From an optimization exercise on the open Yosys and OpenROAD flow, aimed at small area and a short achievable clock period; shortcuts taken in it are not production practice. Where RTL was checked, it was by simulation tests only, not by an equivalence proof against the original. The series may have gaps, and a smaller design here may also do less where the tests do not look. For runs 2 to 14, only the layout was checked, not whether the RTL still works. Power is estimated from default activity; no workload was simulated.

run_1/m4.png
Scale bar: 50 µm. Supply wires on this layer in gray.
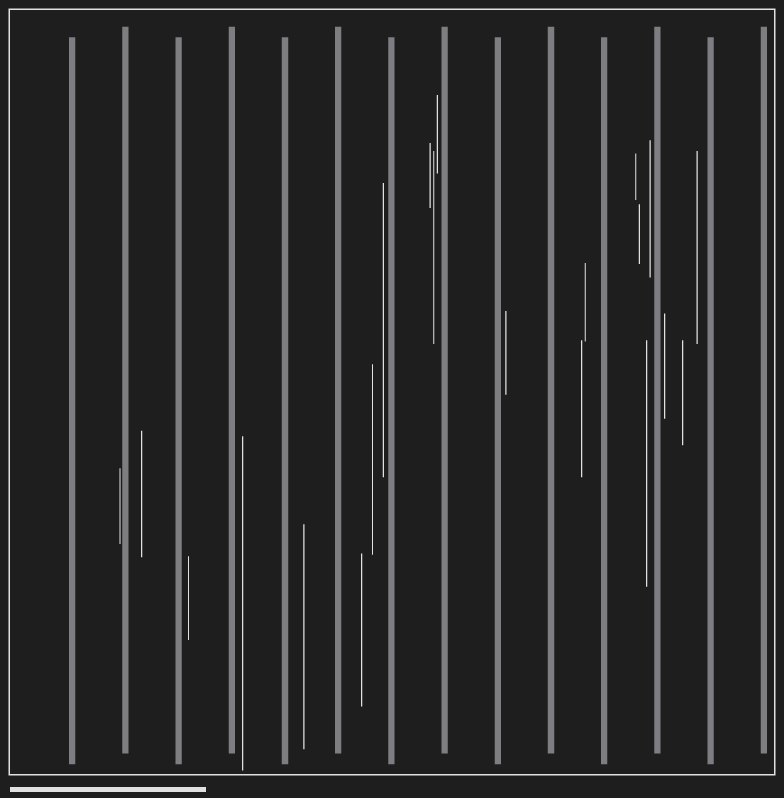
run_1/sizing.png
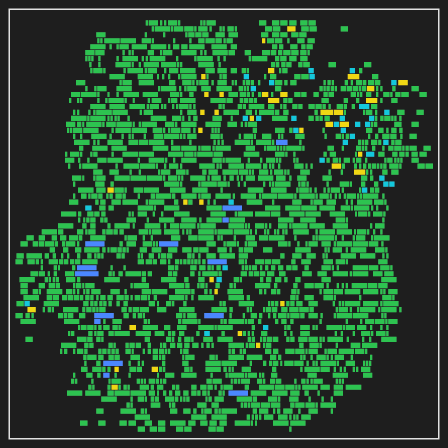
run_1/util_map.png
Scale bar: 50 µm. The die is cut into 19 by 19 equal tiles; black is low, pale yellow is high, 0 to 100% covered.
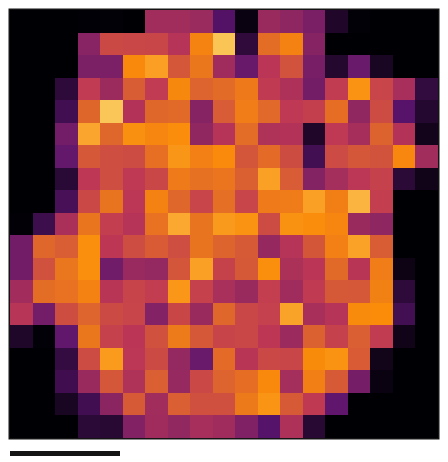
run_1/routed.png
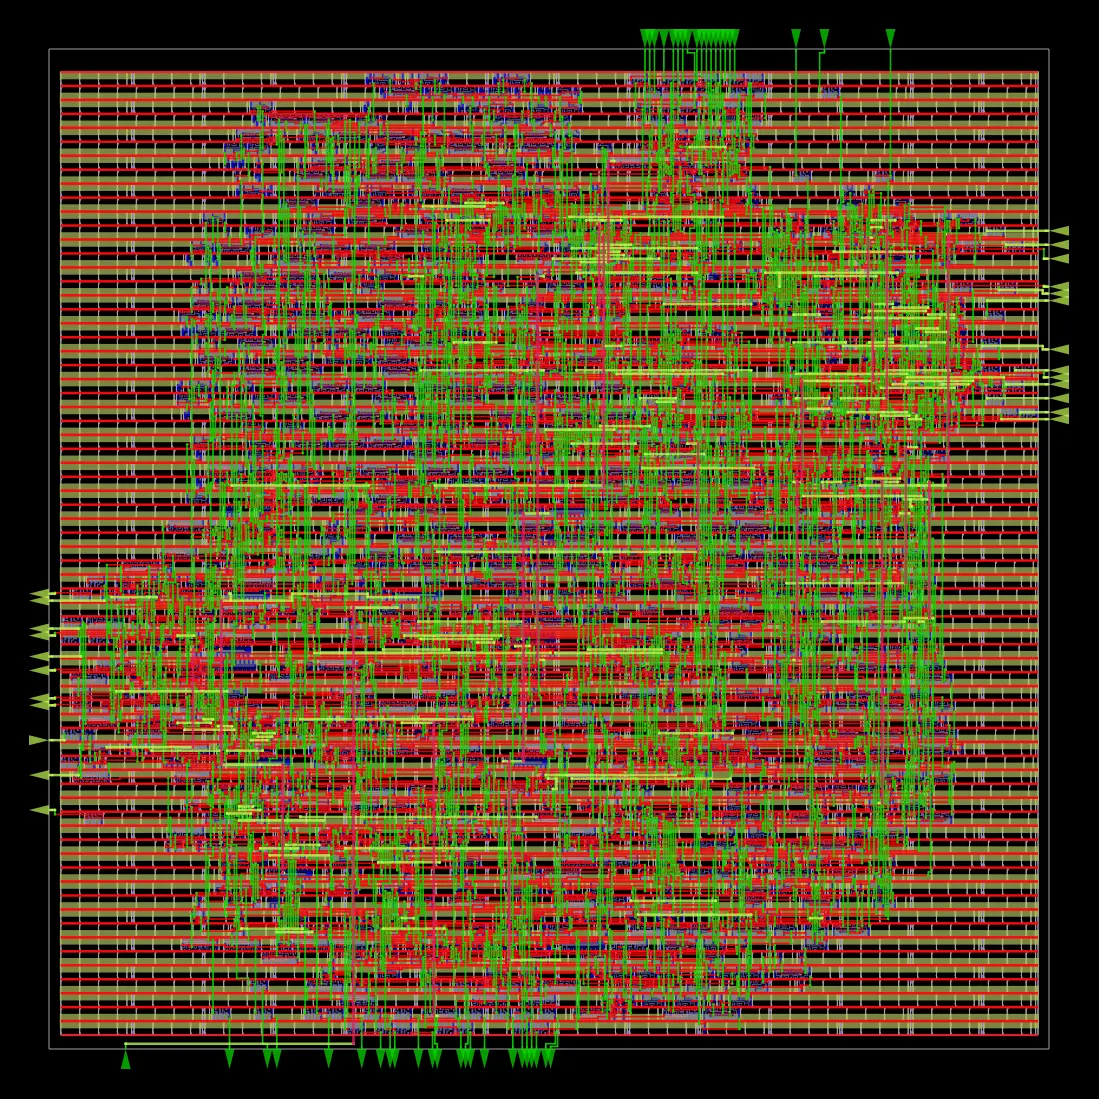
`design/flow/config.mk`:
```
export PLATFORM = sky130hd
export DESIGN_NAME = mac
export DESIGN_NICKNAME = mac
export VERILOG_FILES = /design/flow/design.v
export SDC_FILE = /design/flow/constraint.sdc
export NUM_CORES = 4
export LEC_CHECK = 0
export CAP_MARGIN = 20
export CORE_MARGIN = 2
export CORE_UTILIZATION = 40
export SLEW_MARGIN = 20
```
`design/flow/constraint.sdc`:
```
create_clock -name core_clock -period 12.0 [get_ports {clk}]
set_input_delay 2.4000 -clock core_clock [delete_from_list [all_inputs] [get_ports {clk}]]
set_output_delay 2.4000 -clock core_clock [all_outputs]
set_load 0.01 [all_outputs]
```
`design/flow/design.v`:
```
module p#(parameter DATA_WIDTH = 16, OUT_WIDTH = 32)
(
  input [DATA_WIDTH-1:0] a,  
  input [DATA_WIDTH-1:0] b,  
output reg [OUT_WIDTH-1:0] c,  
output reg done,
input clk,
input rst  
    );
wire [DATA_WIDTH-1:0] a2,a1,d,e;
wire [DATA_WIDTH:0] na;  
assign a1 = (~a) +1'b1;
assign a2 = a;
assign na = (~{a[DATA_WIDTH-1],a}) + 1'b1;
assign d=2*a;
assign e=2*a1;
reg  [DATA_WIDTH+1:0] y;
reg[2:0] j;  
reg[5:0] i;
reg  [DATA_WIDTH:0] b1;  
reg  [OUT_WIDTH-1:0] y1;  
localparam  count = DATA_WIDTH / 2;
localparam  p = OUT_WIDTH / 2;
localparam k = DATA_WIDTH ;
localparam v= (OUT_WIDTH/2)-2;
always@(posedge clk)
begin
if(rst==1)        
begin
c=0;
i=0;
y=0;
done<=0;
end
if(rst==0 && i<count) 
begin
if(rst==0)
begin
b1={b,1'b0};      
if(i<count)
begin
j={b1[2*i+2],b1[2*i+1],b1[2*i]};   
case(j)           
3'b000:y=0*a;
3'b001:y={{2{a2[k-1]}},a2};
3'b010:y={{2{a2[k-1]}},a2};
3'b011:y={a2[k-1],a2,1'b0};
3'b100:y={na,1'b0};
3'b101:y={na[k],na};
3'b110:y={na[k],na};
3'b111:y=0*a;
default:y=128'dX;
endcase
y1={{v{y[p+1]}},y}; 
c=c+(y1*(4**i));      
i=i+1;                
if(i==count)
begin
done<=1;
end
end
end
end
end
endmodule
`timescale 1ns / 1ps
module mac#(
    parameter DATA_WIDTH = 16,
              OUT_WIDTH = 32
)(  
        input clk,
        input rst,
        input clr,
        input [DATA_WIDTH - 1: 0] a,
        input [DATA_WIDTH - 1: 0] b,
        output reg [OUT_WIDTH-1: 0] out
    );
    wire ready;
    wire  [OUT_WIDTH -1: 0] pro;
    wire reset;
    assign reset= rst;
    p#( .DATA_WIDTH(DATA_WIDTH), .OUT_WIDTH(OUT_WIDTH))
product (
   .a(a),.b(b),.c(pro),.done(ready),.clk(clk),.rst(rst)
   );
    always@(posedge clk)
     begin
        if(clr==1)
        begin
            out <= 0;
        end
        else if(ready==1 && reset==0)
        begin
            out <= pro + out;
        end
     end
endmodule
```
`design/flow/run.sh`:
```
#!/bin/bash
# synth_recipe.tcl (not shown) runs the flow's synth.tcl, then flattens the netlist and writes it again
# the make line also repeats each setting of config.mk as NAME=value (left out here)
make -C /OpenROAD-flow-scripts/flow DESIGN_CONFIG=/design/flow/config.mk WORK_HOME=/design/flow/orfs CLKGATE_MAP_FILE= SYNTH_SCRIPT=/design/flow/synth_recipe.tcl finish
```
==> results.sh, run 1 <==
export IMPL_fin_nets=2296
export IMPL_synth_main_ff_cell="dfxtp_1"
export IMPL_synth_area_mux_share_pct=0.635
export IMPL_r2r_cells=30
export IMPL_p_seq_mw=0.354
export IMPL_finalSetupViolations=0
export IMPL_crit_start="a[1]"
export IMPL_cpMostUsedCell="fa_1"
export IMPL_dp_cells=2279
export IMPL_path_depth=28
export IMPL_r2r_slack_ns=2.66
export IMPL_clock_buffers=9
export IMPL_synth_compound_area_share_pct=13.9
export IMPL_cap_viol_max_count=0
export IMPL_first_pass_iters=5
export IMPL_synthesis_instances=1736
export IMPL_seq_area_um2=1420
export IMPL_slowest_stage="or4_1"
export IMPL_overflow=0
export IMPL_fin_cells=2296
export IMPL_post_synth_top_count_cell="inv_1"
export IMPL_fin_ws_ns=0.905
export IMPL_grt_use_met3_pct=1.61
export IMPL_power_group_top="combinational cells"
export IMPL_buffers=98
export IMPL_min_period_ns=11.10
export IMPL_status="finished clean"
export IMPL_cts_setup_buffers=0
export IMPL_multi_input_area_share_pct=74.3
export IMPL_avgSynthCellArea_um2=8.40
export IMPL_grt_pass1_wl_mm=62.3
export IMPL_final_clk_cell_share_pct=1.86
export IMPL_netlist_area_um2=14600
export IMPL_cts_tree="done"
export IMPL_intPower_mw=1.31
export IMPL_finalMaxSlewViolations=0
export IMPL_async_flop_share_pct=0
export IMPL_grtUsageMet2_pct=34.0
export IMPL_cp_top_family="adder cells"
export IMPL_layout_drive_gt1_share_pct=4.74
export IMPL_synth_edf_count=0
export IMPL_ys_types=77
export IMPL_wl_met2_mm=17.5
export IMPL_fillers=3557
export IMPL_antenna_found_initial=0
export IMPL_num_antenna_cells=0
export IMPL_clock_latency_ns=0.35
export IMPL_hold_path_class="reg -> reg"
export IMPL_synth_area_leaders="fa_1, ha_1, dfxtp_1, inv_1, nor2_1"
export IMPL_yosysSeqAreaShare_pct=9.75
export IMPL_taps=461
export IMPL_finalHoldViolations=0
export IMPL_synth_area_leader_cell="fa_1"
export IMPL_synth_top_family_by_area="adder cells"
export IMPL_total_power_mw=2.60
export IMPL_multi_input_gates=1387
-- m4.png (at the start) --
nets with wire on the layer	17
main direction	vertical
share of all routed wire	2.1%
longest straight run	85.0 µm
Via Count: 12100
drt total wl: 37.2 mm

-- sizing.png (at the start) --
color	size	cells
cyan	x3 and x4	35
green	x1 and smaller	1748
blue	x6 and larger	14
yellow	x2	38
area delta synth->final: 11.8%
final instance area: 16300 µm²

-- util_map.png (at the start) --
mean over tiles	41%
densest ninth of the die	center
nearly empty tiles	19%
tiles over 75% full	7.5%
core area: 35700 µm²
initial core utilization: 40.8%
final core occ: 45.6%

-- routed.png (at the start) --
overall routing resource usage: 20.3%
met1 wire length: 17.2 mm
top sig layer: met4

run_1/clock_wires.png
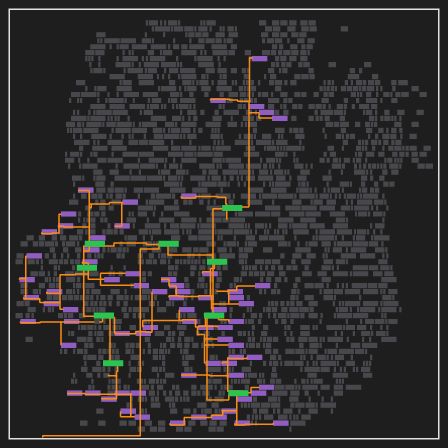

==> inputs of run 2 (changes only) <==
==> design/flow/design.v (replaced) <==
module p #(parameter DATA_WIDTH = 16, OUT_WIDTH = 32)
(
    input [DATA_WIDTH-1:0] a,
    input [DATA_WIDTH-1:0] b,
    output [OUT_WIDTH-1:0] c,
    output reg done,
    input clk,
    input rst
);
    localparam K = DATA_WIDTH;
    reg [K-1:0] hi;      
    reg [K-1:0] lo;      
    reg bprev;           
    reg [2:0] cnt;
    assign c = {hi, lo};
    wire one = lo[0] ^ bprev;
    wire two = (lo[1] & ~lo[0] & ~bprev) | (~lo[1] & lo[0] & bprev);
    wire neg = lo[1];
    wire [K+1:0] m = one ? {{2{a[K-1]}}, a} :
                     two ? {a[K-1], a, 1'b0} : {(K+2){1'b0}};
    wire [K+1:0] sum = {{2{hi[K-1]}}, hi} + (m ^ {(K+2){neg}}) + neg;
    always @(posedge clk) begin
        if (rst) begin
            hi <= 0;
            lo <= b;
            bprev <= 1'b0;
            cnt <= 3'd0;
            done <= 1'b0;
        end else if (!done) begin
            hi <= sum[K+1:2];
            lo <= {sum[1:0], lo[K-1:2]};
            bprev <= lo[1];
            cnt <= cnt + 3'd1;
            done <= (cnt == 3'd7);
        end
    end
endmodule
`timescale 1ns / 1ps
module mac #(
    parameter DATA_WIDTH = 16,
              OUT_WIDTH = 32
)(
    input clk,
    input rst,
    input clr,
    input [DATA_WIDTH - 1: 0] a,
    input [DATA_WIDTH - 1: 0] b,
    output reg [OUT_WIDTH-1: 0] out
);
    wire ready;
    wire [OUT_WIDTH-1:0] pro;
    p #(.DATA_WIDTH(DATA_WIDTH), .OUT_WIDTH(OUT_WIDTH)) product (
        .a(a), .b(b), .c(pro), .done(ready), .clk(clk), .rst(rst)
    );
    always @(posedge clk) begin
        if (clr)
            out <= 0;
        else if (ready && !rst)
            out <= out + pro;
    end
endmodule
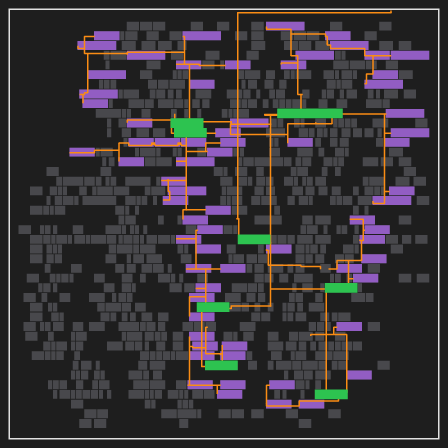
run_2/clock_wires.png
[orange] clock wires | length: 911 µm
[purple] flip-flops | count: 69
[green] clock-net drivers | count: 9
routed clock nets	10
Clock Power Share: 24.8%
Clock Power: 0.249 mW
Max Clock Skew: 0.00840 ns
worst-skew pair later-pin latency: 0.34 ns

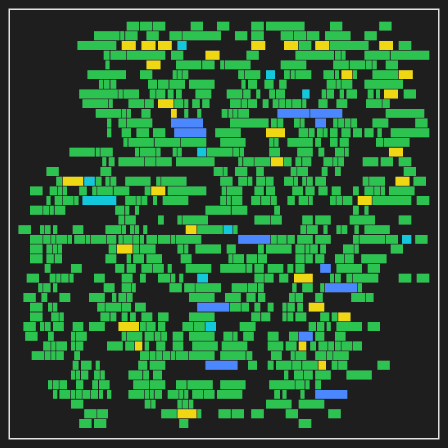
run_2/sizing.png
color	size	cells
blue	x6 and larger	12
cyan	x3 and x4	10
green	x1 and smaller	644
yellow	x2	31
area delta synth->final: 19.7%
final instance area: 6460 µm²

==> run 2 against run 1 <==
- die area down 62%
- clock power down 12%
- critical endpoint is now product.hi[12]
- largest power group unchanged
- non-clock buffer count down 27
- synthesized cell count down 63%
- total power down 61%
- wire length down 64%
- sequential power down 8.5%
- flip-flop and latch count down 2
- register-to-register slack better by 4.8 ns
==> results.sh, run 2 <==
export IMPL_grtUsageMet2_pct=29.5
export IMPL_layout_drive_gt1_share_pct=7.60
export IMPL_netlist_area_um2=5390
export IMPL_cts_made_buffers=9
export IMPL_finalHoldViolations=0
export IMPL_synth_main_ff_cell="dfxtp_1"
export IMPL_grt_use_met3_pct=2.95
export IMPL_synth_edf_count=16
export IMPL_min_period_ns=5.42
export IMPL_crit_start="a[7]"
export IMPL_first_pass_iters=5
export IMPL_fin_ws_ns=6.58
export IMPL_async_flop_share_pct=0
export IMPL_r2r_cells=14
export IMPL_fin_cells=873
export IMPL_taps=176
export IMPL_intPower_mw=0.620
export IMPL_cts_setup_buffers=0
export IMPL_overflow=0
export IMPL_cp_top_family="compound AO/OA/AOI/OAI gates"
export IMPL_avgSynthCellArea_um2=8.36
export IMPL_drt_met1_wl_mm=6.49
export IMPL_multi_input_area_share_pct=56.4
export IMPL_fillers=1247
export IMPL_wl_mm=13.2
export IMPL_synth_area_leader_cell="dfxtp_1"
export IMPL_vias=4882
export IMPL_synth_area_leaders="dfxtp_1, ha_1, edfxtp_1, a21oi_1, nor2_1"
export IMPL_seq_area_um2=1540
export IMPL_finalMaxSlewViolations=0
export IMPL_synthesis_instances=645
export IMPL_worstSetupPathType="in -> reg"
export IMPL_synth_area_mux_share_pct=4.45
export IMPL_fin_nets=778
export IMPL_path_depth=14
export IMPL_grt_use_total_pct=18.8
export IMPL_num_antenna_cells=0
export IMPL_post_synth_top_count_cell="nor2_1"
export IMPL_cts_tree="done"
export IMPL_routed_top_layer="met4"
export IMPL_synth_compound_area_share_pct=29.2
export IMPL_r2r_slack_ns=7.50
export IMPL_multi_input_gates=521
export IMPL_status="finished clean"
export IMPL_dp_cells=857
export IMPL_synth_top_family_by_area="compound AO/OA/AOI/OAI gates"
export IMPL_antenna_found_initial=0
export IMPL_grt_pass1_wl_mm=22.2
export IMPL_post_cts_resize_count=0
export IMPL_power_group_top="combinational cells"
export IMPL_cap_viol_max_count=0
export IMPL_total_power_mw=1.00
export IMPL_p_seq_mw=0.324
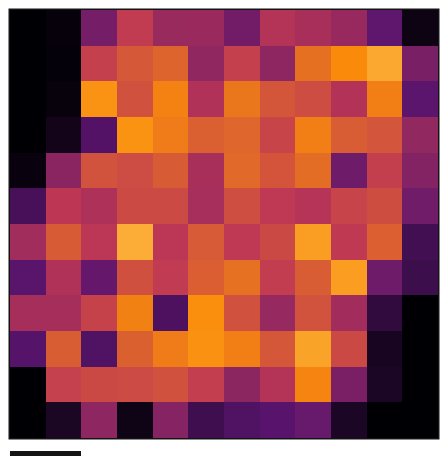
run_2/util_map.png
Scale bar: 20 µm. The die is cut into 12 by 12 equal tiles; black is low, pale yellow is high, 0 to 100% covered.
core area: 13200 µm²
final core occ: 49.0%
initial core utilization: 40.9%

run_2/m4.png
Scale bar: 20 µm. Supply wires on this layer in gray.
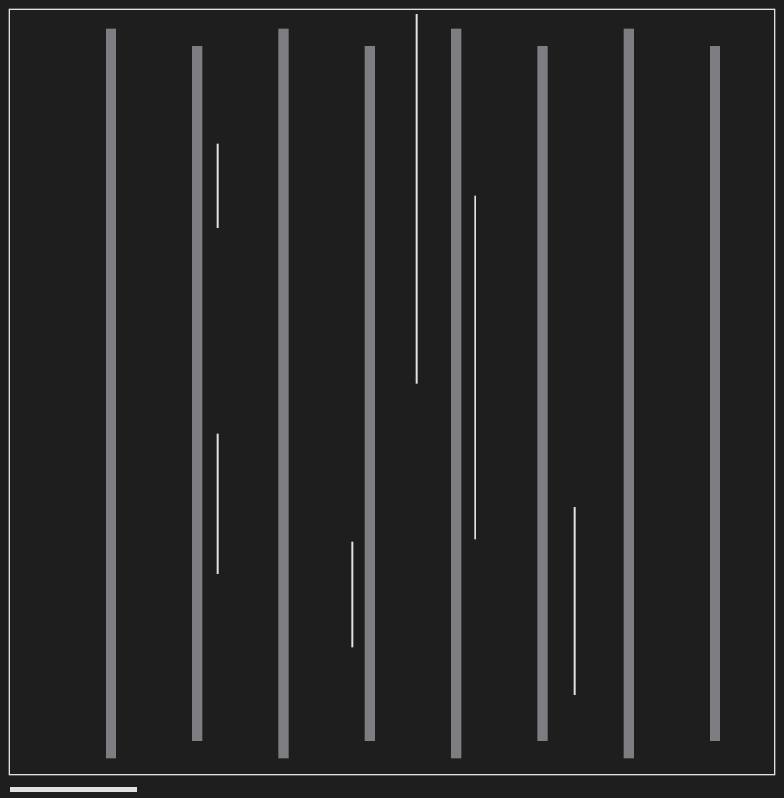

==> inputs of run 3 (changes only) <==
--- a/design/flow/design.v
+++ b/design/flow/design.v
@@ -8,6 +8,7 @@
     input rst
 );
     localparam K = DATA_WIDTH;
+    reg [K-1:0] areg;    
     reg [K-1:0] hi;      
     reg [K-1:0] lo;      
     reg bprev;           
@@ -16,10 +17,11 @@
     wire one = lo[0] ^ bprev;
     wire two = (lo[1] & ~lo[0] & ~bprev) | (~lo[1] & lo[0] & bprev);
     wire neg = lo[1];
-    wire [K+1:0] m = one ? {{2{a[K-1]}}, a} :
-                     two ? {a[K-1], a, 1'b0} : {(K+2){1'b0}};
+    wire [K+1:0] m = one ? {{2{areg[K-1]}}, areg} :
+                     two ? {areg[K-1], areg, 1'b0} : {(K+2){1'b0}};
     wire [K+1:0] sum = {{2{hi[K-1]}}, hi} + (m ^ {(K+2){neg}}) + neg;
     always @(posedge clk) begin
+        areg <= a;
         if (rst) begin
             hi <= 0;
             lo <= b;
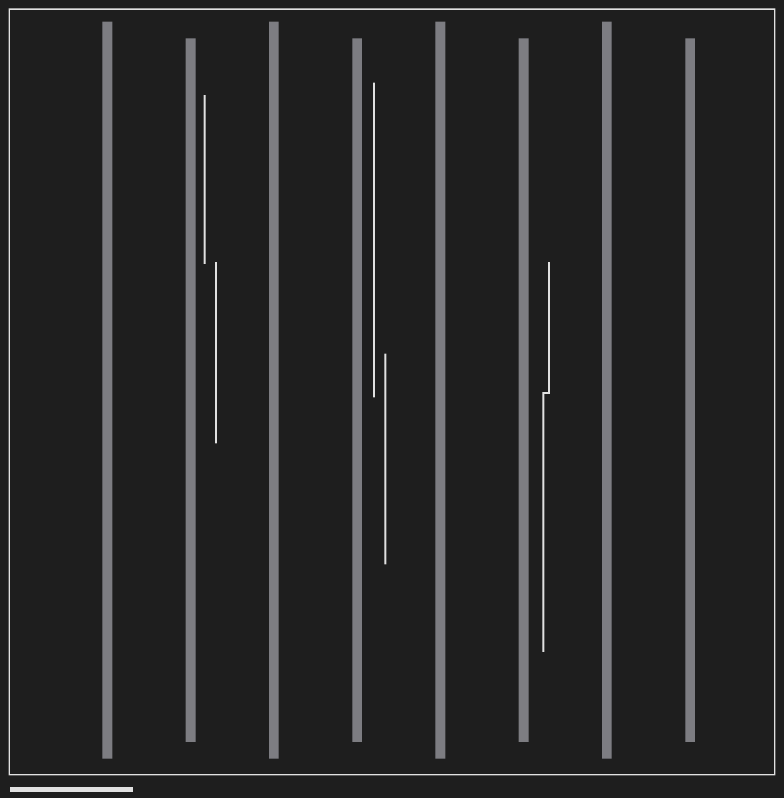
run_3/m4.png
Scale bar: 20 µm. Supply wires on this layer in gray.
drt total wl: 15.0 mm
Via Count: 5160

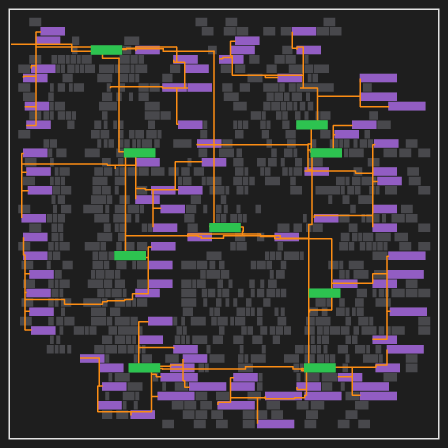
run_3/clock_wires.png
[orange] clock wires | length: 1270 µm
[green] clock-net drivers | count: 9
[purple] flip-flops | count: 85
routed clock nets	10
Clock Power Share: 25.1%
Max Clock Skew: 0.00678 ns
Clock Power: 0.276 mW
worst-skew pair later-pin latency: 0.35 ns

==> run 3 against run 2 <==
- via count is 5.7% higher
- clock skew is 0.0016 ns lower
- critical path depth is 10 lower
- synthesized area is 7.7% higher
- highest routed layer unchanged
==> results.sh, run 3 <==
export IMPL_seq_area_um2=1860
export IMPL_cts_tree="done"
export IMPL_first_pass_iters=5
export IMPL_avgSynthCellArea_um2=8.53
export IMPL_cts_setup_buffers=0
export IMPL_layout_drive_gt1_share_pct=7.26
export IMPL_fillers=1374
export IMPL_r2r_slack_ns=7.81
export IMPL_fin_nets=811
export IMPL_cap_viol_max_count=0
export IMPL_timing_fmax_mhz=229
export IMPL_post_synth_top_count_cell="a21oi_1"
export IMPL_overflow=0
export IMPL_utilization_pct=47.5
export IMPL_finalHoldViolations=0
export IMPL_bufAreaShareNonClock_pct=10.2
export IMPL_synth_area_leader_cell="dfxtp_1"
export IMPL_taps=184
export IMPL_synth_main_ff_cell="dfxtp_1"
export IMPL_synth_edf_count=16
export IMPL_synthesis_instances=681
export IMPL_drc=0
export IMPL_intPower_mw=0.692
export IMPL_port_buffers=66
export IMPL_hold_path_startpoint="out[5]"
export IMPL_netlist_area_um2=5810
export IMPL_finalMaxSlewViolations=0
export IMPL_layout_common_cells="a21oi_1, nor2_1, dfxtp_1, clkdlybuf4s50_1, nand2_1"
export IMPL_worstSetupPathType="in -> reg"
export IMPL_cts_made_buffers=9
export IMPL_p_seq_mw=0.372
export IMPL_fin_cells=914
export IMPL_io_pins=67
export IMPL_drt_met1_wl_mm=6.84
export IMPL_min_period_ns=4.37
export IMPL_status="finished clean"
export IMPL_cp_top_family="simple AND/OR/NAND/NOR gates"
export IMPL_synth_area_mux_share_pct=3.77
export IMPL_synth_compound_area_share_pct=28.3
export IMPL_r2r_cells=12
export IMPL_post_cts_resize_count=0
export IMPL_grtUsageMet2_pct=34.7
export IMPL_multi_input_gates=537
export IMPL_dp_cells=898
export IMPL_grt_use_met3_pct=3.35
export IMPL_num_antenna_cells=0
export IMPL_multi_input_area_share_pct=53.8
export IMPL_crit_start="clr"
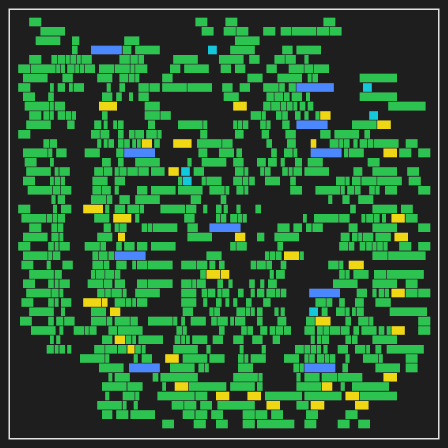
run_3/sizing.png
color	size	cells
yellow	x2	37
cyan	x3 and x4	6
blue	x6 and larger	10
green	x1 and smaller	677
final instance area: 6830 µm²
final worst slack: 7.63 ns
Plain + repair buffers: 71
area delta synth->final: 17.6%

run_3/util_map.png
Scale bar: 20 µm. The die is cut into 12 by 12 equal tiles; black is low, pale yellow is high, 0 to 100% covered.
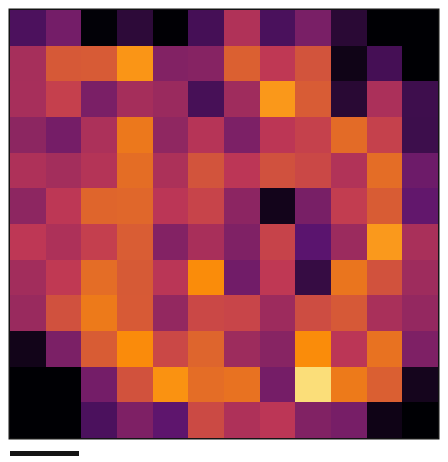

==> inputs of run 4 (changes only) <==
--- a/design/flow/config.mk
+++ b/design/flow/config.mk
@@ -5,6 +5,7 @@
 export SDC_FILE = /design/flow/constraint.sdc
 export NUM_CORES = 4
 export LEC_CHECK = 0
+export ABC_AREA = 1
 export CAP_MARGIN = 20
 export CORE_MARGIN = 2
 export CORE_UTILIZATION = 40
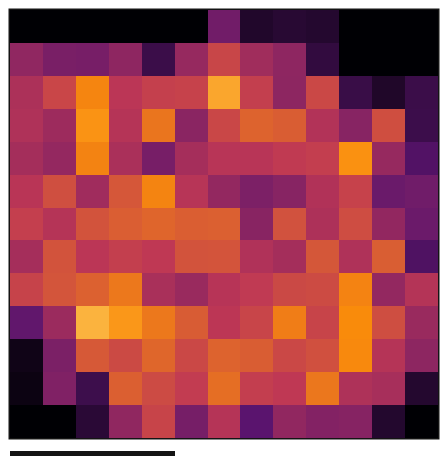
run_4/util_map.png
Scale bar: 50 µm. The die is cut into 13 by 13 equal tiles; black is low, pale yellow is high, 0 to 100% covered.
nearly empty tiles	8.9%
fullest tile	83%
tiles over 75% full	3.0%
emptiest ninth of the die	north-east
mean over tiles	43%
initial core utilization: 41.1%
core area: 15300 µm²
final core occ: 48.4%

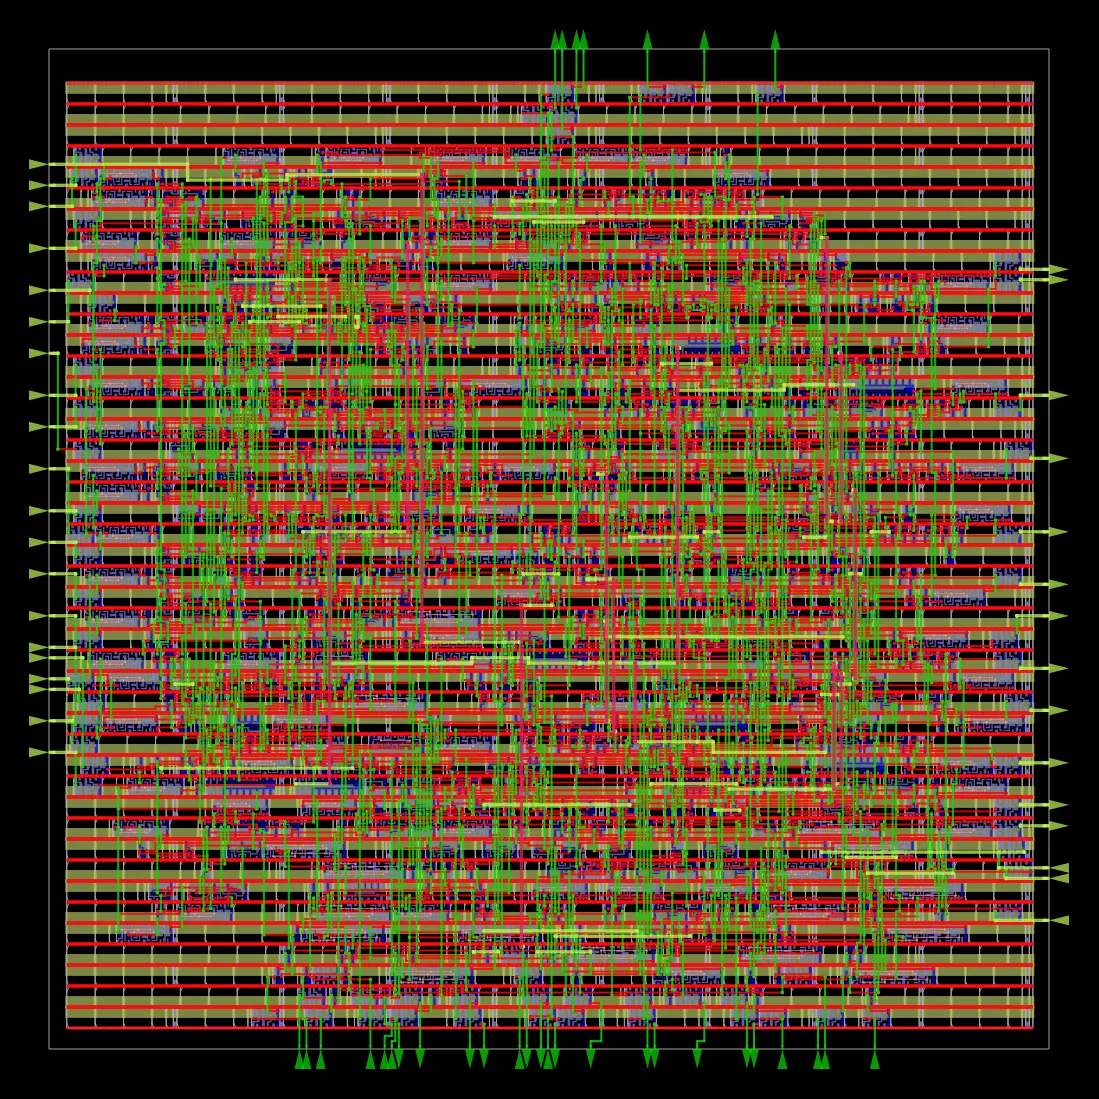
run_4/routed.png
routed len/inst: 13.6 µm
overall routing resource usage: 20.8%
met1 wire length: 7.98 mm
drt total wl: 16.8 mm

==> run 4 against run 3 <==
- still clean
- sequential share of layout area shrank 2.2 points
- hold slack gained 0.0072 ns
- synthesized cell count grew 41%
- wire length grew 12%
- synthesized area grew 8.4%
- die area grew 8.2%
- first-iteration DRC count grew 47%
- via count grew 17%
- global-route usage grew 0.96 points
- register-to-register slack gained 0.47 ns
- critical endpoint is now product.lo[14]
- highest routed layer unchanged
==> results.sh, run 4 <==
export IMPL_status="finished clean"
export IMPL_fin_cells=1235
export IMPL_design_area_um2=7420
export IMPL_synth_compound_area_share_pct=14.0
export IMPL_intPower_mw=0.636
export IMPL_cp_top_family="buffers and inverters"
export IMPL_use_met1_pct=26.6
export IMPL_timing_fmax_mhz=232
export IMPL_synthTopCellsByCount="nand2_1, nor2_1, inv_1"
export IMPL_p_clk_share_pct=24.4
export IMPL_post_synth_top_count_cell="nand2_1"
export IMPL_synth_main_ff_cell="dfxtp_1"
export IMPL_multi_input_area_share_pct=51.6
export IMPL_r2r_slack_ns=8.28
export IMPL_synth_area_mux_share_pct=0
export IMPL_finalHoldViolations=0
export IMPL_r2r_cells=13
export IMPL_layout_drive_gt1_share_pct=4.00
export IMPL_fin_nets=1105
export IMPL_fin_ws_ns=7.68
export IMPL_taps=211
export IMPL_required_ns=12.07
export IMPL_first_pass_iters=4
export IMPL_drc=0
export IMPL_p_seq_mw=0.372
export IMPL_clock_latency_ns=0.35
export IMPL_seq_area_um2=1860
export IMPL_finalMaxSlewViolations=0
export IMPL_worstSetupPathType="in -> reg"
export IMPL_hold_path_startpoint="product.cnt[1]"
export IMPL_cts_tree="done"
export IMPL_synth_area_leader_cell="dfxtp_1"
export IMPL_final_clk_cell_share_pct=3.59
export IMPL_overflow=0
export IMPL_port_buffers=66
export IMPL_netlist_area_um2=6300
export IMPL_dieArea_um2=16800
export IMPL_layout_common_cells="nand2_1, nor2_1, inv_1, dfxtp_1, clkdlybuf4s50_1"
export IMPL_io_pins=67
export IMPL_cap_viol_max_count=0
export IMPL_p_clk_mw=0.263
export IMPL_skew_ns=0.00981
export IMPL_cts_made_buffers=9
export IMPL_num_antenna_cells=0
export IMPL_crit_start="rst"
export IMPL_post_cts_resize_count=0
export IMPL_dp_cells=1218
export IMPL_cts_setup_buffers=0
export IMPL_min_period_ns=4.32
export IMPL_vias=6038
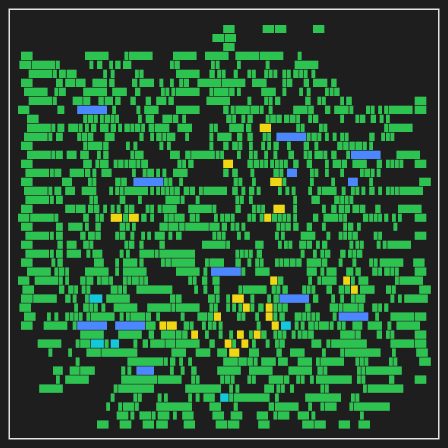
run_4/sizing.png
color	size	cells
cyan	x3 and x4	5
yellow	x2	24
green	x1 and smaller	983
blue	x6 and larger	12
Plain + repair buffers: 69
area delta synth->final: 17.7%

==> inputs of run 5 (changes only) <==
--- a/design/flow/config.mk
+++ b/design/flow/config.mk
@@ -5,7 +5,7 @@
 export SDC_FILE = /design/flow/constraint.sdc
 export NUM_CORES = 4
 export LEC_CHECK = 0
-export ABC_AREA = 1
+export ABC_CLOCK_PERIOD_IN_PS = 3500
 export CAP_MARGIN = 20
 export CORE_MARGIN = 2
 export CORE_UTILIZATION = 40
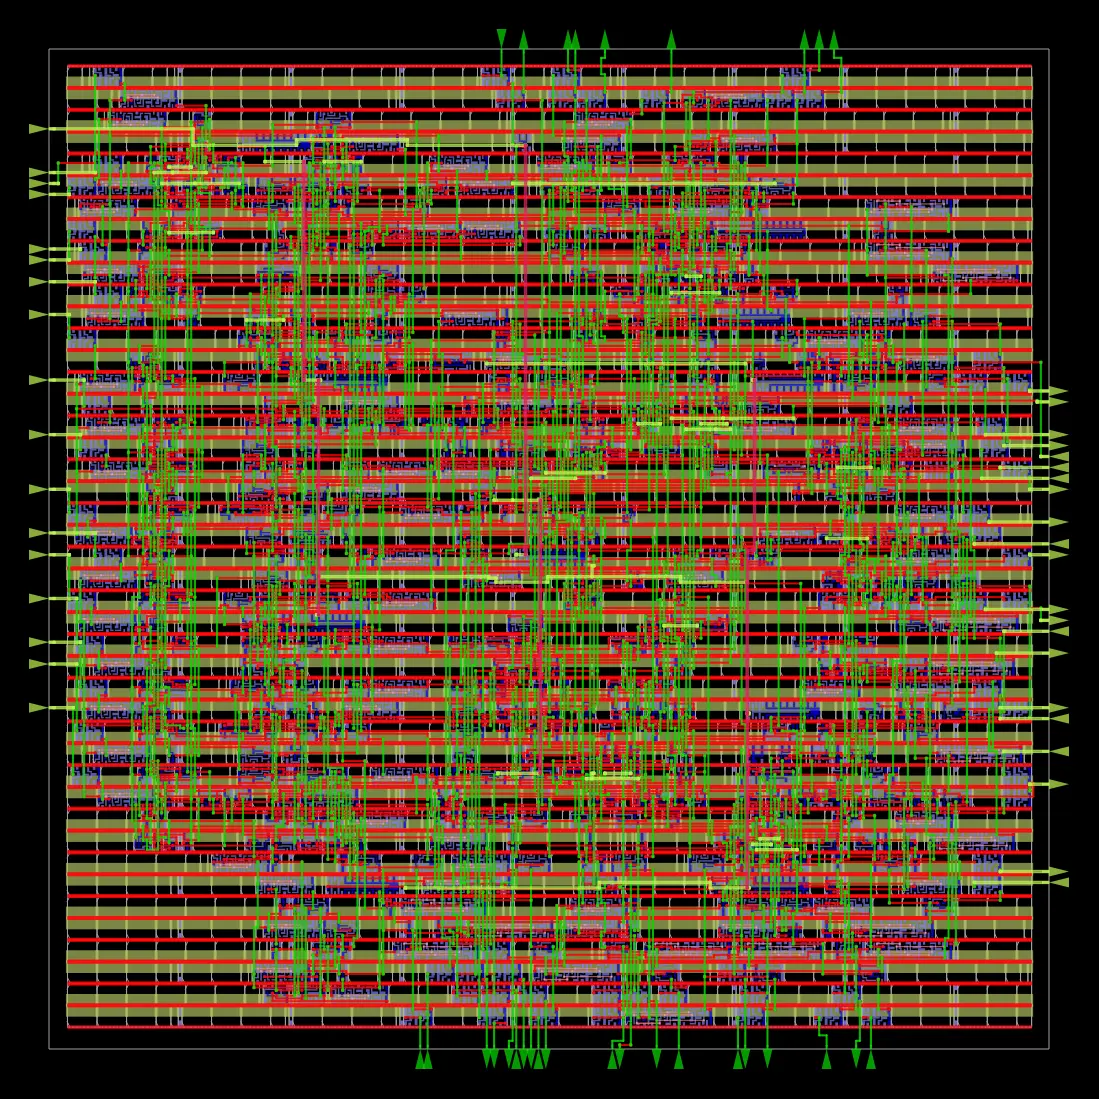
run_5/routed.png
met1 wire length: 6.84 mm
metal3 WL: 506 µm
drt total wl: 15.0 mm
overall routing resource usage: 19.9%

==> run 5 against run 4 <==
- still clean on timing, DRC and antenna
- global-route usage down 0.96 points
- clock skew down 0.0030 ns
- utilization decreased by 0.89 points
- critical path type unchanged
- largest power group unchanged
- highest routed layer unchanged
==> results.sh, run 5 <==
export IMPL_synth_compound_area_share_pct=28.3
export IMPL_clock_latency_ns=0.35
export IMPL_grt_pass1_vias=5078
export IMPL_synthTopCellsByCount="a21oi_1, nor2_1, dfxtp_1"
export IMPL_worstSetupPathType="in -> reg"
export IMPL_synth_area_mux_share_pct=3.77
export IMPL_cts_setup_buffers=0
export IMPL_timing_fmax_mhz=229
export IMPL_layout_common_cells="a21oi_1, nor2_1, dfxtp_1, clkdlybuf4s50_1, nand2_1"
export IMPL_dieArea_um2=15500
export IMPL_layout_drive_gt1_share_pct=7.26
export IMPL_utilization_pct=47.5
export IMPL_first_pass_iters=5
export IMPL_post_cts_resize_count=0
export IMPL_overflow=0
export IMPL_cap_viol_max_count=0
export IMPL_buffers=71
export IMPL_intPower_mw=0.692
export IMPL_post_synth_top_count_cell="a21oi_1"
export IMPL_port_buffers=66
export IMPL_hold_path_startpoint="out[5]"
export IMPL_design_area_um2=6830
export IMPL_cts_tree="done"
export IMPL_drc=0
export IMPL_p_clk_mw=0.276
export IMPL_netlist_area_um2=5810
export IMPL_dp_cells=898
export IMPL_fin_nets=811
export IMPL_synth_area_leader_cell="dfxtp_1"
export IMPL_p_seq_mw=0.372
export IMPL_crit_start="clr"
export IMPL_area_growth_pct=17.6
export IMPL_status="finished clean"
export IMPL_seq_area_um2=1860
export IMPL_cts_made_buffers=9
export IMPL_finalHoldViolations=0
export IMPL_r2r_slack_ns=7.81
export IMPL_num_antenna_cells=0
export IMPL_final_clk_cell_share_pct=4.16
export IMPL_fin_cells=914
export IMPL_required_ns=12.29
export IMPL_io_pins=67
export IMPL_finalMaxSlewViolations=0
export IMPL_vias=5160
export IMPL_fin_ws_ns=7.63
export IMPL_taps=184
export IMPL_synth_main_ff_cell="dfxtp_1"
export IMPL_p_clk_share_pct=25.1
export IMPL_grt_pass1_wl_mm=25.2
export IMPL_avgRoutedWirePerCell_um=16.4
export IMPL_use_met1_pct=25.2
==> inputs of run 6 (changes only) <==
--- a/design/flow/design.v
+++ b/design/flow/design.v
@@ -8,30 +8,29 @@
     input rst
 );
     localparam K = DATA_WIDTH;
-    reg [K-1:0] areg;    
     reg [K-1:0] hi;      
     reg [K-1:0] lo;      
-    reg bprev;           
+    reg [K:0] pp;        
+    reg pneg;            
     reg [2:0] cnt;
     assign c = {hi, lo};
-    wire one = lo[0] ^ bprev;
-    wire two = (lo[1] & ~lo[0] & ~bprev) | (~lo[1] & lo[0] & bprev);
-    wire neg = lo[1];
-    wire [K+1:0] m = one ? {{2{areg[K-1]}}, areg} :
-                     two ? {areg[K-1], areg, 1'b0} : {(K+2){1'b0}};
-    wire [K+1:0] sum = {{2{hi[K-1]}}, hi} + (m ^ {(K+2){neg}}) + neg;
+    wire [2:0] bits = rst ? {b[1:0], 1'b0} : lo[3:1];
+    wire one = bits[0] ^ bits[1];
+    wire two = (bits[2] & ~bits[1] & ~bits[0]) | (~bits[2] & bits[1] & bits[0]);
+    wire neg = bits[2];
+    wire [K:0] m = one ? {a[K-1], a} : two ? {a, 1'b0} : {(K+1){1'b0}};
+    wire [K+1:0] sum = {{2{hi[K-1]}}, hi} + {pp[K], pp} + pneg;
     always @(posedge clk) begin
-        areg <= a;
+        pp <= m ^ {(K+1){neg}};
+        pneg <= neg;
         if (rst) begin
             hi <= 0;
             lo <= b;
-            bprev <= 1'b0;
             cnt <= 3'd0;
             done <= 1'b0;
         end else if (!done) begin
             hi <= sum[K+1:2];
             lo <= {sum[1:0], lo[K-1:2]};
-            bprev <= lo[1];
             cnt <= cnt + 3'd1;
             done <= (cnt == 3'd7);
         end
--- a/design/flow/config.mk
+++ b/design/flow/config.mk
@@ -5,7 +5,6 @@
 export SDC_FILE = /design/flow/constraint.sdc
 export NUM_CORES = 4
 export LEC_CHECK = 0
-export ABC_CLOCK_PERIOD_IN_PS = 3500
 export CAP_MARGIN = 20
 export CORE_MARGIN = 2
 export CORE_UTILIZATION = 40
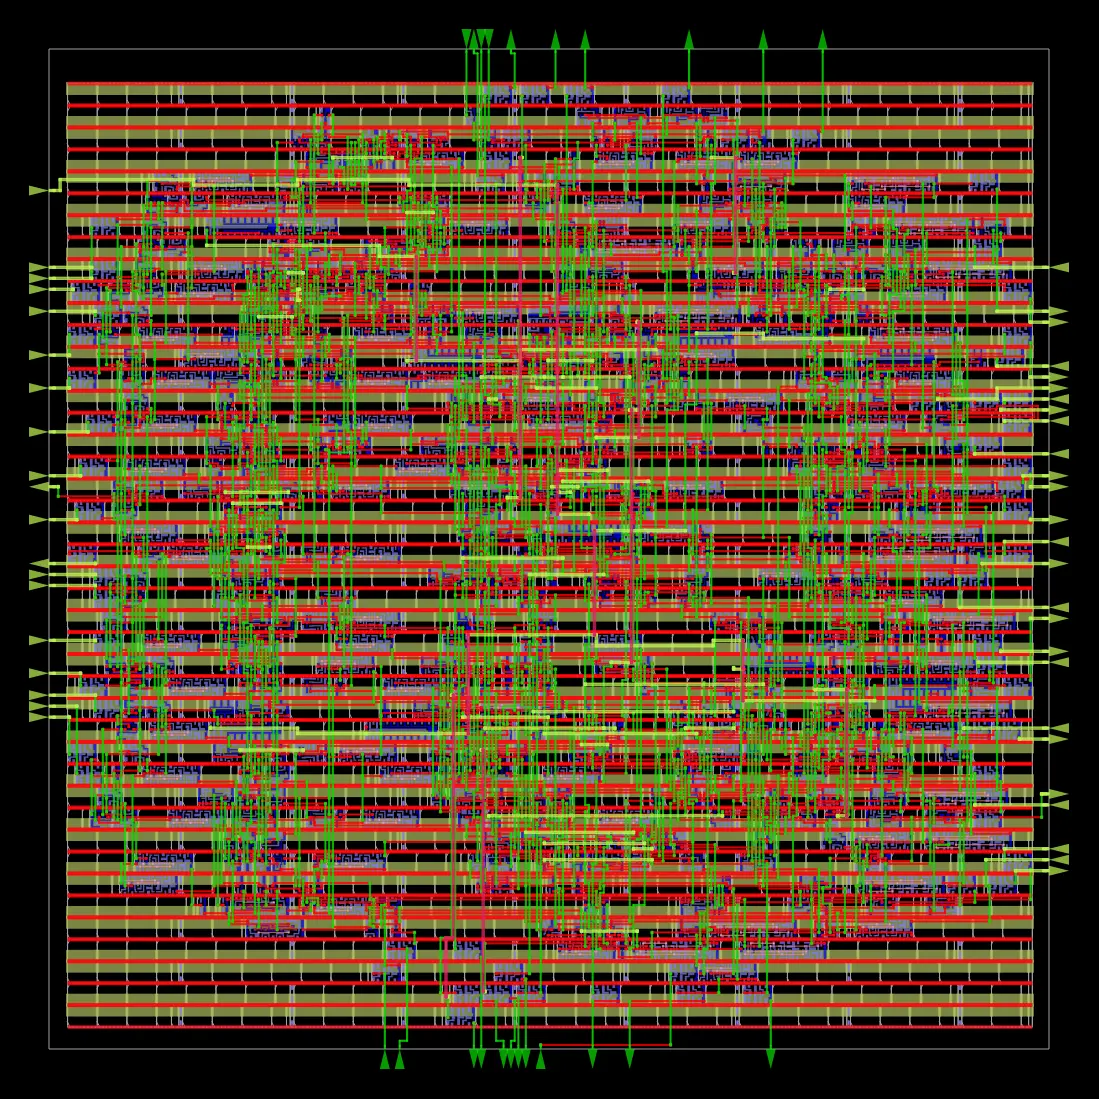
run_6/routed.png
drt total wl: 14.5 mm
Via Count: 5168
overall routing resource usage: 19.5%
met1 wire length: 6.58 mm
metal3 WL: 791 µm

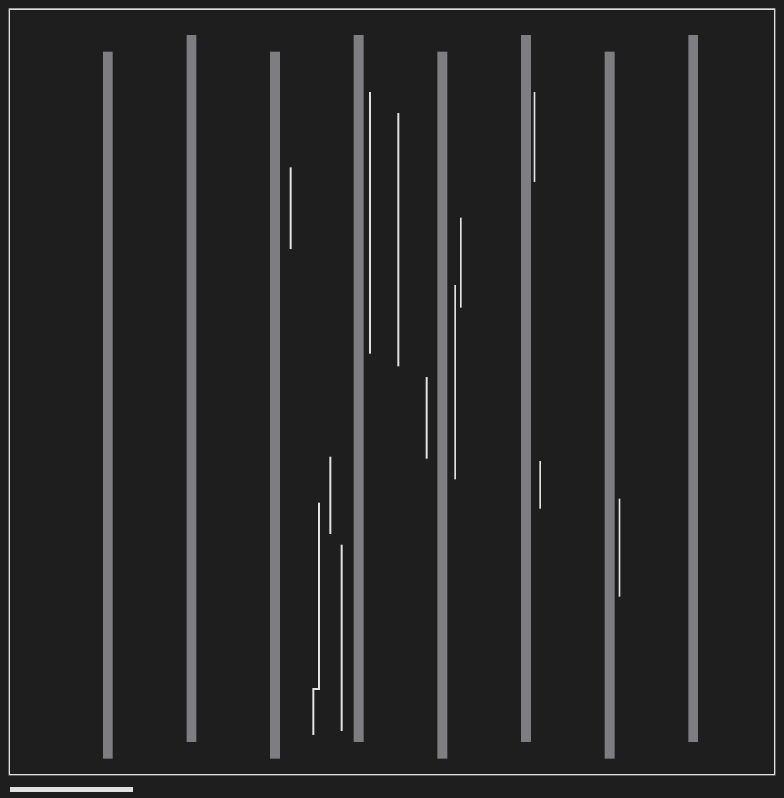
run_6/m4.png
Scale bar: 20 µm. Supply wires on this layer in gray.
longest straight run	42.2 µm
share of all routed wire	1.9%
main direction	vertical
wire length on this layer	272 µm
nets with wire on the layer	9

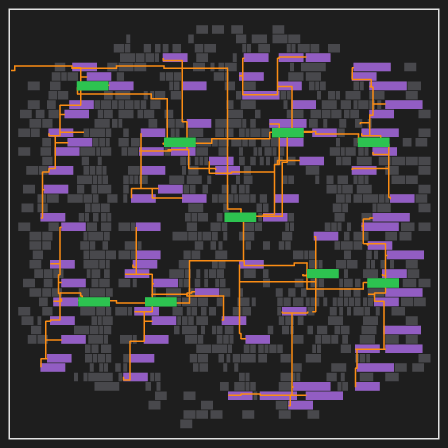
run_6/clock_wires.png
[green] clock-net drivers | count: 9
[purple] flip-flops | count: 86
[orange] clock wires | length: 1160 µm
flops lie	all over the die
routed clock nets	10
Clock Power: 0.259 mW
Clock Power Share: 23.9%

==> run 6 against run 5 <==
- maximum frequency up 0.78%
- cell count down 0.33%
- die area down 0.90%
- cell area about the same
==> results.sh, run 6 <==
export IMPL_fin_cells=911
export IMPL_buffers=70
export IMPL_synth_compound_area_share_pct=23.6
export IMPL_required_ns=12.27
export IMPL_netlist_area_um2=5760
export IMPL_final_clk_cell_share_pct=4.01
export IMPL_design_area_um2=6830
export IMPL_cts_setup_buffers=0
export IMPL_crit_start="rst"
export IMPL_layout_drive_gt1_share_pct=6.98
export IMPL_clock_latency_ns=0.35
export IMPL_fin_nets=813
export IMPL_status="finished clean"
export IMPL_p_seq_mw=0.386
export IMPL_dp_cells=895
export IMPL_synth_area_mux_share_pct=4.28
export IMPL_first_pass_iters=5
export IMPL_grt_pass1_wl_mm=23.4
export IMPL_cap_viol_max_count=0
export IMPL_post_cts_resize_count=0
export IMPL_layout_common_cells="nand2_1, dfxtp_1, a21oi_1, clkdlybuf4s50_1, ha_1"
export IMPL_io_pins=67
export IMPL_post_synth_top_count_cell="nand2_1"
export IMPL_use_met1_pct=24.3
export IMPL_avgRoutedWirePerCell_um=15.9
export IMPL_overflow=0
export IMPL_hold_path_startpoint="out[12]"
export IMPL_cts_tree="done"
export IMPL_num_antenna_cells=0
run_6/sizing.png
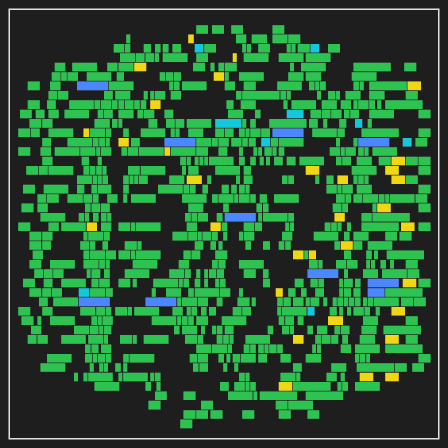

==> inputs of run 7 (changes only) <==
==> design/flow/flow/run.sh (new file) <==
#!/bin/bash
# Standard ORFS layout, with port buffers of a plain buffer cell and setup repair
# aiming further below the clock period. Make's full output goes to flow_make.log.
set -euo pipefail
bash standard.sh \
  "BUFFER_PORTS_ARGS=-buffer_cell sky130_fd_sc_hd__buf_2" \
  SETUP_SLACK_MARGIN=${MARGIN:-8.5} \
  finish > flow_make.log 2>&1
==> design/flow/standard.sh (new file) <==
#!/bin/bash
# synth_recipe.tcl (not shown) runs the flow's synth.tcl, then flattens the netlist and writes it again
# the make line also repeats each setting of config.mk as NAME=value (left out here)
make -C /OpenROAD-flow-scripts/flow DESIGN_CONFIG=/design/flow/config.mk WORK_HOME=/design/flow/orfs CLKGATE_MAP_FILE= SYNTH_SCRIPT=/design/flow/synth_recipe.tcl "${@:-finish}"
removed: design/flow/run.sh
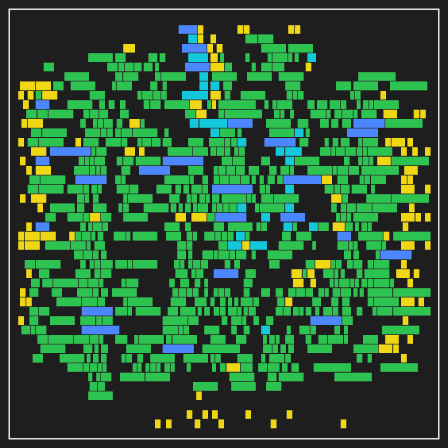
run_7/sizing.png
area delta synth->final: 22.3%
final worst slack: 8.52 ns
Plain + repair buffers: 97
final instance area: 7040 µm²

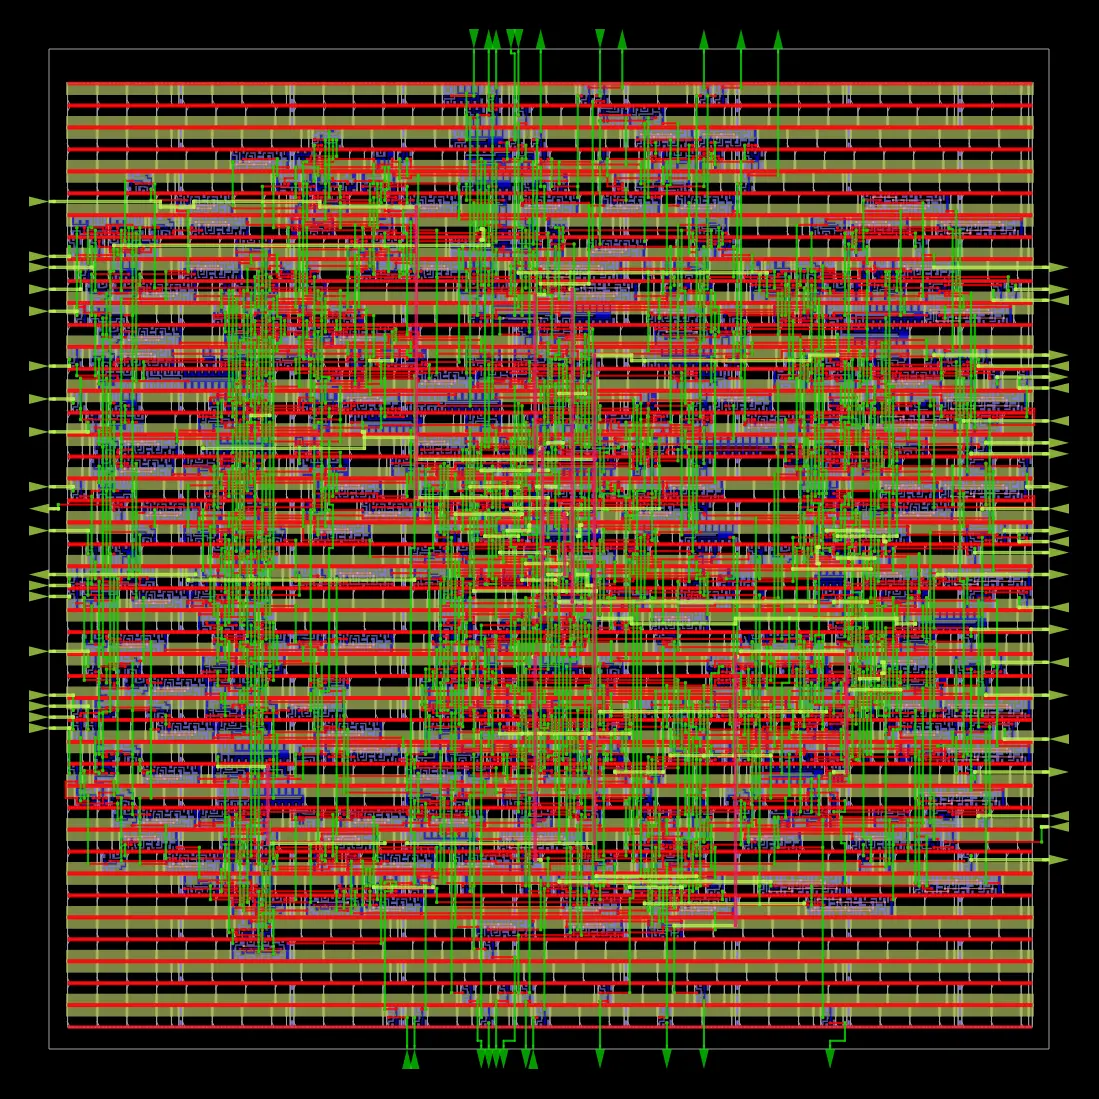
run_7/routed.png
routed len/inst: 16.0 µm
drt total wl: 15.0 mm
Via Count: 5211
DR WL met2: 7.09 mm

==> run 7 against run 6 <==
- cell count increased by 3.1%
- combinational power increased by 4%
- die area unchanged
==> results.sh, run 7 <==
export IMPL_first_pass_iters=5
export IMPL_p_per_area_nw_per_um2=160
export IMPL_post_synth_top_count_cell="nand2_1"
export IMPL_largest_reg_flops=32
export IMPL_clock_sinks=86
export IMPL_fp_row_count=43
export IMPL_fin_nets=841
export IMPL_status="finished clean"
export IMPL_cp_max_fo=8
export IMPL_synth_area_leader_cell="dfxtp_1"
export IMPL_io_pins=67
export IMPL_use_met1_pct=25.2
export IMPL_crit_start="rst"
export IMPL_overflow=0
export IMPL_layout_common_cells="nand2_1, dfxtp_1, a21oi_1, buf_2, ha_1"
export IMPL_largest_register="out"
export IMPL_drt_met1_wl_mm=6.75
export IMPL_hold_path_startpoint="out[14]"
export IMPL_htreeDepth=3
export IMPL_synth_compound_area_share_pct=23.6
export IMPL_dp_cells=894
export IMPL_pwr_share_comb_pct=40.3
export IMPL_synth_area_mux_share_pct=4.28
export IMPL_core_um2=14000
export IMPL_final_clk_cell_share_pct=4.30
export IMPL_root_buffer="clkbuf_16"
export IMPL_timing_fmax_mhz=288
export IMPL_r2r_cells=9
export IMPL_grt_pass1_wl_mm=23.7
export IMPL_cpMostUsedCell="buf_12"
export IMPL_post_cts_resize_count=17
export IMPL_cts_tree="done"
export IMPL_p_seq_mw=0.386
export IMPL_num_antenna_cells=0
export IMPL_utilization_pct=50.3
export IMPL_synthSimpleGateAreaFrac_pct=17.1
export IMPL_p_clk_share_pct=25.5
export IMPL_seq_cells=86
export IMPL_fin_cells=939
export IMPL_cts_hold_buf=0
export IMPL_layout_commonest_cell="nand2_1"
export IMPL_clock_latency_ns=0.35
export IMPL_netlist_area_um2=5760
export IMPL_wl_met3_um=934
export IMPL_worstReg2RegStart="product.lo[1]"
export IMPL_netlist_area_leader_share_pct=24.3
export IMPL_required_ns=12.22
export IMPL_dominant_cells="multi-input gates"
export IMPL_cts_setup_buffers=12
export IMPL_grt_use_total_pct=20.0
export IMPL_cap_viol_max_count=0
export IMPL_yosysWarnings=2
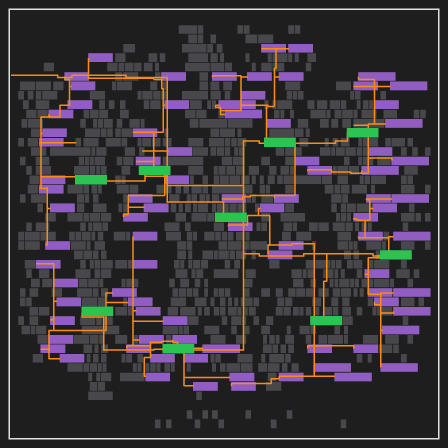
run_7/clock_wires.png
[green] clock-net drivers | count: 9
[purple] flip-flops | count: 86
[orange] clock wires | length: 1200 µm
flops lie	all over the die
routed clock nets	10
Clock Power: 0.287 mW
Max Clock Skew: 0.00913 ns

run_7/util_map.png
Scale bar: 20 µm. The die is cut into 12 by 12 equal tiles; black is low, pale yellow is high, 0 to 100% covered.
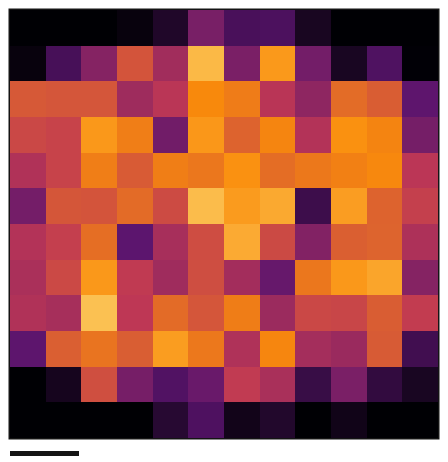

==> inputs of run 8 (changes only) <==
==> design/flow/flow/run.sh (replaced) <==
#!/bin/bash
# Standard ORFS layout (standard.sh), with port buffers of a plain buffer
# cell and setup repair aiming further below the clock period. Make's full output
# goes to flow_make.log; ORFS keeps each tool's log under orfs/logs.
set -euo pipefail
bash standard.sh \
  "BUFFER_PORTS_ARGS=-buffer_cell sky130_fd_sc_hd__buf_2" \
  SETUP_SLACK_MARGIN=9.0 \
  finish > flow_make.log 2>&1
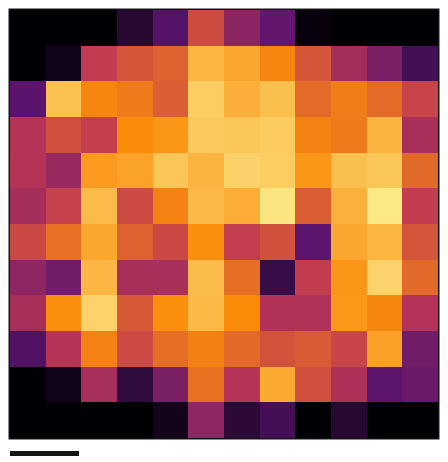
run_8/util_map.png
Scale bar: 20 µm. The die is cut into 12 by 12 equal tiles; black is low, pale yellow is high, 0 to 100% covered.
initial core utilization: 41.2%
core area: 14000 µm²
final core occ: 59.9%

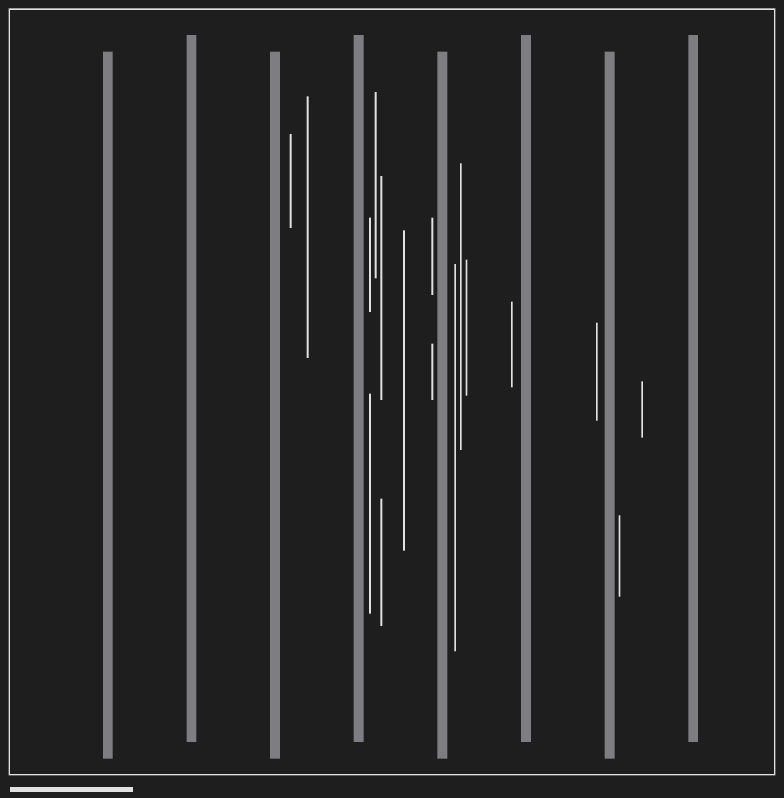
run_8/m4.png
Scale bar: 20 µm. Supply wires on this layer in gray.
drt total wl: 17.7 mm
Via Count: 5662

==> run 8 against run 7 <==
- still clean on timing, DRC and antenna
- clock power down 3%
- non-clock buffer count increased by 66
- synthesized area is the same
- first-iteration DRC count rose by 14%
- utilization up 9.6 points
- flip-flop and latch count did not move
- total power is 3.9% higher
- clock-buffer cell count decreased by 2
- cell area is 19% higher
- cell count is 7.0% higher
- maximum frequency grew 1.3%
- critical endpoint is now out[27]
- largest cell class unchanged
==> results.sh, run 8 <==
export IMPL_status="finished clean"
export IMPL_skew_ns=0.00835
export IMPL_fin_nets=907
export IMPL_wl_met3_um=970
export IMPL_dp_cells=894
export IMPL_grt_pass1_wl_mm=26.5
export IMPL_final_clk_cell_share_pct=3.51
export IMPL_drt_met1_wl_mm=7.35
export IMPL_fin_ws_ns=8.57
export IMPL_netlist_area_um2=5760
export IMPL_overflow=0
export IMPL_num_antenna_cells=0
export IMPL_p_clk_share_pct=23.8
export IMPL_cap_viol_max_count=0
export IMPL_buffers=163
export IMPL_post_synth_top_count_cell="nand2_1"
export IMPL_io_pins=67
export IMPL_layout_common_cells="buf_6, nand2_1, a21oi_1, ha_1, buf_4"
export IMPL_use_met1_pct=26.2
export IMPL_root_buffer="clkbuf_16"
export IMPL_dominant_cells="multi-input gates"
export IMPL_synthSimpleGateAreaFrac_pct=17.1
export IMPL_cts_hold_buf=0
export IMPL_fin_cells=1005
export IMPL_cp_max_fo=7
export IMPL_design_area_um2=8380
export IMPL_largest_reg_flops=32
export IMPL_p_clk_mw=0.279
export IMPL_worstReg2RegStart="product.lo[1]"
export IMPL_cpMostUsedCell="buf_12"
export IMPL_timing_fmax_mhz=291
export IMPL_cts_setup_buffers=71
export IMPL_htreeDepth=3
export IMPL_p_per_area_nw_per_um2=140
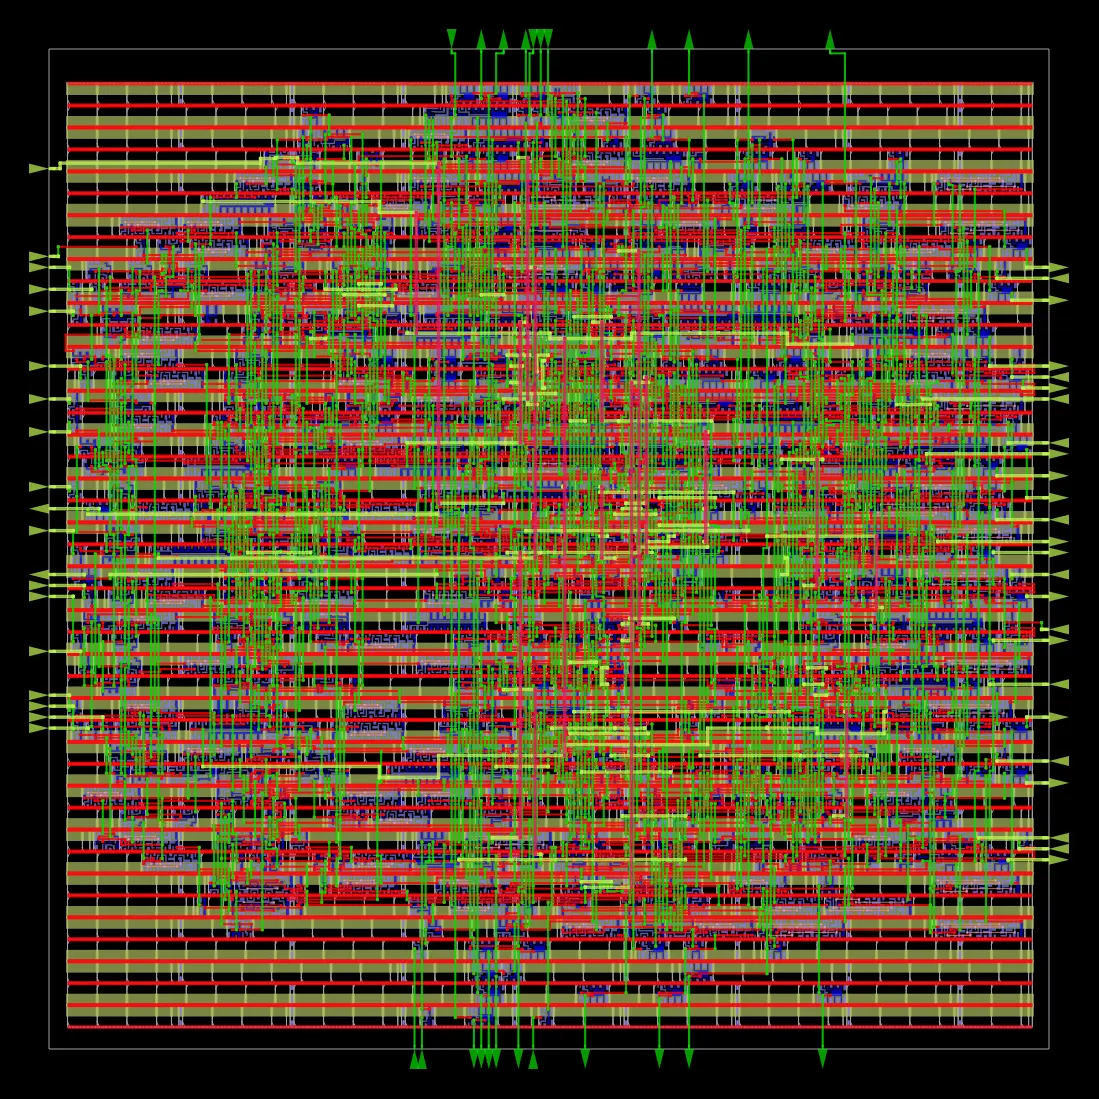
run_8/routed.png
overall routing resource usage: 22.4%
DR WL met2: 8.90 mm
routed len/inst: 17.6 µm

run_8/sizing.png
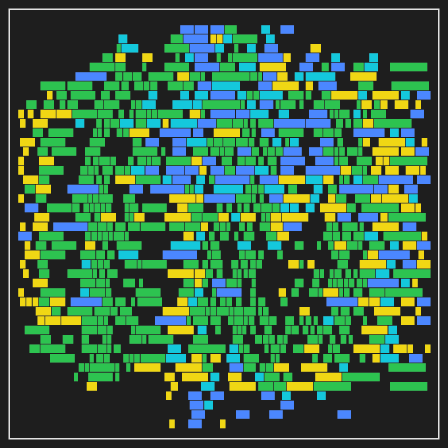

==> inputs of run 9 (changes only) <==
==> design/flow/flow/run.sh (replaced) <==
#!/bin/bash
# Standard ORFS layout (standard.sh), with port buffers of a plain buffer
# cell and setup repair aiming further below the clock period. Make's full output
# goes to flow_make.log; ORFS keeps each tool's log under orfs/logs.
set -euo pipefail
bash standard.sh \
  "BUFFER_PORTS_ARGS=-buffer_cell sky130_fd_sc_hd__buf_1" \
  SETUP_SLACK_MARGIN=8.8 \
  finish > flow_make.log 2>&1
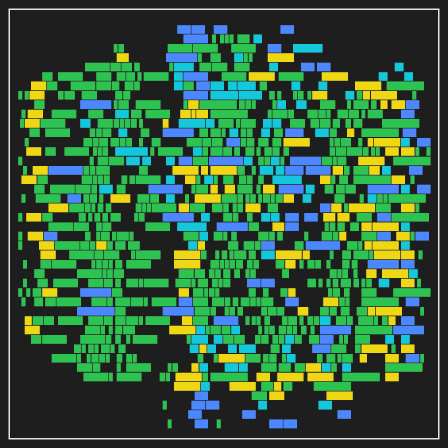
run_9/sizing.png
color	size	cells
yellow	x2	104
blue	x6 and larger	70
cyan	x3 and x4	83
green	x1 and smaller	555
area delta synth->final: 37.7%
Plain + repair buffers: 150
final instance area: 7930 µm²
final worst slack: 8.57 ns

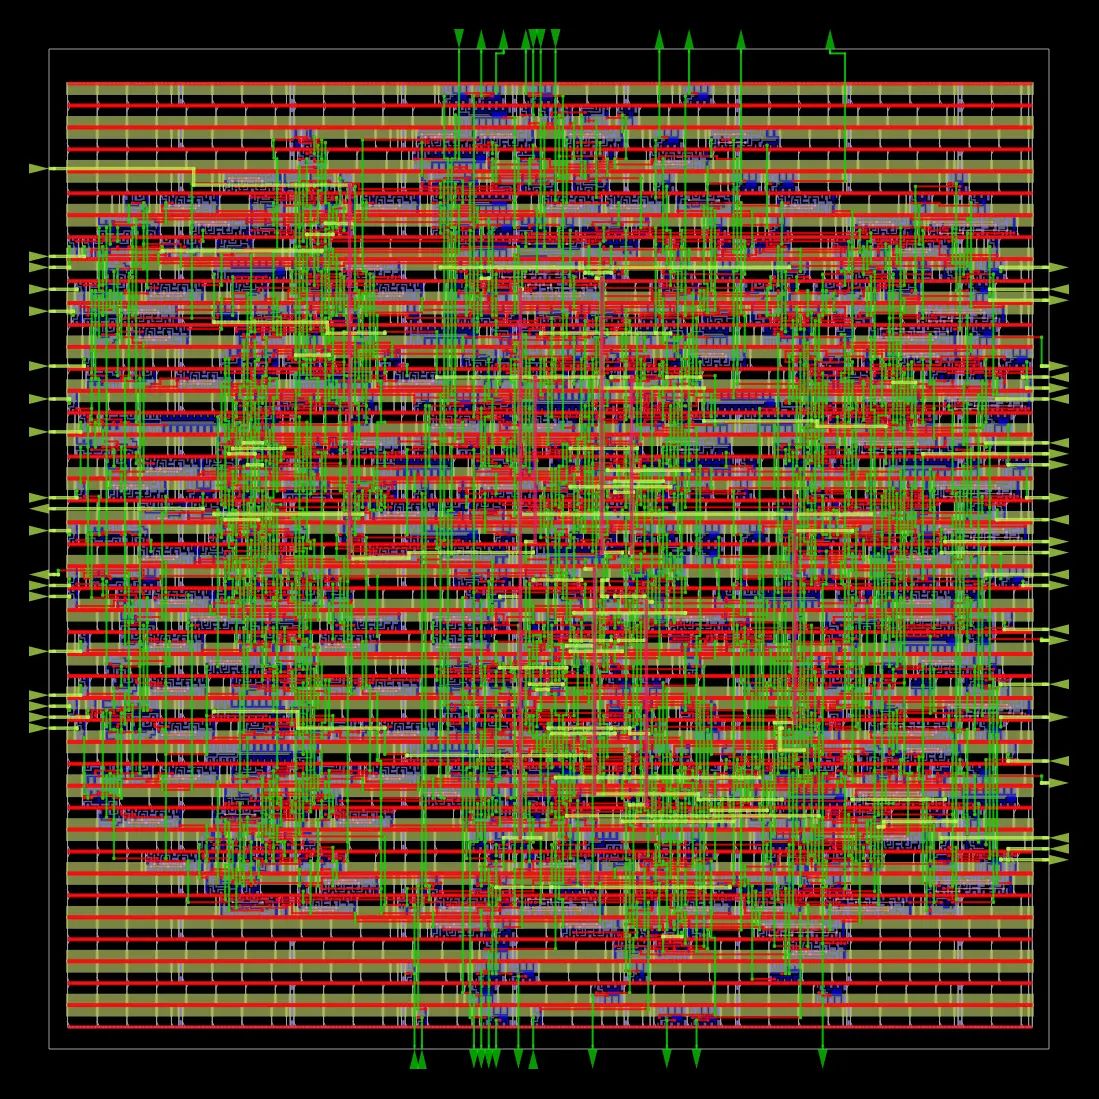
run_9/routed.png
DR WL met2: 8.02 mm
routed len/inst: 16.3 µm
drt total wl: 16.2 mm
Via Count: 5476
metal3 WL: 894 µm

==> run 9 against run 8 <==
- first-iteration DRC count shrank 27%
- maximum frequency fell by 0.10%
- largest power group unchanged
- cell area down 5.4%
- hold slack lost 0.0052 ns
- flip-flop and latch count is the same
- highest routed layer unchanged
- via count fell by 3.3%
==> results.sh, run 9 <==
export IMPL_core_um2=14000
export IMPL_final_clk_cell_share_pct=3.79
export IMPL_cpMostUsedCell="buf_12"
export IMPL_overflow=0
export IMPL_p_per_area_nw_per_um2=145
export IMPL_netlist_area_um2=5760
export IMPL_largest_reg_flops=32
export IMPL_start_util_pct=41.2
export IMPL_cts_made_buffers=9
export IMPL_utilization_pct=56.7
export IMPL_htreeDepth=3
export IMPL_layout_common_cells="nand2_1, a21oi_1, buf_4, ha_1, buf_6"
export IMPL_status="finished clean"
export IMPL_fin_cells=992
export IMPL_worstReg2RegStart="product.hi[0]"
export IMPL_num_antenna_cells=0
export IMPL_cp_max_fo=8
export IMPL_root_buffer="clkbuf_16"
export IMPL_grt_pass1_wl_mm=25.7
export IMPL_post_synth_top_count_cell="nand2_1"
export IMPL_timing_fmax_mhz=291
export IMPL_io_pins=67
export IMPL_cts_setup_buffers=54
export IMPL_avgSynthCellArea_um2=8.49
export IMPL_synthSimpleGateAreaFrac_pct=17.1
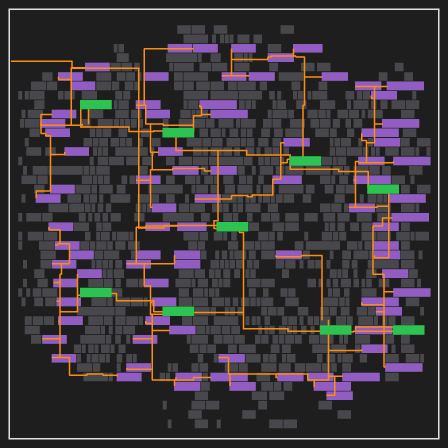
run_9/clock_wires.png
[purple] flip-flops | count: 86
[orange] clock wires | length: 1250 µm
[green] clock-net drivers | count: 9
flops lie	all over the die
Clock Power: 0.285 mW
Clock Power Share: 24.8%
Max Clock Skew: 0.00628 ns

run_9/util_map.png
Scale bar: 20 µm. The die is cut into 12 by 12 equal tiles; black is low, pale yellow is high, 0 to 100% covered.
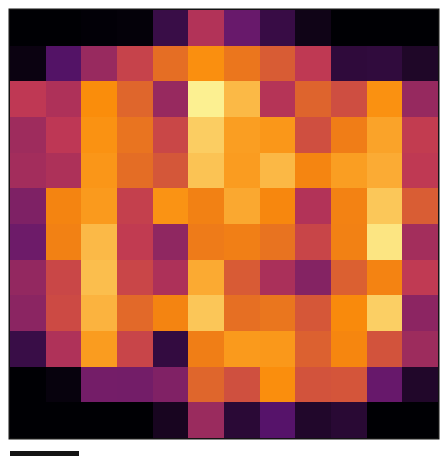

==> inputs of run 10 (changes only) <==
--- a/design/flow/design.v
+++ b/design/flow/design.v
@@ -19,7 +19,8 @@
     wire two = (bits[2] & ~bits[1] & ~bits[0]) | (~bits[2] & bits[1] & bits[0]);
     wire neg = bits[2];
     wire [K:0] m = one ? {a[K-1], a} : two ? {a, 1'b0} : {(K+1){1'b0}};
-    wire [K+1:0] sum = {{2{hi[K-1]}}, hi} + {pp[K], pp} + pneg;
+    wire [K+1:0] sum;
+    pfx_add #(.W(K+2)) stepadd (.x({{2{hi[K-1]}}, hi}), .y({pp[K], pp}), .ci(pneg), .s(sum));
     always @(posedge clk) begin
         pp <= m ^ {(K+1){neg}};
         pneg <= neg;
@@ -50,13 +51,76 @@
 );
     wire ready;
     wire [OUT_WIDTH-1:0] pro;
+    wire [OUT_WIDTH-1:0] acc;
     p #(.DATA_WIDTH(DATA_WIDTH), .OUT_WIDTH(OUT_WIDTH)) product (
         .a(a), .b(b), .c(pro), .done(ready), .clk(clk), .rst(rst)
     );
+    pfx_add #(.W(OUT_WIDTH)) accadd (.x(out), .y(pro), .ci(1'b0), .s(acc));
     always @(posedge clk) begin
         if (clr)
             out <= 0;
         else if (ready && !rst)
-            out <= out + pro;
+            out <= acc;
     end
 endmodule
+module pfx_add #(parameter W = 32, KIND = 0) (
+    input [W-1:0] x,
+    input [W-1:0] y,
+    input ci,
+    output [W-1:0] s
+);
+    localparam L = $clog2(W);
+    wire [W-1:0] p0 = x ^ y;
+    wire [W-1:0] g0 = {x[W-1:1] & y[W-1:1], (x[0] & y[0]) | (p0[0] & ci)};
+    wire [W-1:0] g [0:2*L];
+    wire [W-1:0] pp [0:2*L];
+    assign g[0] = g0;
+    assign pp[0] = p0;
+    genvar l, i;
+    generate
+        if (KIND == 0) begin : skl
+            for (l = 0; l < L; l = l + 1) begin : lv
+                for (i = 0; i < W; i = i + 1) begin : bt
+                    if ((i >> l) & 1) begin : nd
+                        localparam J = ((i >> l) << l) - 1;
+                        assign g[l+1][i] = g[l][i] | (pp[l][i] & g[l][J]);
+                        assign pp[l+1][i] = pp[l][i] & pp[l][J];
+                    end else begin : th
+                        assign g[l+1][i] = g[l][i];
+                        assign pp[l+1][i] = pp[l][i];
+                    end
+                end
+            end
+            for (l = L; l < 2*L; l = l + 1) begin : pad
+                assign g[l+1] = g[l];
+                assign pp[l+1] = pp[l];
+            end
+        end else begin : bk
+            for (l = 0; l < L; l = l + 1) begin : up
+                for (i = 0; i < W; i = i + 1) begin : bt
+                    if (((i + 1) % (2 << l)) == 0) begin : nd
+                        assign g[l+1][i] = g[l][i] | (pp[l][i] & g[l][i - (1 << l)]);
+                        assign pp[l+1][i] = pp[l][i] & pp[l][i - (1 << l)];
+                    end else begin : th
+                        assign g[l+1][i] = g[l][i];
+                        assign pp[l+1][i] = pp[l][i];
+                    end
+                end
+            end
+            for (l = L - 2; l >= 0; l = l - 1) begin : dn
+                for (i = 0; i < W; i = i + 1) begin : bt
+                    if (((i + 1) % (2 << l)) == (1 << l) && i >= (2 << l)) begin : nd
+                        assign g[2*L-1-l][i] = g[2*L-2-l][i] | (pp[2*L-2-l][i] & g[2*L-2-l][i - (1 << l)]);
+                        assign pp[2*L-1-l][i] = pp[2*L-2-l][i] & pp[2*L-2-l][i - (1 << l)];
+                    end else begin : th
+                        assign g[2*L-1-l][i] = g[2*L-2-l][i];
+                        assign pp[2*L-1-l][i] = pp[2*L-2-l][i];
+                    end
+                end
+            end
+            assign g[2*L] = g[2*L-1];
+            assign pp[2*L] = pp[2*L-1];
+        end
+    endgenerate
+    assign s = p0 ^ {g[2*L][W-2:0], ci};
+endmodule
--- a/design/flow/flow/run.sh
+++ b/design/flow/flow/run.sh
@@ -5,5 +5,5 @@
 set -euo pipefail
 bash standard.sh \
   "BUFFER_PORTS_ARGS=-buffer_cell sky130_fd_sc_hd__buf_1" \
-  SETUP_SLACK_MARGIN=8.8 \
+  SETUP_SLACK_MARGIN=8.5 \
   finish > flow_make.log 2>&1
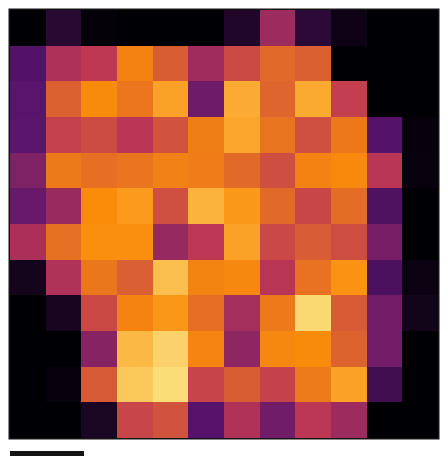
run_10/util_map.png
Scale bar: 20 µm. The die is cut into 12 by 12 equal tiles; black is low, pale yellow is high, 0 to 100% covered.
fullest tile	93%
tiles over 75% full	13%
mean over tiles	45%
initial core utilization: 40.6%
core area: 12500 µm²

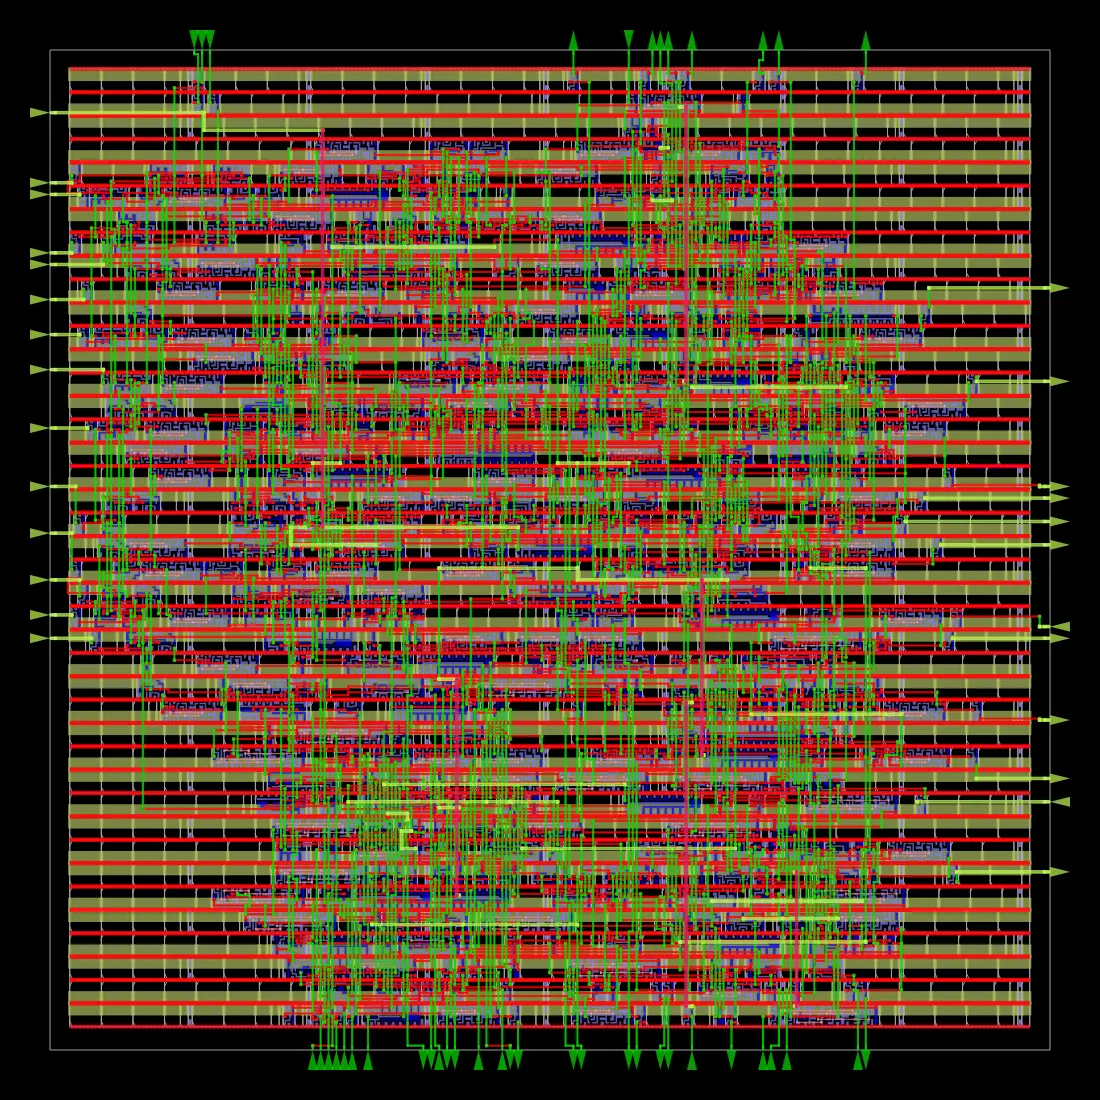
run_10/routed.png
overall routing resource usage: 17.9%
drt total wl: 12.3 mm

==> run 10 against run 9 <==
- total power fell by 7.5%
- still clean
- via count fell by 25%
- synthesized area fell by 12%
- hold slack got worse by 0.046 ns
- utilization fell by 6.3 points
- clock-buffer cell count rose by 3
- cell count fell by 21%
- global-route usage fell by 3.6 points
- combinational power fell by about 20%
- clock skew barely moved
- cell area fell by 21%
==> results.sh, run 10 <==
export IMPL_status="finished clean"
export IMPL_clock_latency_ns=0.34
export IMPL_vias_per_cell=5.23
export IMPL_area_growth_pct=24.1
export IMPL_cts_made_buffers=9
export IMPL_wl_met3_um=501
export IMPL_p_per_area_nw_per_um2=170
export IMPL_final_clk_cell_share_pct=4.99
export IMPL_use_met1_pct=23.2
export IMPL_largest_reg_flops=32
export IMPL_timing_fmax_mhz=287
export IMPL_skew_ns=0.00621
export IMPL_cpMostUsedCell="buf_12"
export IMPL_cts_setup_buffers=2
export IMPL_wl_met2_mm=5.94
export IMPL_cp_max_fo=5
export IMPL_worst_slew_pin_slew_ns=0.993
export IMPL_cts_tree="done"
export IMPL_worstReg2RegStart="product.hi[0]"
export IMPL_path_depth=10
export IMPL_avgRoutedWirePerCell_um=15.6
export IMPL_avgSynthCellArea_um2=9.56
export IMPL_netlist_area_um2=5060
export IMPL_root_buffer="clkbuf_16"
export IMPL_synthSimpleGateAreaFrac_pct=11.7
export IMPL_p_clk_mw=0.287
export IMPL_design_area_um2=6270
export IMPL_clk_pin_slew_ns=0.06
export IMPL_grt_pass1_vias=3913
export IMPL_buffers=92
export IMPL_htreeDepth=3
export IMPL_drt_met1_wl_mm=5.65
export IMPL_utilization_pct=50.3
export IMPL_cp_top_family="compound AO/OA/AOI/OAI gates"
export IMPL_overflow=0
export IMPL_fin_ws_ns=8.51
export IMPL_taps=172
export IMPL_layout_commonest_cell="dfxtp_1"
export IMPL_num_antenna_cells=0
export IMPL_slowest_delay_ns=0.29
export IMPL_layout_common_cells="dfxtp_1, buf_1, nand2_1, ha_1"
export IMPL_clock_buffers=12
export IMPL_io_pins=67
export IMPL_fin_cells=788
export IMPL_fin_nets=704
export IMPL_grt_pass1_wl_mm=18.7
export IMPL_p_clk_share_pct=26.9
export IMPL_routed_top_layer="met4"
export IMPL_post_synth_top_count_cell="dfxtp_1"
export IMPL_vias=4118
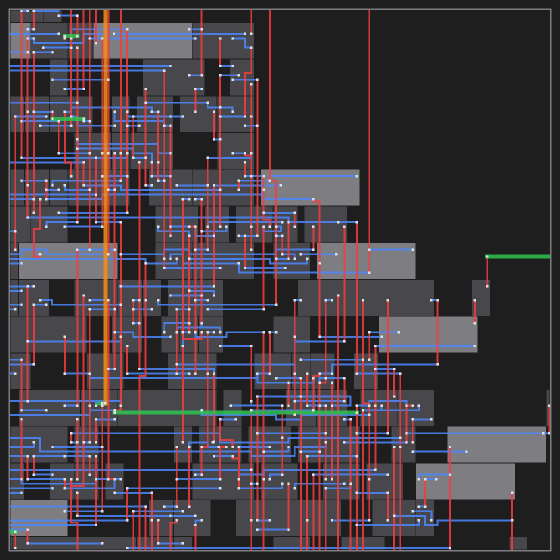
run_10/closeup.png
Window x 67 to 107, y 67 to 107 µm. Cells in gray, sequential cells in the stronger gray; small squares are vias.
color	layer
orange	M4
red	M2
green	M3
blue	M1
netlist names of flops here include	out (8)
sequential cells in the window	8
most frequent	ha_1 (8), dfxtp_1 (8)
cells with their middle in the window	86

run_10/clock_wires.png
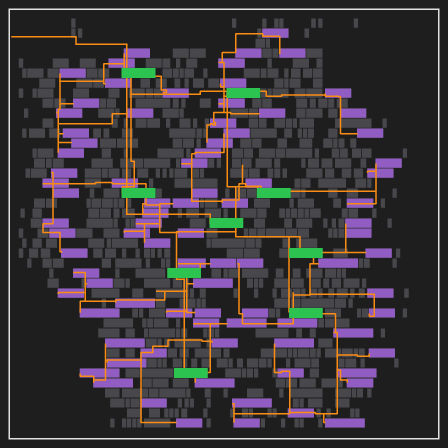

==> inputs of run 11 (changes only) <==
--- a/design/flow/design.v
+++ b/design/flow/design.v
@@ -63,7 +63,7 @@
             out <= acc;
     end
 endmodule
-module pfx_add #(parameter W = 32, KIND = 0) (
+module pfx_add #(parameter W = 32, KIND = 1) (
     input [W-1:0] x,
     input [W-1:0] y,
     input ci,
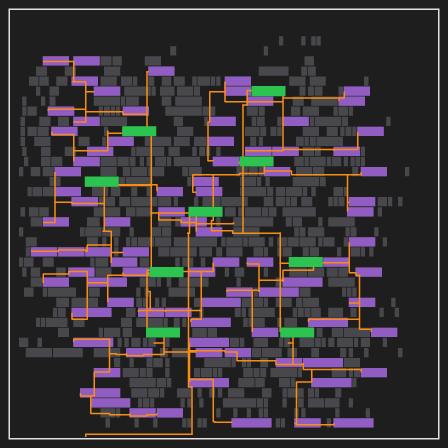
run_11/clock_wires.png
[green] clock-net drivers | count: 9
[orange] clock wires | length: 1180 µm
[purple] flip-flops | count: 86
flops lie	all over the die
worst-skew pair later-pin latency: 0.34 ns
Clock Power Share: 27.5%
Clock Power: 0.287 mW
Max Clock Skew: 0.00605 ns

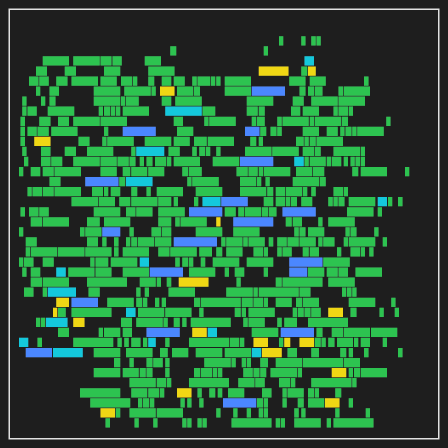
run_11/sizing.png
Plain + repair buffers: 81
final worst slack: 8.56 ns

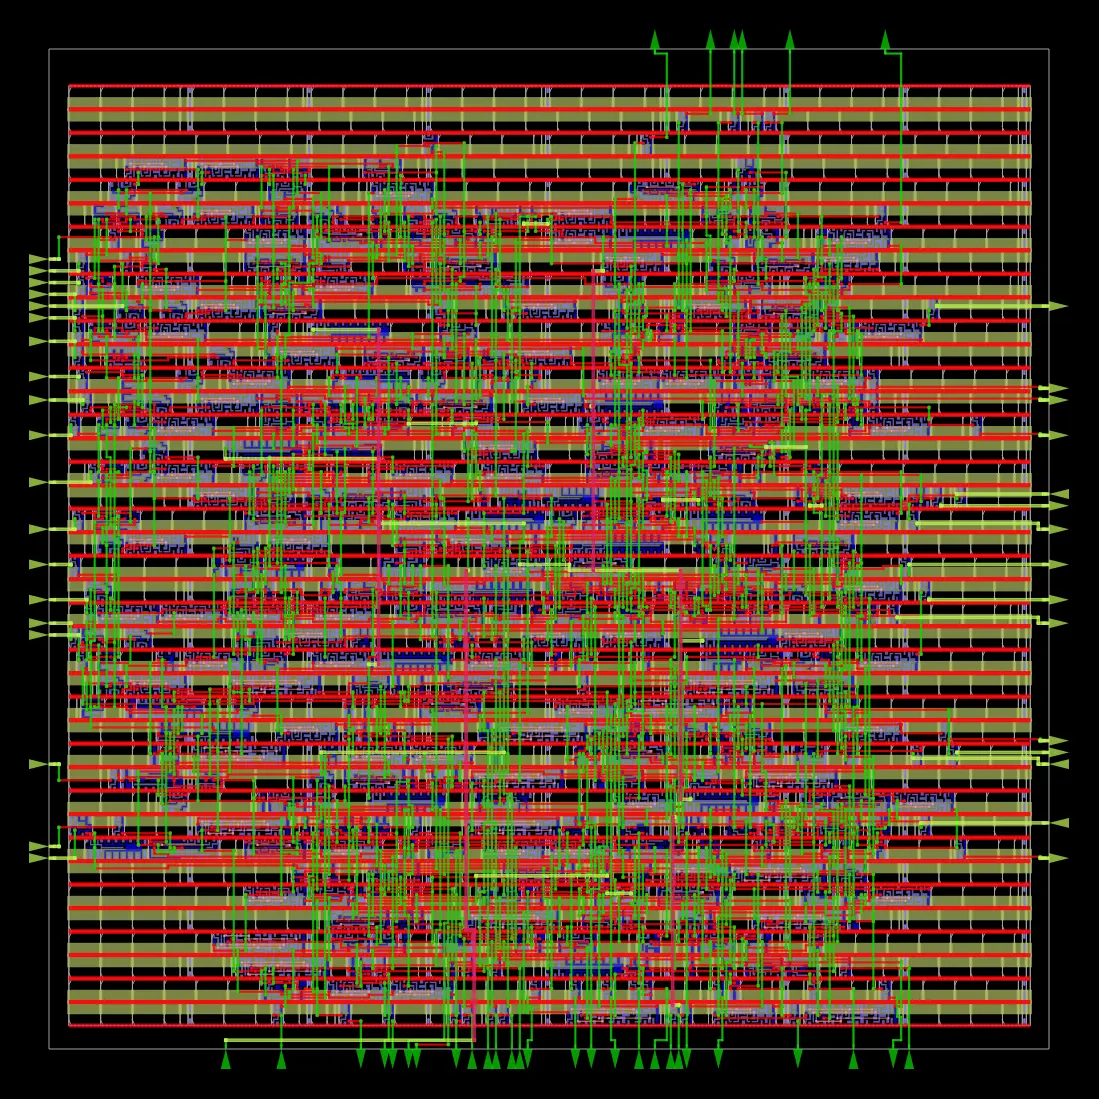
run_11/routed.png
Via Count: 3753
overall routing resource usage: 16.9%

==> run 11 against run 10 <==
- cell area decreased by 4.4%
- register-to-register slack improved by 0.04 ns
- critical path type unchanged
- combinational power decreased by 7.3%
- wire length decreased by 11%
- critical endpoint is now product.pp[4]
- first-iteration DRC count decreased by 26%
==> results.sh, run 11 <==
export IMPL_synthSimpleGateAreaFrac_pct=9.21
export IMPL_wl_met3_um=352
export IMPL_drt_met1_wl_mm=5.47
export IMPL_vias_per_cell=5.01
export IMPL_layout_common_cells="dfxtp_1, buf_1, nand2_1"
export IMPL_start_util_pct=41.3
export IMPL_fin_nets=683
export IMPL_core_um2=12100
export IMPL_p_per_area_nw_per_um2=174
export IMPL_wl_met2_mm=4.97
export IMPL_cpMostUsedCell="buf_12"
export IMPL_overflow=0
export IMPL_path_depth=8
export IMPL_grt_pass1_wl_mm=17.6
export IMPL_fin_cells=749
export IMPL_layout_commonest_cell="dfxtp_1"
export IMPL_post_synth_top_count_cell="dfxtp_1"
export IMPL_htreeDepth=3
export IMPL_final_clk_cell_share_pct=5.03
export IMPL_design_area_um2=6000
export IMPL_worstReg2RegStart="product.hi[0]"
export IMPL_area_growth_pct=20.0
export IMPL_status="finished clean"
export IMPL_num_antenna_cells=0
export IMPL_largest_reg_flops=32
run_11/m4.png
Scale bar: 20 µm. Supply wires on this layer in gray.
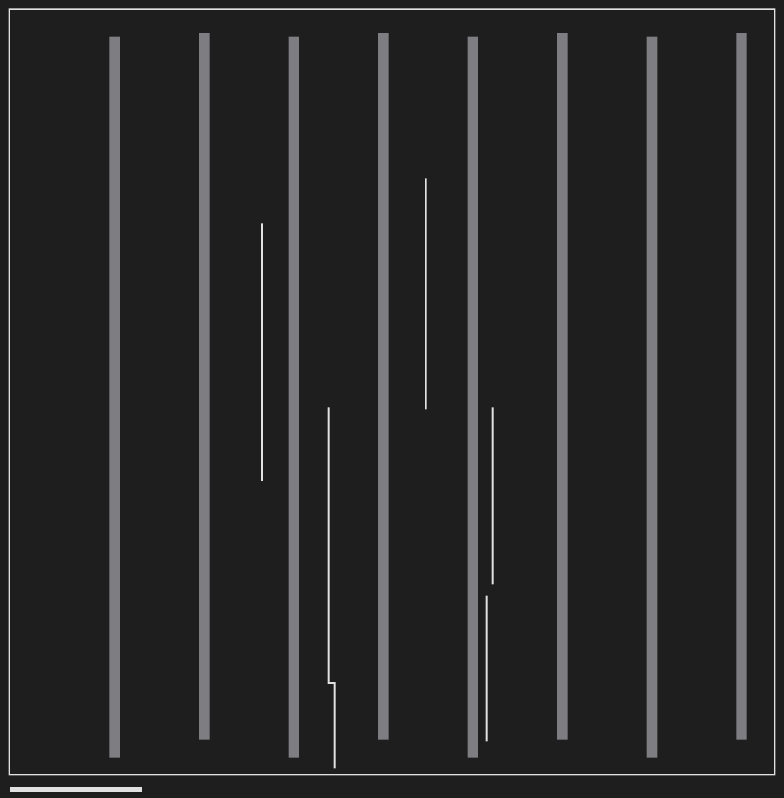

==> inputs of run 12 (changes only) <==
--- a/design/flow/config.mk
+++ b/design/flow/config.mk
@@ -5,6 +5,7 @@
 export SDC_FILE = /design/flow/constraint.sdc
 export NUM_CORES = 4
 export LEC_CHECK = 0
+export ABC_AREA = 1
 export CAP_MARGIN = 20
 export CORE_MARGIN = 2
 export CORE_UTILIZATION = 40
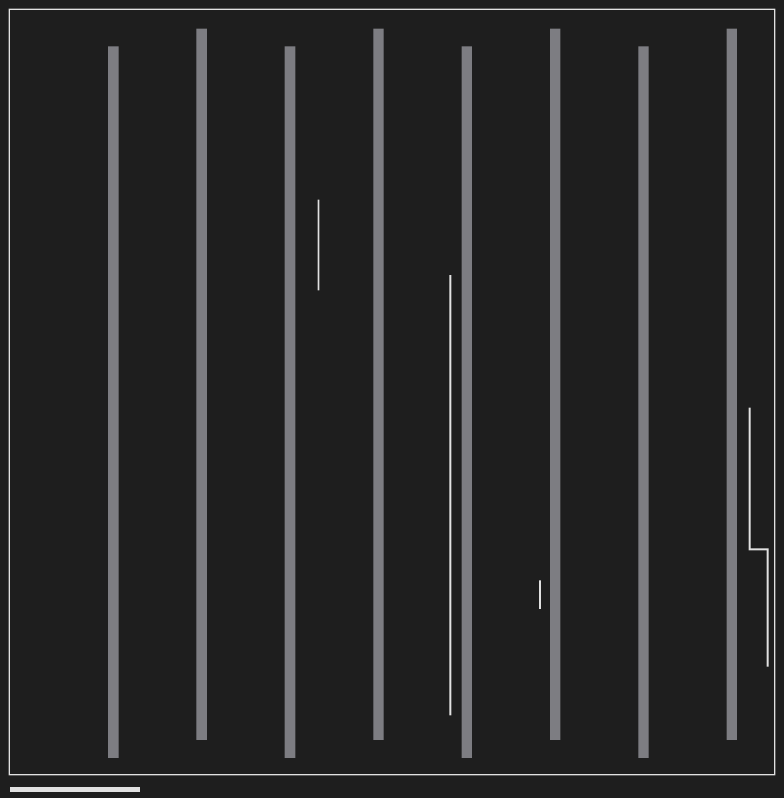
run_12/m4.png
Scale bar: 20 µm. Supply wires on this layer in gray.
longest straight run	67.3 µm
share of all routed wire	1.2%
Via Count: 4010
drt total wl: 10.7 mm

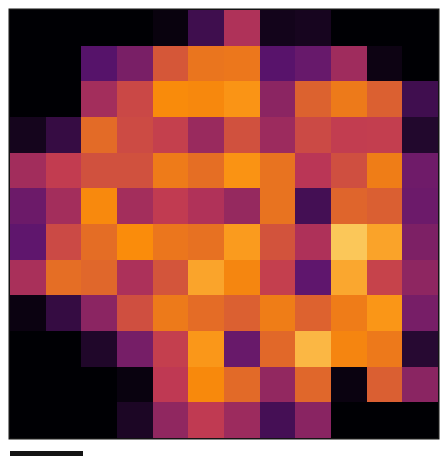
run_12/util_map.png
Scale bar: 20 µm. The die is cut into 12 by 12 equal tiles; black is low, pale yellow is high, 0 to 100% covered.
densest ninth of the die	center
emptiest ninth of the die	south-west
tiles over 75% full	7.6%
fullest tile	88%
nearly empty tiles	16%
mean over tiles	41%
final core occ: 46.7%
core area: 12600 µm²
initial core utilization: 40.9%

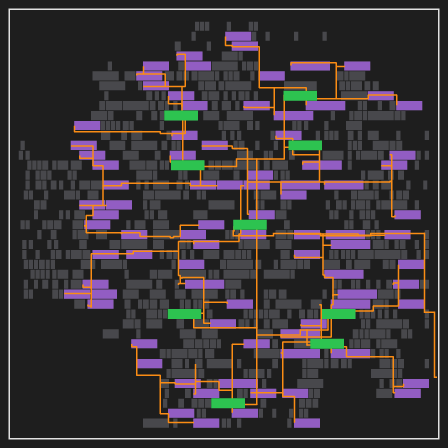
run_12/clock_wires.png
Clock Power: 0.278 mW
Clock Power Share: 29.2%
Max Clock Skew: 0.00811 ns

==> run 12 against run 11 <==
- clock power down 3%
- wire length down 2.8%
- critical path depth rose by 1
- clock-buffer cell count down 1
- non-clock buffer count shrank 14
- synthesized area grew 2.8%
- critical path type unchanged
- highest routed layer unchanged
==> results.sh, run 12 <==
export IMPL_wl_met3_um=368
export IMPL_grt_max_degree=56
export IMPL_clock_latency_ns=0.34
export IMPL_total_power_mw=0.952
export IMPL_cpMostUsedCell="nand2_1"
export IMPL_p_per_area_nw_per_um2=162
export IMPL_fin_cells=833
export IMPL_synthSimpleGateAreaFrac_pct=14.9
export IMPL_netlist_area_um2=5140
export IMPL_area_growth_pct=14.2
export IMPL_grt_use_total_pct=16.3
export IMPL_synth_area_leader_cell="dfxtp_1"
export IMPL_bufAreaShareNonClock_pct=4.84
export IMPL_required_ns=12.23
export IMPL_first_pass_iters=4
export IMPL_cp_start_kind="primary input"
export IMPL_power_leakage_nw=2.72
export IMPL_multi_input_gates=429
export IMPL_num_antenna_cells=0
export IMPL_layout_common_cells="nand2_1, dfxtp_1, buf_1, o21ai_0, nor2_1"
export IMPL_wl_met2_mm=5.15
export IMPL_post_synth_top_count_cell="nand2_1"
export IMPL_worstReg2RegStart="product.lo[0]"
export IMPL_final_clk_cell_share_pct=5.03
export IMPL_dominant_cells="multi-input gates"
export IMPL_layout_commonest_cell="nand2_1"
export IMPL_hold_ws_ns=0.479
export IMPL_p_sw_share_pct=34.1
export IMPL_status="finished clean"
export IMPL_crit_path_end_kind="flip-flop"
export IMPL_htreeDepth=3
export IMPL_path_depth=9
export IMPL_buffers=67
export IMPL_synth_area_mux_share_pct=0
export IMPL_root_buffer="clkbuf_16"
export IMPL_dieArea_um2=13800
export IMPL_drt_met1_wl_mm=5.02
export IMPL_fin_nets=763
export IMPL_largest_reg_flops=32
export IMPL_design_area_um2=5870
export IMPL_cp_top_family="simple AND/OR/NAND/NOR gates"
export IMPL_fin_ws_ns=8.61
run_12/sizing.png
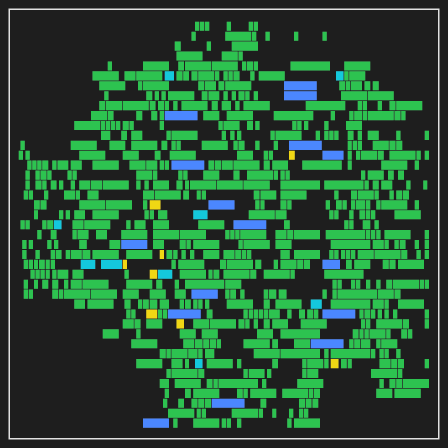

==> inputs of run 13 (changes only) <==
--- a/design/flow/config.mk
+++ b/design/flow/config.mk
@@ -5,8 +5,9 @@
 export SDC_FILE = /design/flow/constraint.sdc
 export NUM_CORES = 4
 export LEC_CHECK = 0
-export ABC_AREA = 1
 export CAP_MARGIN = 20
 export CORE_MARGIN = 2
 export CORE_UTILIZATION = 40
+export CTS_BUF_LIST = sky130_fd_sc_hd__clkbuf_4 sky130_fd_sc_hd__clkbuf_8
+export CTS_CLUSTER_SIZE = 40
 export SLEW_MARGIN = 20
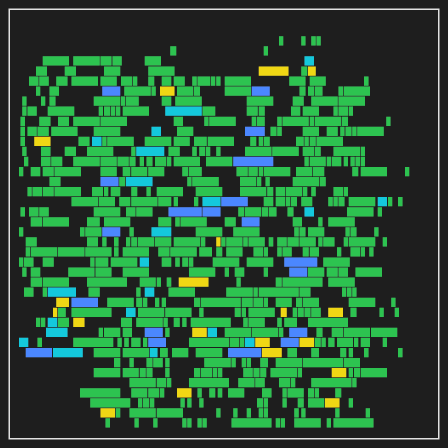
run_13/sizing.png
area delta synth->final: 18.3%
final instance area: 5910 µm²
Plain + repair buffers: 82
final worst slack: 8.56 ns

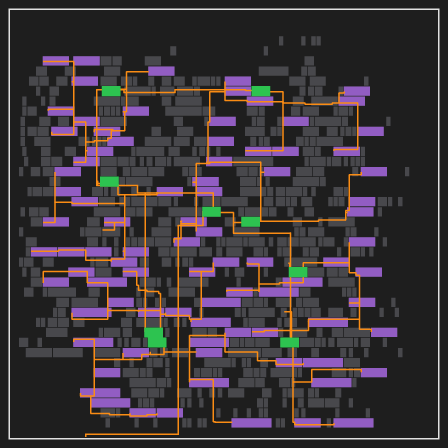
run_13/clock_wires.png
[orange] clock wires | length: 1220 µm
[green] clock-net drivers | count: 9
[purple] flip-flops | count: 86
flops lie	all over the die
routed clock nets	10
Max Clock Skew: 0.0111 ns
Clock Power: 0.218 mW
Clock Power Share: 22.2%
worst-skew pair later-pin latency: 0.37 ns

==> run 13 against run 12 <==
- sequential share of layout area shrank 0.25 points
- cell area up 0.79%
- global-route usage is 0.28 points higher
- synthesized cell count shrank 16%
- clock-buffer cell count is 1 higher
- clock power down 22%
- synthesized area is 2.7% lower
- via count decreased by 6.4%
- highest routed layer unchanged
- worst setup slack got worse by 0.048 ns
- clock skew increased by 0.0030 ns
- largest power group unchanged
==> results.sh, run 13 <==
export IMPL_synth_area_mux_share_pct=4.01
export IMPL_synthSimpleGateAreaFrac_pct=9.21
export IMPL_cp_top_family="buffers and inverters"
export IMPL_dominant_cells="multi-input gates"
export IMPL_htreeDepth=3
export IMPL_layout_common_cells="dfxtp_1, buf_1, nand2_1"
export IMPL_first_pass_iters=4
export IMPL_final_clk_cell_share_pct=3.51
export IMPL_finalHoldViolations=0
export IMPL_synth_area_leader_cell="dfxtp_1"
export IMPL_cpMostUsedCell="buf_12"
export IMPL_vias=3754
export IMPL_p_sw_share_pct=34.8
export IMPL_fin_nets=684
export IMPL_synth_top_family_by_area="adder cells"
export IMPL_status="finished clean"
export IMPL_multi_input_gates=368
export IMPL_grt_use_total_pct=16.6
export IMPL_dieArea_um2=13400
export IMPL_grt_max_degree=47
export IMPL_power_leakage_nw=2.38
export IMPL_total_power_mw=0.982
export IMPL_num_antenna_cells=0
export IMPL_wl_met2_mm=5.05
export IMPL_fin_cells=750
export IMPL_path_depth=8
export IMPL_worstReg2RegStart="product.lo[0]"
export IMPL_root_buffer="clkbuf_8"
export IMPL_bufAreaShareNonClock_pct=7.93
export IMPL_drt_met1_wl_mm=5.42
export IMPL_wl_mm=11.1
export IMPL_p_per_area_nw_per_um2=166
export IMPL_hold_ws_ns=0.479
export IMPL_crit_path_end_kind="flip-flop"
export IMPL_wl_met3_um=469
export IMPL_layout_commonest_cell="dfxtp_1"
export IMPL_post_synth_top_count_cell="dfxtp_1"
export IMPL_largest_reg_flops=32
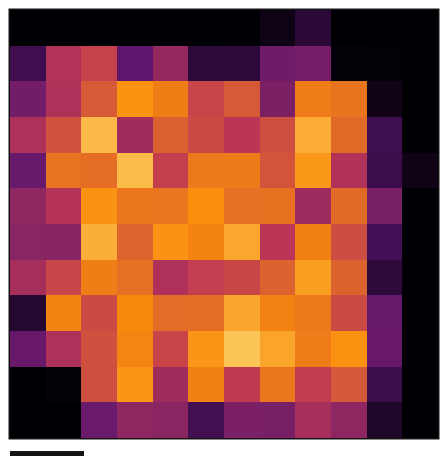
run_13/util_map.png
Scale bar: 20 µm. The die is cut into 12 by 12 equal tiles; black is low, pale yellow is high, 0 to 100% covered.
mean over tiles	43%
emptiest ninth of the die	north-east
tiles over 75% full	12%
fullest tile	88%
densest ninth of the die	center
nearly empty tiles	18%
initial core utilization: 41.3%
core area: 12100 µm²
final core occ: 48.8%

run_13/closeup.png
Window x 67 to 107, y 67 to 107 µm. Cells in gray, sequential cells in the stronger gray; small squares are vias.
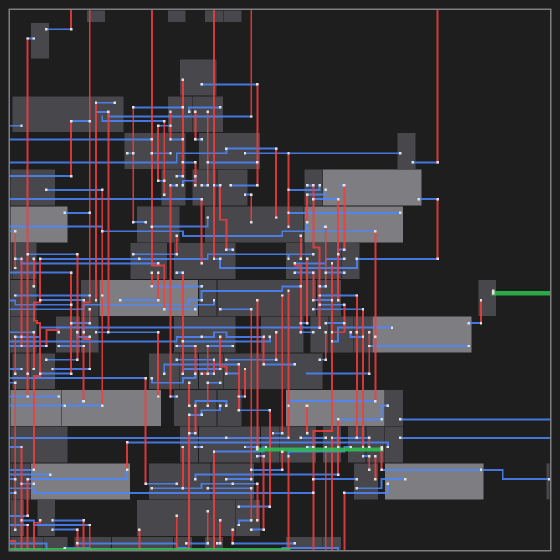

==> inputs of run 14 (changes only) <==
==> design/flow/design.v (replaced) <==
module p #(parameter DATA_WIDTH = 16, OUT_WIDTH = 32)
(
    input [DATA_WIDTH-1:0] a,
    input [DATA_WIDTH-1:0] b,
    output [OUT_WIDTH-1:0] c,
    output reg done,
    input clk,
    input rst
);
    localparam K = DATA_WIDTH;
    reg [K-1:0] hi;      
    reg [K-1:0] lo;      
    reg [K:0] pp;        
    reg pneg;            
    reg [2:0] cnt;
    assign c = {hi, lo};
    wire one_l = lo[1] ^ lo[2];
    wire two_l = (lo[3] & ~lo[2] & ~lo[1]) | (~lo[3] & lo[2] & lo[1]);
    wire one = rst ? b[0] : one_l;
    wire two = rst ? (b[1] & ~b[0]) : two_l;
    wire neg = rst ? b[1] : lo[3];
    wire [K:0] m = one ? {a[K-1], a} : two ? {a, 1'b0} : {(K+1){1'b0}};
    wire [K+1:0] sum;
    pfx_add #(.W(K+2)) stepadd (.x({{2{hi[K-1]}}, hi}), .y({pp[K], pp}), .ci(pneg), .s(sum));
    always @(posedge clk) begin
        pp <= m ^ {(K+1){neg}};
        pneg <= neg;
        if (rst) begin
            hi <= 0;
            lo <= b;
            cnt <= 3'd0;
            done <= 1'b0;
        end else if (!done) begin
            hi <= sum[K+1:2];
            lo <= {sum[1:0], lo[K-1:2]};
            cnt <= cnt + 3'd1;
            done <= (cnt == 3'd7);
        end
    end
endmodule
`timescale 1ns / 1ps
module mac #(
    parameter DATA_WIDTH = 16,
              OUT_WIDTH = 32
)(
    input clk,
    input rst,
    input clr,
    input [DATA_WIDTH - 1: 0] a,
    input [DATA_WIDTH - 1: 0] b,
    output reg [OUT_WIDTH-1: 0] out
);
    wire ready;
    wire [OUT_WIDTH-1:0] pro;
    wire [OUT_WIDTH-1:0] acc;
    p #(.DATA_WIDTH(DATA_WIDTH), .OUT_WIDTH(OUT_WIDTH)) product (
        .a(a), .b(b), .c(pro), .done(ready), .clk(clk), .rst(rst)
    );
    pfx_add #(.W(OUT_WIDTH)) accadd (.x(out), .y(pro), .ci(1'b0), .s(acc));
    always @(posedge clk) begin
        if (clr)
            out <= 0;
        else if (ready && !rst)
            out <= acc;
    end
endmodule
module pfx_add #(parameter W = 32, KIND = 1) (
    input [W-1:0] x,
    input [W-1:0] y,
    input ci,
    output [W-1:0] s
);
    localparam L = (W <= 2) ? 1 : (W <= 4) ? 2 : (W <= 8) ? 3 : (W <= 16) ? 4 : (W <= 32) ? 5 : 6;
    wire [W-1:0] p0 = x ^ y;
    wire [W-1:0] g0 = {x[W-1:1] & y[W-1:1], (x[0] & y[0]) | (p0[0] & ci)};
    reg [W-1:0] g, pg;
    integer l, i, j;
    always @* begin
        g = g0;
        pg = p0;
        if (KIND == 0) begin
            for (l = 0; l < L; l = l + 1)
                for (i = 0; i < W; i = i + 1)
                    if ((i >> l) & 1) begin
                        j = ((i >> l) << l) - 1;
                        g[i] = g[i] | (pg[i] & g[j]);
                        pg[i] = pg[i] & pg[j];
                    end
        end else begin
            for (l = 0; l < L; l = l + 1)
                for (i = 0; i < W; i = i + 1)
                    if (((i + 1) % (2 << l)) == 0) begin
                        g[i] = g[i] | (pg[i] & g[i - (1 << l)]);
                        pg[i] = pg[i] & pg[i - (1 << l)];
                    end
            for (l = L - 2; l >= 0; l = l - 1)
                for (i = 0; i < W; i = i + 1)
                    if (((i + 1) % (2 << l)) == (1 << l) && i >= (2 << l)) begin
                        g[i] = g[i] | (pg[i] & g[i - (1 << l)]);
                        pg[i] = pg[i] & pg[i - (1 << l)];
                    end
        end
    end
    assign s = p0 ^ {g[W-2:0], ci};
endmodule
--- a/design/flow/config.mk
+++ b/design/flow/config.mk
@@ -5,6 +5,7 @@
 export SDC_FILE = /design/flow/constraint.sdc
 export NUM_CORES = 4
 export LEC_CHECK = 0
+export ABC_AREA = 1
 export CAP_MARGIN = 20
 export CORE_MARGIN = 2
 export CORE_UTILIZATION = 40
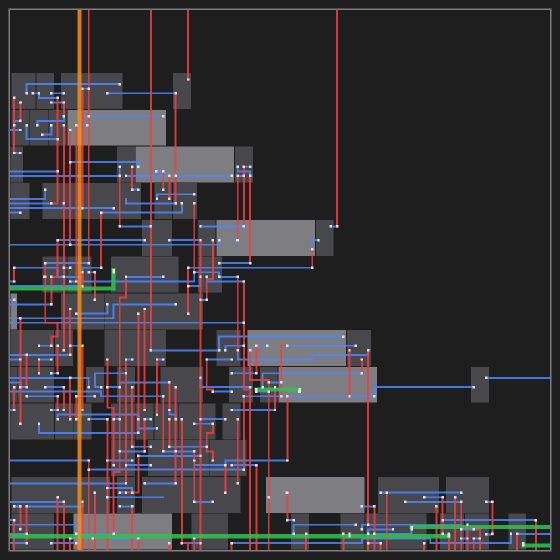
run_14/closeup.png
Window x 68 to 108, y 68 to 108 µm. Cells in gray, sequential cells in the stronger gray; small squares are vias.
color	layer
red	M2
orange	M4
green	M3
blue	M1
netlist names of flops here include	out (7)
most frequent	nor2_1 (10)
cells with their middle in the window	64
sequential cells in the window	7

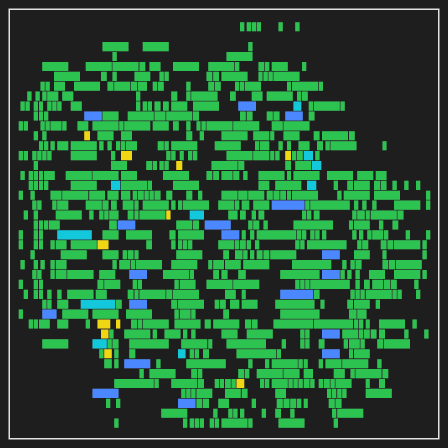
run_14/sizing.png
final worst slack: 8.53 ns
area delta synth->final: 14.0%
Plain + repair buffers: 73
final instance area: 5870 µm²

==> run 14 against run 13 <==
- combinational power fell by 24%
- global-route usage rose by 0.16 points
- utilization fell by 2.3 points
- hold slack improved by 0.0056 ns
- wire length rose by 4.3%
- largest power group unchanged
- critical endpoint is now product.pp[13]
- sequential power fell by 2%
- still clean on timing, DRC and antenna
- flip-flop and latch count did not move
==> results.sh, run 14 <==
export IMPL_status="finished clean"
export IMPL_total_power_mw=0.867
export IMPL_synth_area_mux_share_pct=0
export IMPL_vias=4115
export IMPL_multi_input_gates=449
export IMPL_use_met1_pct=21.9
export IMPL_dieArea_um2=13800
export IMPL_layout_common_cells="nand2_1, dfxtp_1, buf_1, nor2_1, o21ai_0"
export IMPL_grt_pass1_wl_mm=18.7
export IMPL_p_clk_mw=0.200
export IMPL_cap_viol_max_count=0
export IMPL_layout_commonest_cell="nand2_1"
export IMPL_finalMaxSlewViolations=0
export IMPL_post_synth_top_count_cell="nand2_1"
export IMPL_grt_max_degree=56
export IMPL_bufAreaShareNonClock_pct=6.35
export IMPL_p_clk_share_pct=23.1
export IMPL_utilization_pct=46.5
export IMPL_netlist_area_leader_share_pct=27.2
export IMPL_layout_drive_gt1_share_pct=5.74
export IMPL_grtUsageMet2_pct=27.4
export IMPL_fin_nets=781
export IMPL_htreeDepth=3
export IMPL_overflow=0
export IMPL_path_depth=7
export IMPL_power_leakage_nw=2.75
export IMPL_final_clk_cell_share_pct=3.22
export IMPL_hold_ws_ns=0.485
export IMPL_finalHoldViolations=0
export IMPL_fillers=1239
export IMPL_start_util_pct=40.8
export IMPL_p_per_area_nw_per_um2=148
export IMPL_fin_cells=851
export IMPL_drt_met1_wl_mm=5.39
export IMPL_r2r_slack_ns=8.98
export IMPL_num_antenna_cells=0
export IMPL_crit_path_end_kind="flip-flop"
export IMPL_r2r_end="out[31]"
export IMPL_power_group_top="registers"
export IMPL_synthTopCellsByCount="nand2_1, dfxtp_1, nor2_1"
export IMPL_core_um2=12600
export IMPL_cp_top_family="buffers and inverters"
export IMPL_root_buffer="clkbuf_8"
export IMPL_synth_area_leader_cell="dfxtp_1"
export IMPL_dominant_cells="multi-input gates"
export IMPL_io_pins=67
export IMPL_largest_reg_flops=32
export IMPL_first_pass_iters=4
export IMPL_synth_top_family_by_area="adder cells"
export IMPL_skew_ns=0.0153
export IMPL_worstReg2RegStart="product.lo[0]"
export IMPL_synthSimpleGateAreaFrac_pct=17.0
export IMPL_p_sw_share_pct=35.9
export IMPL_clock_latency_ns=0.37
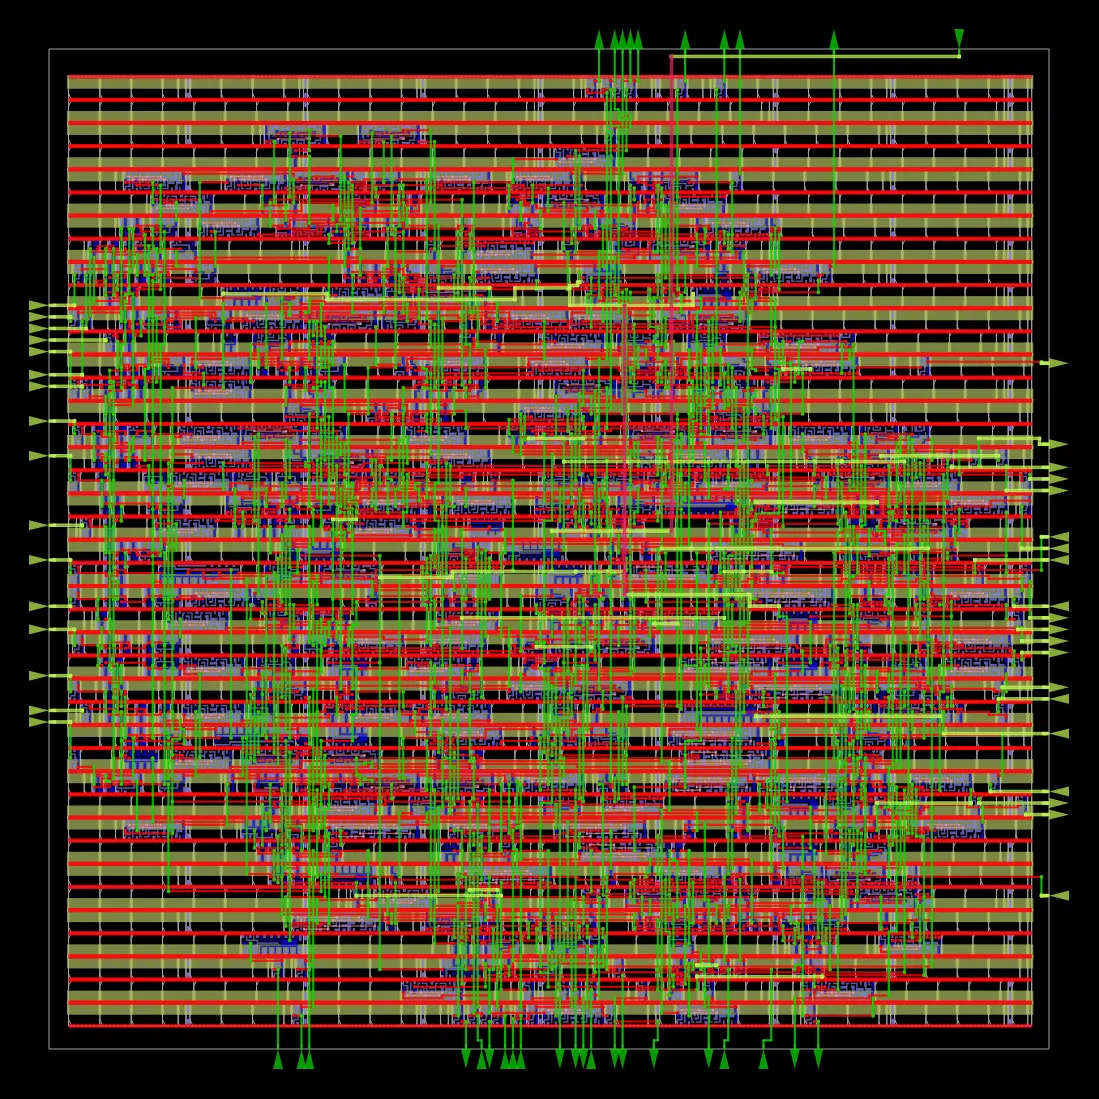
run_14/routed.png
drt total wl: 11.5 mm
metal3 WL: 534 µm
routed len/inst: 13.5 µm
DR WL met2: 5.52 mm
overall routing resource usage: 16.8%

run_14/util_map.png
Scale bar: 20 µm. The die is cut into 12 by 12 equal tiles; black is low, pale yellow is high, 0 to 100% covered.
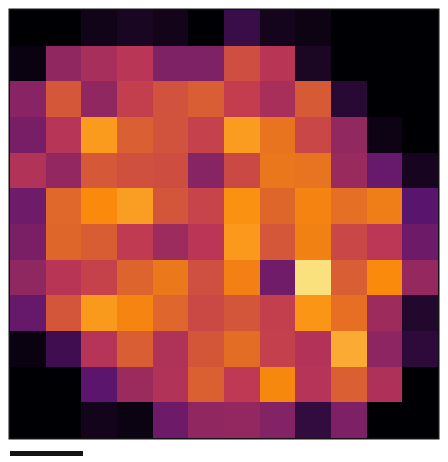

==> inputs of run 15 (changes only) <==
--- a/design/flow/design.v
+++ b/design/flow/design.v
@@ -14,11 +14,10 @@
     reg pneg;            
     reg [2:0] cnt;
     assign c = {hi, lo};
-    wire one_l = lo[1] ^ lo[2];
-    wire two_l = (lo[3] & ~lo[2] & ~lo[1]) | (~lo[3] & lo[2] & lo[1]);
-    wire one = rst ? b[0] : one_l;
-    wire two = rst ? (b[1] & ~b[0]) : two_l;
-    wire neg = rst ? b[1] : lo[3];
+    wire [2:0] bits = rst ? {b[1:0], 1'b0} : lo[3:1];
+    wire one = bits[0] ^ bits[1];
+    wire two = (bits[2] & ~bits[1] & ~bits[0]) | (~bits[2] & bits[1] & bits[0]);
+    wire neg = bits[2];
     wire [K:0] m = one ? {a[K-1], a} : two ? {a, 1'b0} : {(K+1){1'b0}};
     wire [K+1:0] sum;
     pfx_add #(.W(K+2)) stepadd (.x({{2{hi[K-1]}}, hi}), .y({pp[K], pp}), .ci(pneg), .s(sum));
--- a/design/flow/flow/run.sh
+++ b/design/flow/flow/run.sh
@@ -5,5 +5,5 @@
 set -euo pipefail
 bash standard.sh \
   "BUFFER_PORTS_ARGS=-buffer_cell sky130_fd_sc_hd__buf_1" \
-  SETUP_SLACK_MARGIN=8.5 \
+  SETUP_SLACK_MARGIN=8.65 \
   finish > flow_make.log 2>&1
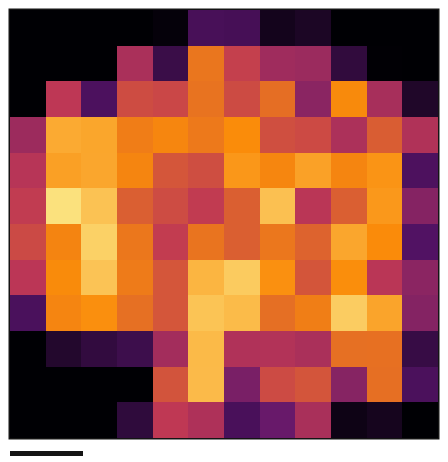
run_15/util_map.png
Scale bar: 20 µm. The die is cut into 12 by 12 equal tiles; black is low, pale yellow is high, 0 to 100% covered.
tiles over 75% full	17%
emptiest ninth of the die	south-west
fullest tile	94%
nearly empty tiles	16%
mean over tiles	46%
core area: 12600 µm²
final core occ: 52.5%
initial core utilization: 40.9%

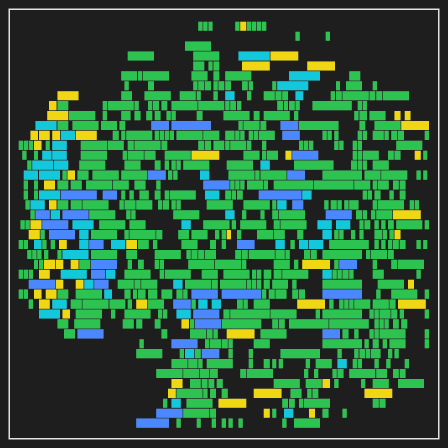
run_15/sizing.png
final worst slack: 8.55 ns
Plain + repair buffers: 98
final instance area: 6600 µm²
area delta synth->final: 28.5%

==> run 15 against run 14 <==
- still clean on timing, DRC and antenna
- utilization up 6.0 points
- critical endpoint unchanged
- register-to-register slack about the same
- synthesized cell count down 1.5%
==> results.sh, run 15 <==
export IMPL_wl_met3_um=573
export IMPL_fillers=1169
export IMPL_post_synth_top_count_cell="nand2_1"
export IMPL_p_sw_share_pct=34.6
export IMPL_grt_max_degree=33
export IMPL_bufAreaShareNonClock_pct=9.72
export IMPL_synthTopCellsByCount="nand2_1, dfxtp_1, o21ai_0"
export IMPL_htreeDepth=3
export IMPL_layout_drive_gt1_share_pct=20.0
export IMPL_wl_met2_mm=6.61
export IMPL_netlist_area_leader_share_pct=27.3
export IMPL_multi_input_gates=435
export IMPL_path_depth=13
export IMPL_skew_ns=0.0152
export IMPL_crit_path_end_kind="flip-flop"
export IMPL_hold_ws_ns=0.476
export IMPL_p_per_area_nw_per_um2=150
export IMPL_synth_area_mux_share_pct=0
export IMPL_dominant_cells="multi-input gates"
export IMPL_finalHoldViolations=0
export IMPL_grtUsageMet2_pct=34.3
export IMPL_synth_top_family_by_area="adder cells"
export IMPL_drt_met1_wl_mm=5.48
export IMPL_cts_hold_buf=0
export IMPL_p_clk_mw=0.254
export IMPL_fin_nets=802
export IMPL_root_buffer="clkbuf_8"
export IMPL_power_group_top="registers"
export IMPL_layout_common_cells="nand2_1, nor2_1, inv_1, buf_1, o21ai_0"
export IMPL_num_antenna_cells=0
export IMPL_first_pass_iters=4
export IMPL_avgRoutedWirePerCell_um=14.7
export IMPL_p_clk_share_pct=25.6
export IMPL_dieArea_um2=13800
export IMPL_final_clk_cell_share_pct=3.75
export IMPL_power_leakage_nw=3.06
export IMPL_status="finished clean"
export IMPL_r2r_slack_ns=8.97
export IMPL_cp_top_family="buffers and inverters"
export IMPL_grt_pass1_wl_mm=21.5
export IMPL_largest_reg_flops=32
export IMPL_fin_cells=872
export IMPL_cap_viol_max_count=0
export IMPL_layout_commonest_cell="nand2_1"
export IMPL_finalMaxSlewViolations=0
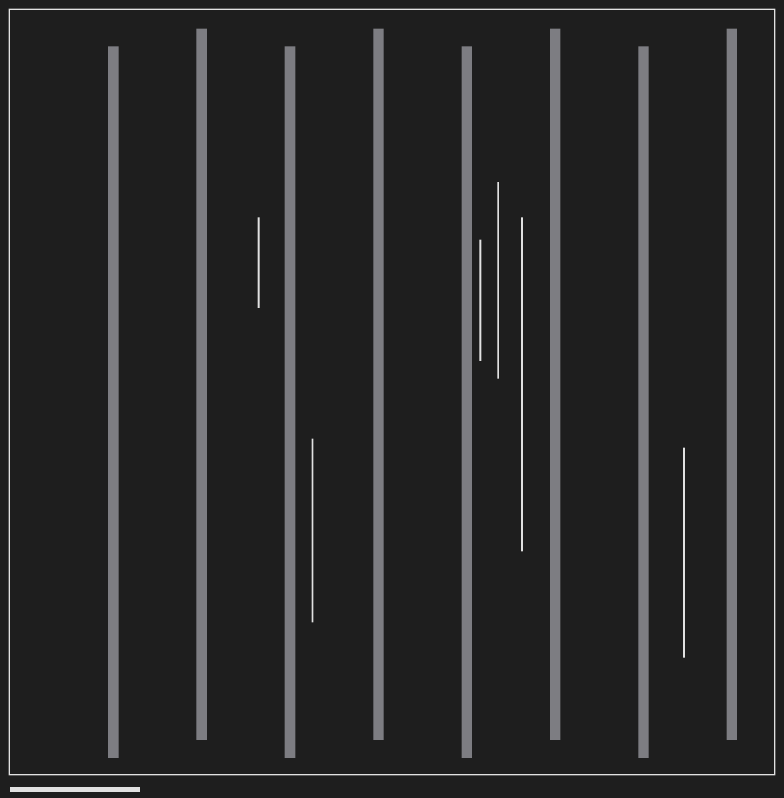
run_15/m4.png
Scale bar: 20 µm. Supply wires on this layer in gray.
nets with wire on the layer	4
main direction	vertical
share of all routed wire	1.3%
Via Count: 4308
drt total wl: 12.8 mm

-- what the ideal ports hide --
Ports are ideal in the flow. The routed layouts listed here were re-timed in OpenROAD. Step 1 assumes that a clkbuf_16 drives the clock port and a buf_2 every other input. Step 2 adds t to the input delays and takes it off the output delays; t is the mean of the earliest and latest rising clock arrival at the registers after step 1. Input paths then give back, and output paths get back, about the clock's delay inside the block. Slacks: ideal / step 1 / step 2; pairs: ideal / step 1.
| run | t, ns | slack for setup (ns) | pins driven straight from the clock port |
|---|---|---|---|
| run 1 | 0.395 | 0.905 / 0.926 / 0.532 | 1 |
| run 2 | 0.372 | 6.584 / 6.601 / 6.228 | 1 |
| run 3 | 0.390 | 7.631 / 7.643 / 7.253 | 1 |
| run 4 | 0.393 | 7.681 / 7.703 / 7.311 | 1 |
| run 5 | 0.390 | 7.631 / 7.643 / 7.253 | 1 |
| run 6 | 0.387 | 7.665 / 7.687 / 7.300 | 1 |
| run 7 | 0.389 | 8.524 / 8.526 / 8.138 | 1 |
| run 8 | 0.389 | 8.569 / 8.561 / 8.172 | 1 |
| run 9 | 0.392 | 8.565 / 8.547 / 8.155 | 1 |
| run 10 | 0.379 | 8.512 / 8.508 / 8.129 | 1 |
| run 11 | 0.373 | 8.557 / 8.573 / 8.200 | 1 |
| run 12 | 0.377 | 8.611 / 8.588 / 8.211 | 1 |
| run 13 | 0.394 | 8.563 / 8.576 / 8.182 | 1 |
| run 14 | 0.398 | 8.533 / 8.545 / 8.147 | 1 |
| run 15 | 0.400 | 8.552 / 8.547 / 8.147 | 1 |
After both steps setup and hold are still met in every run listed. For run 9, which loses most, drivers alone change the setup slack by -0.018 ns; drivers and shift together by -0.410 ns.
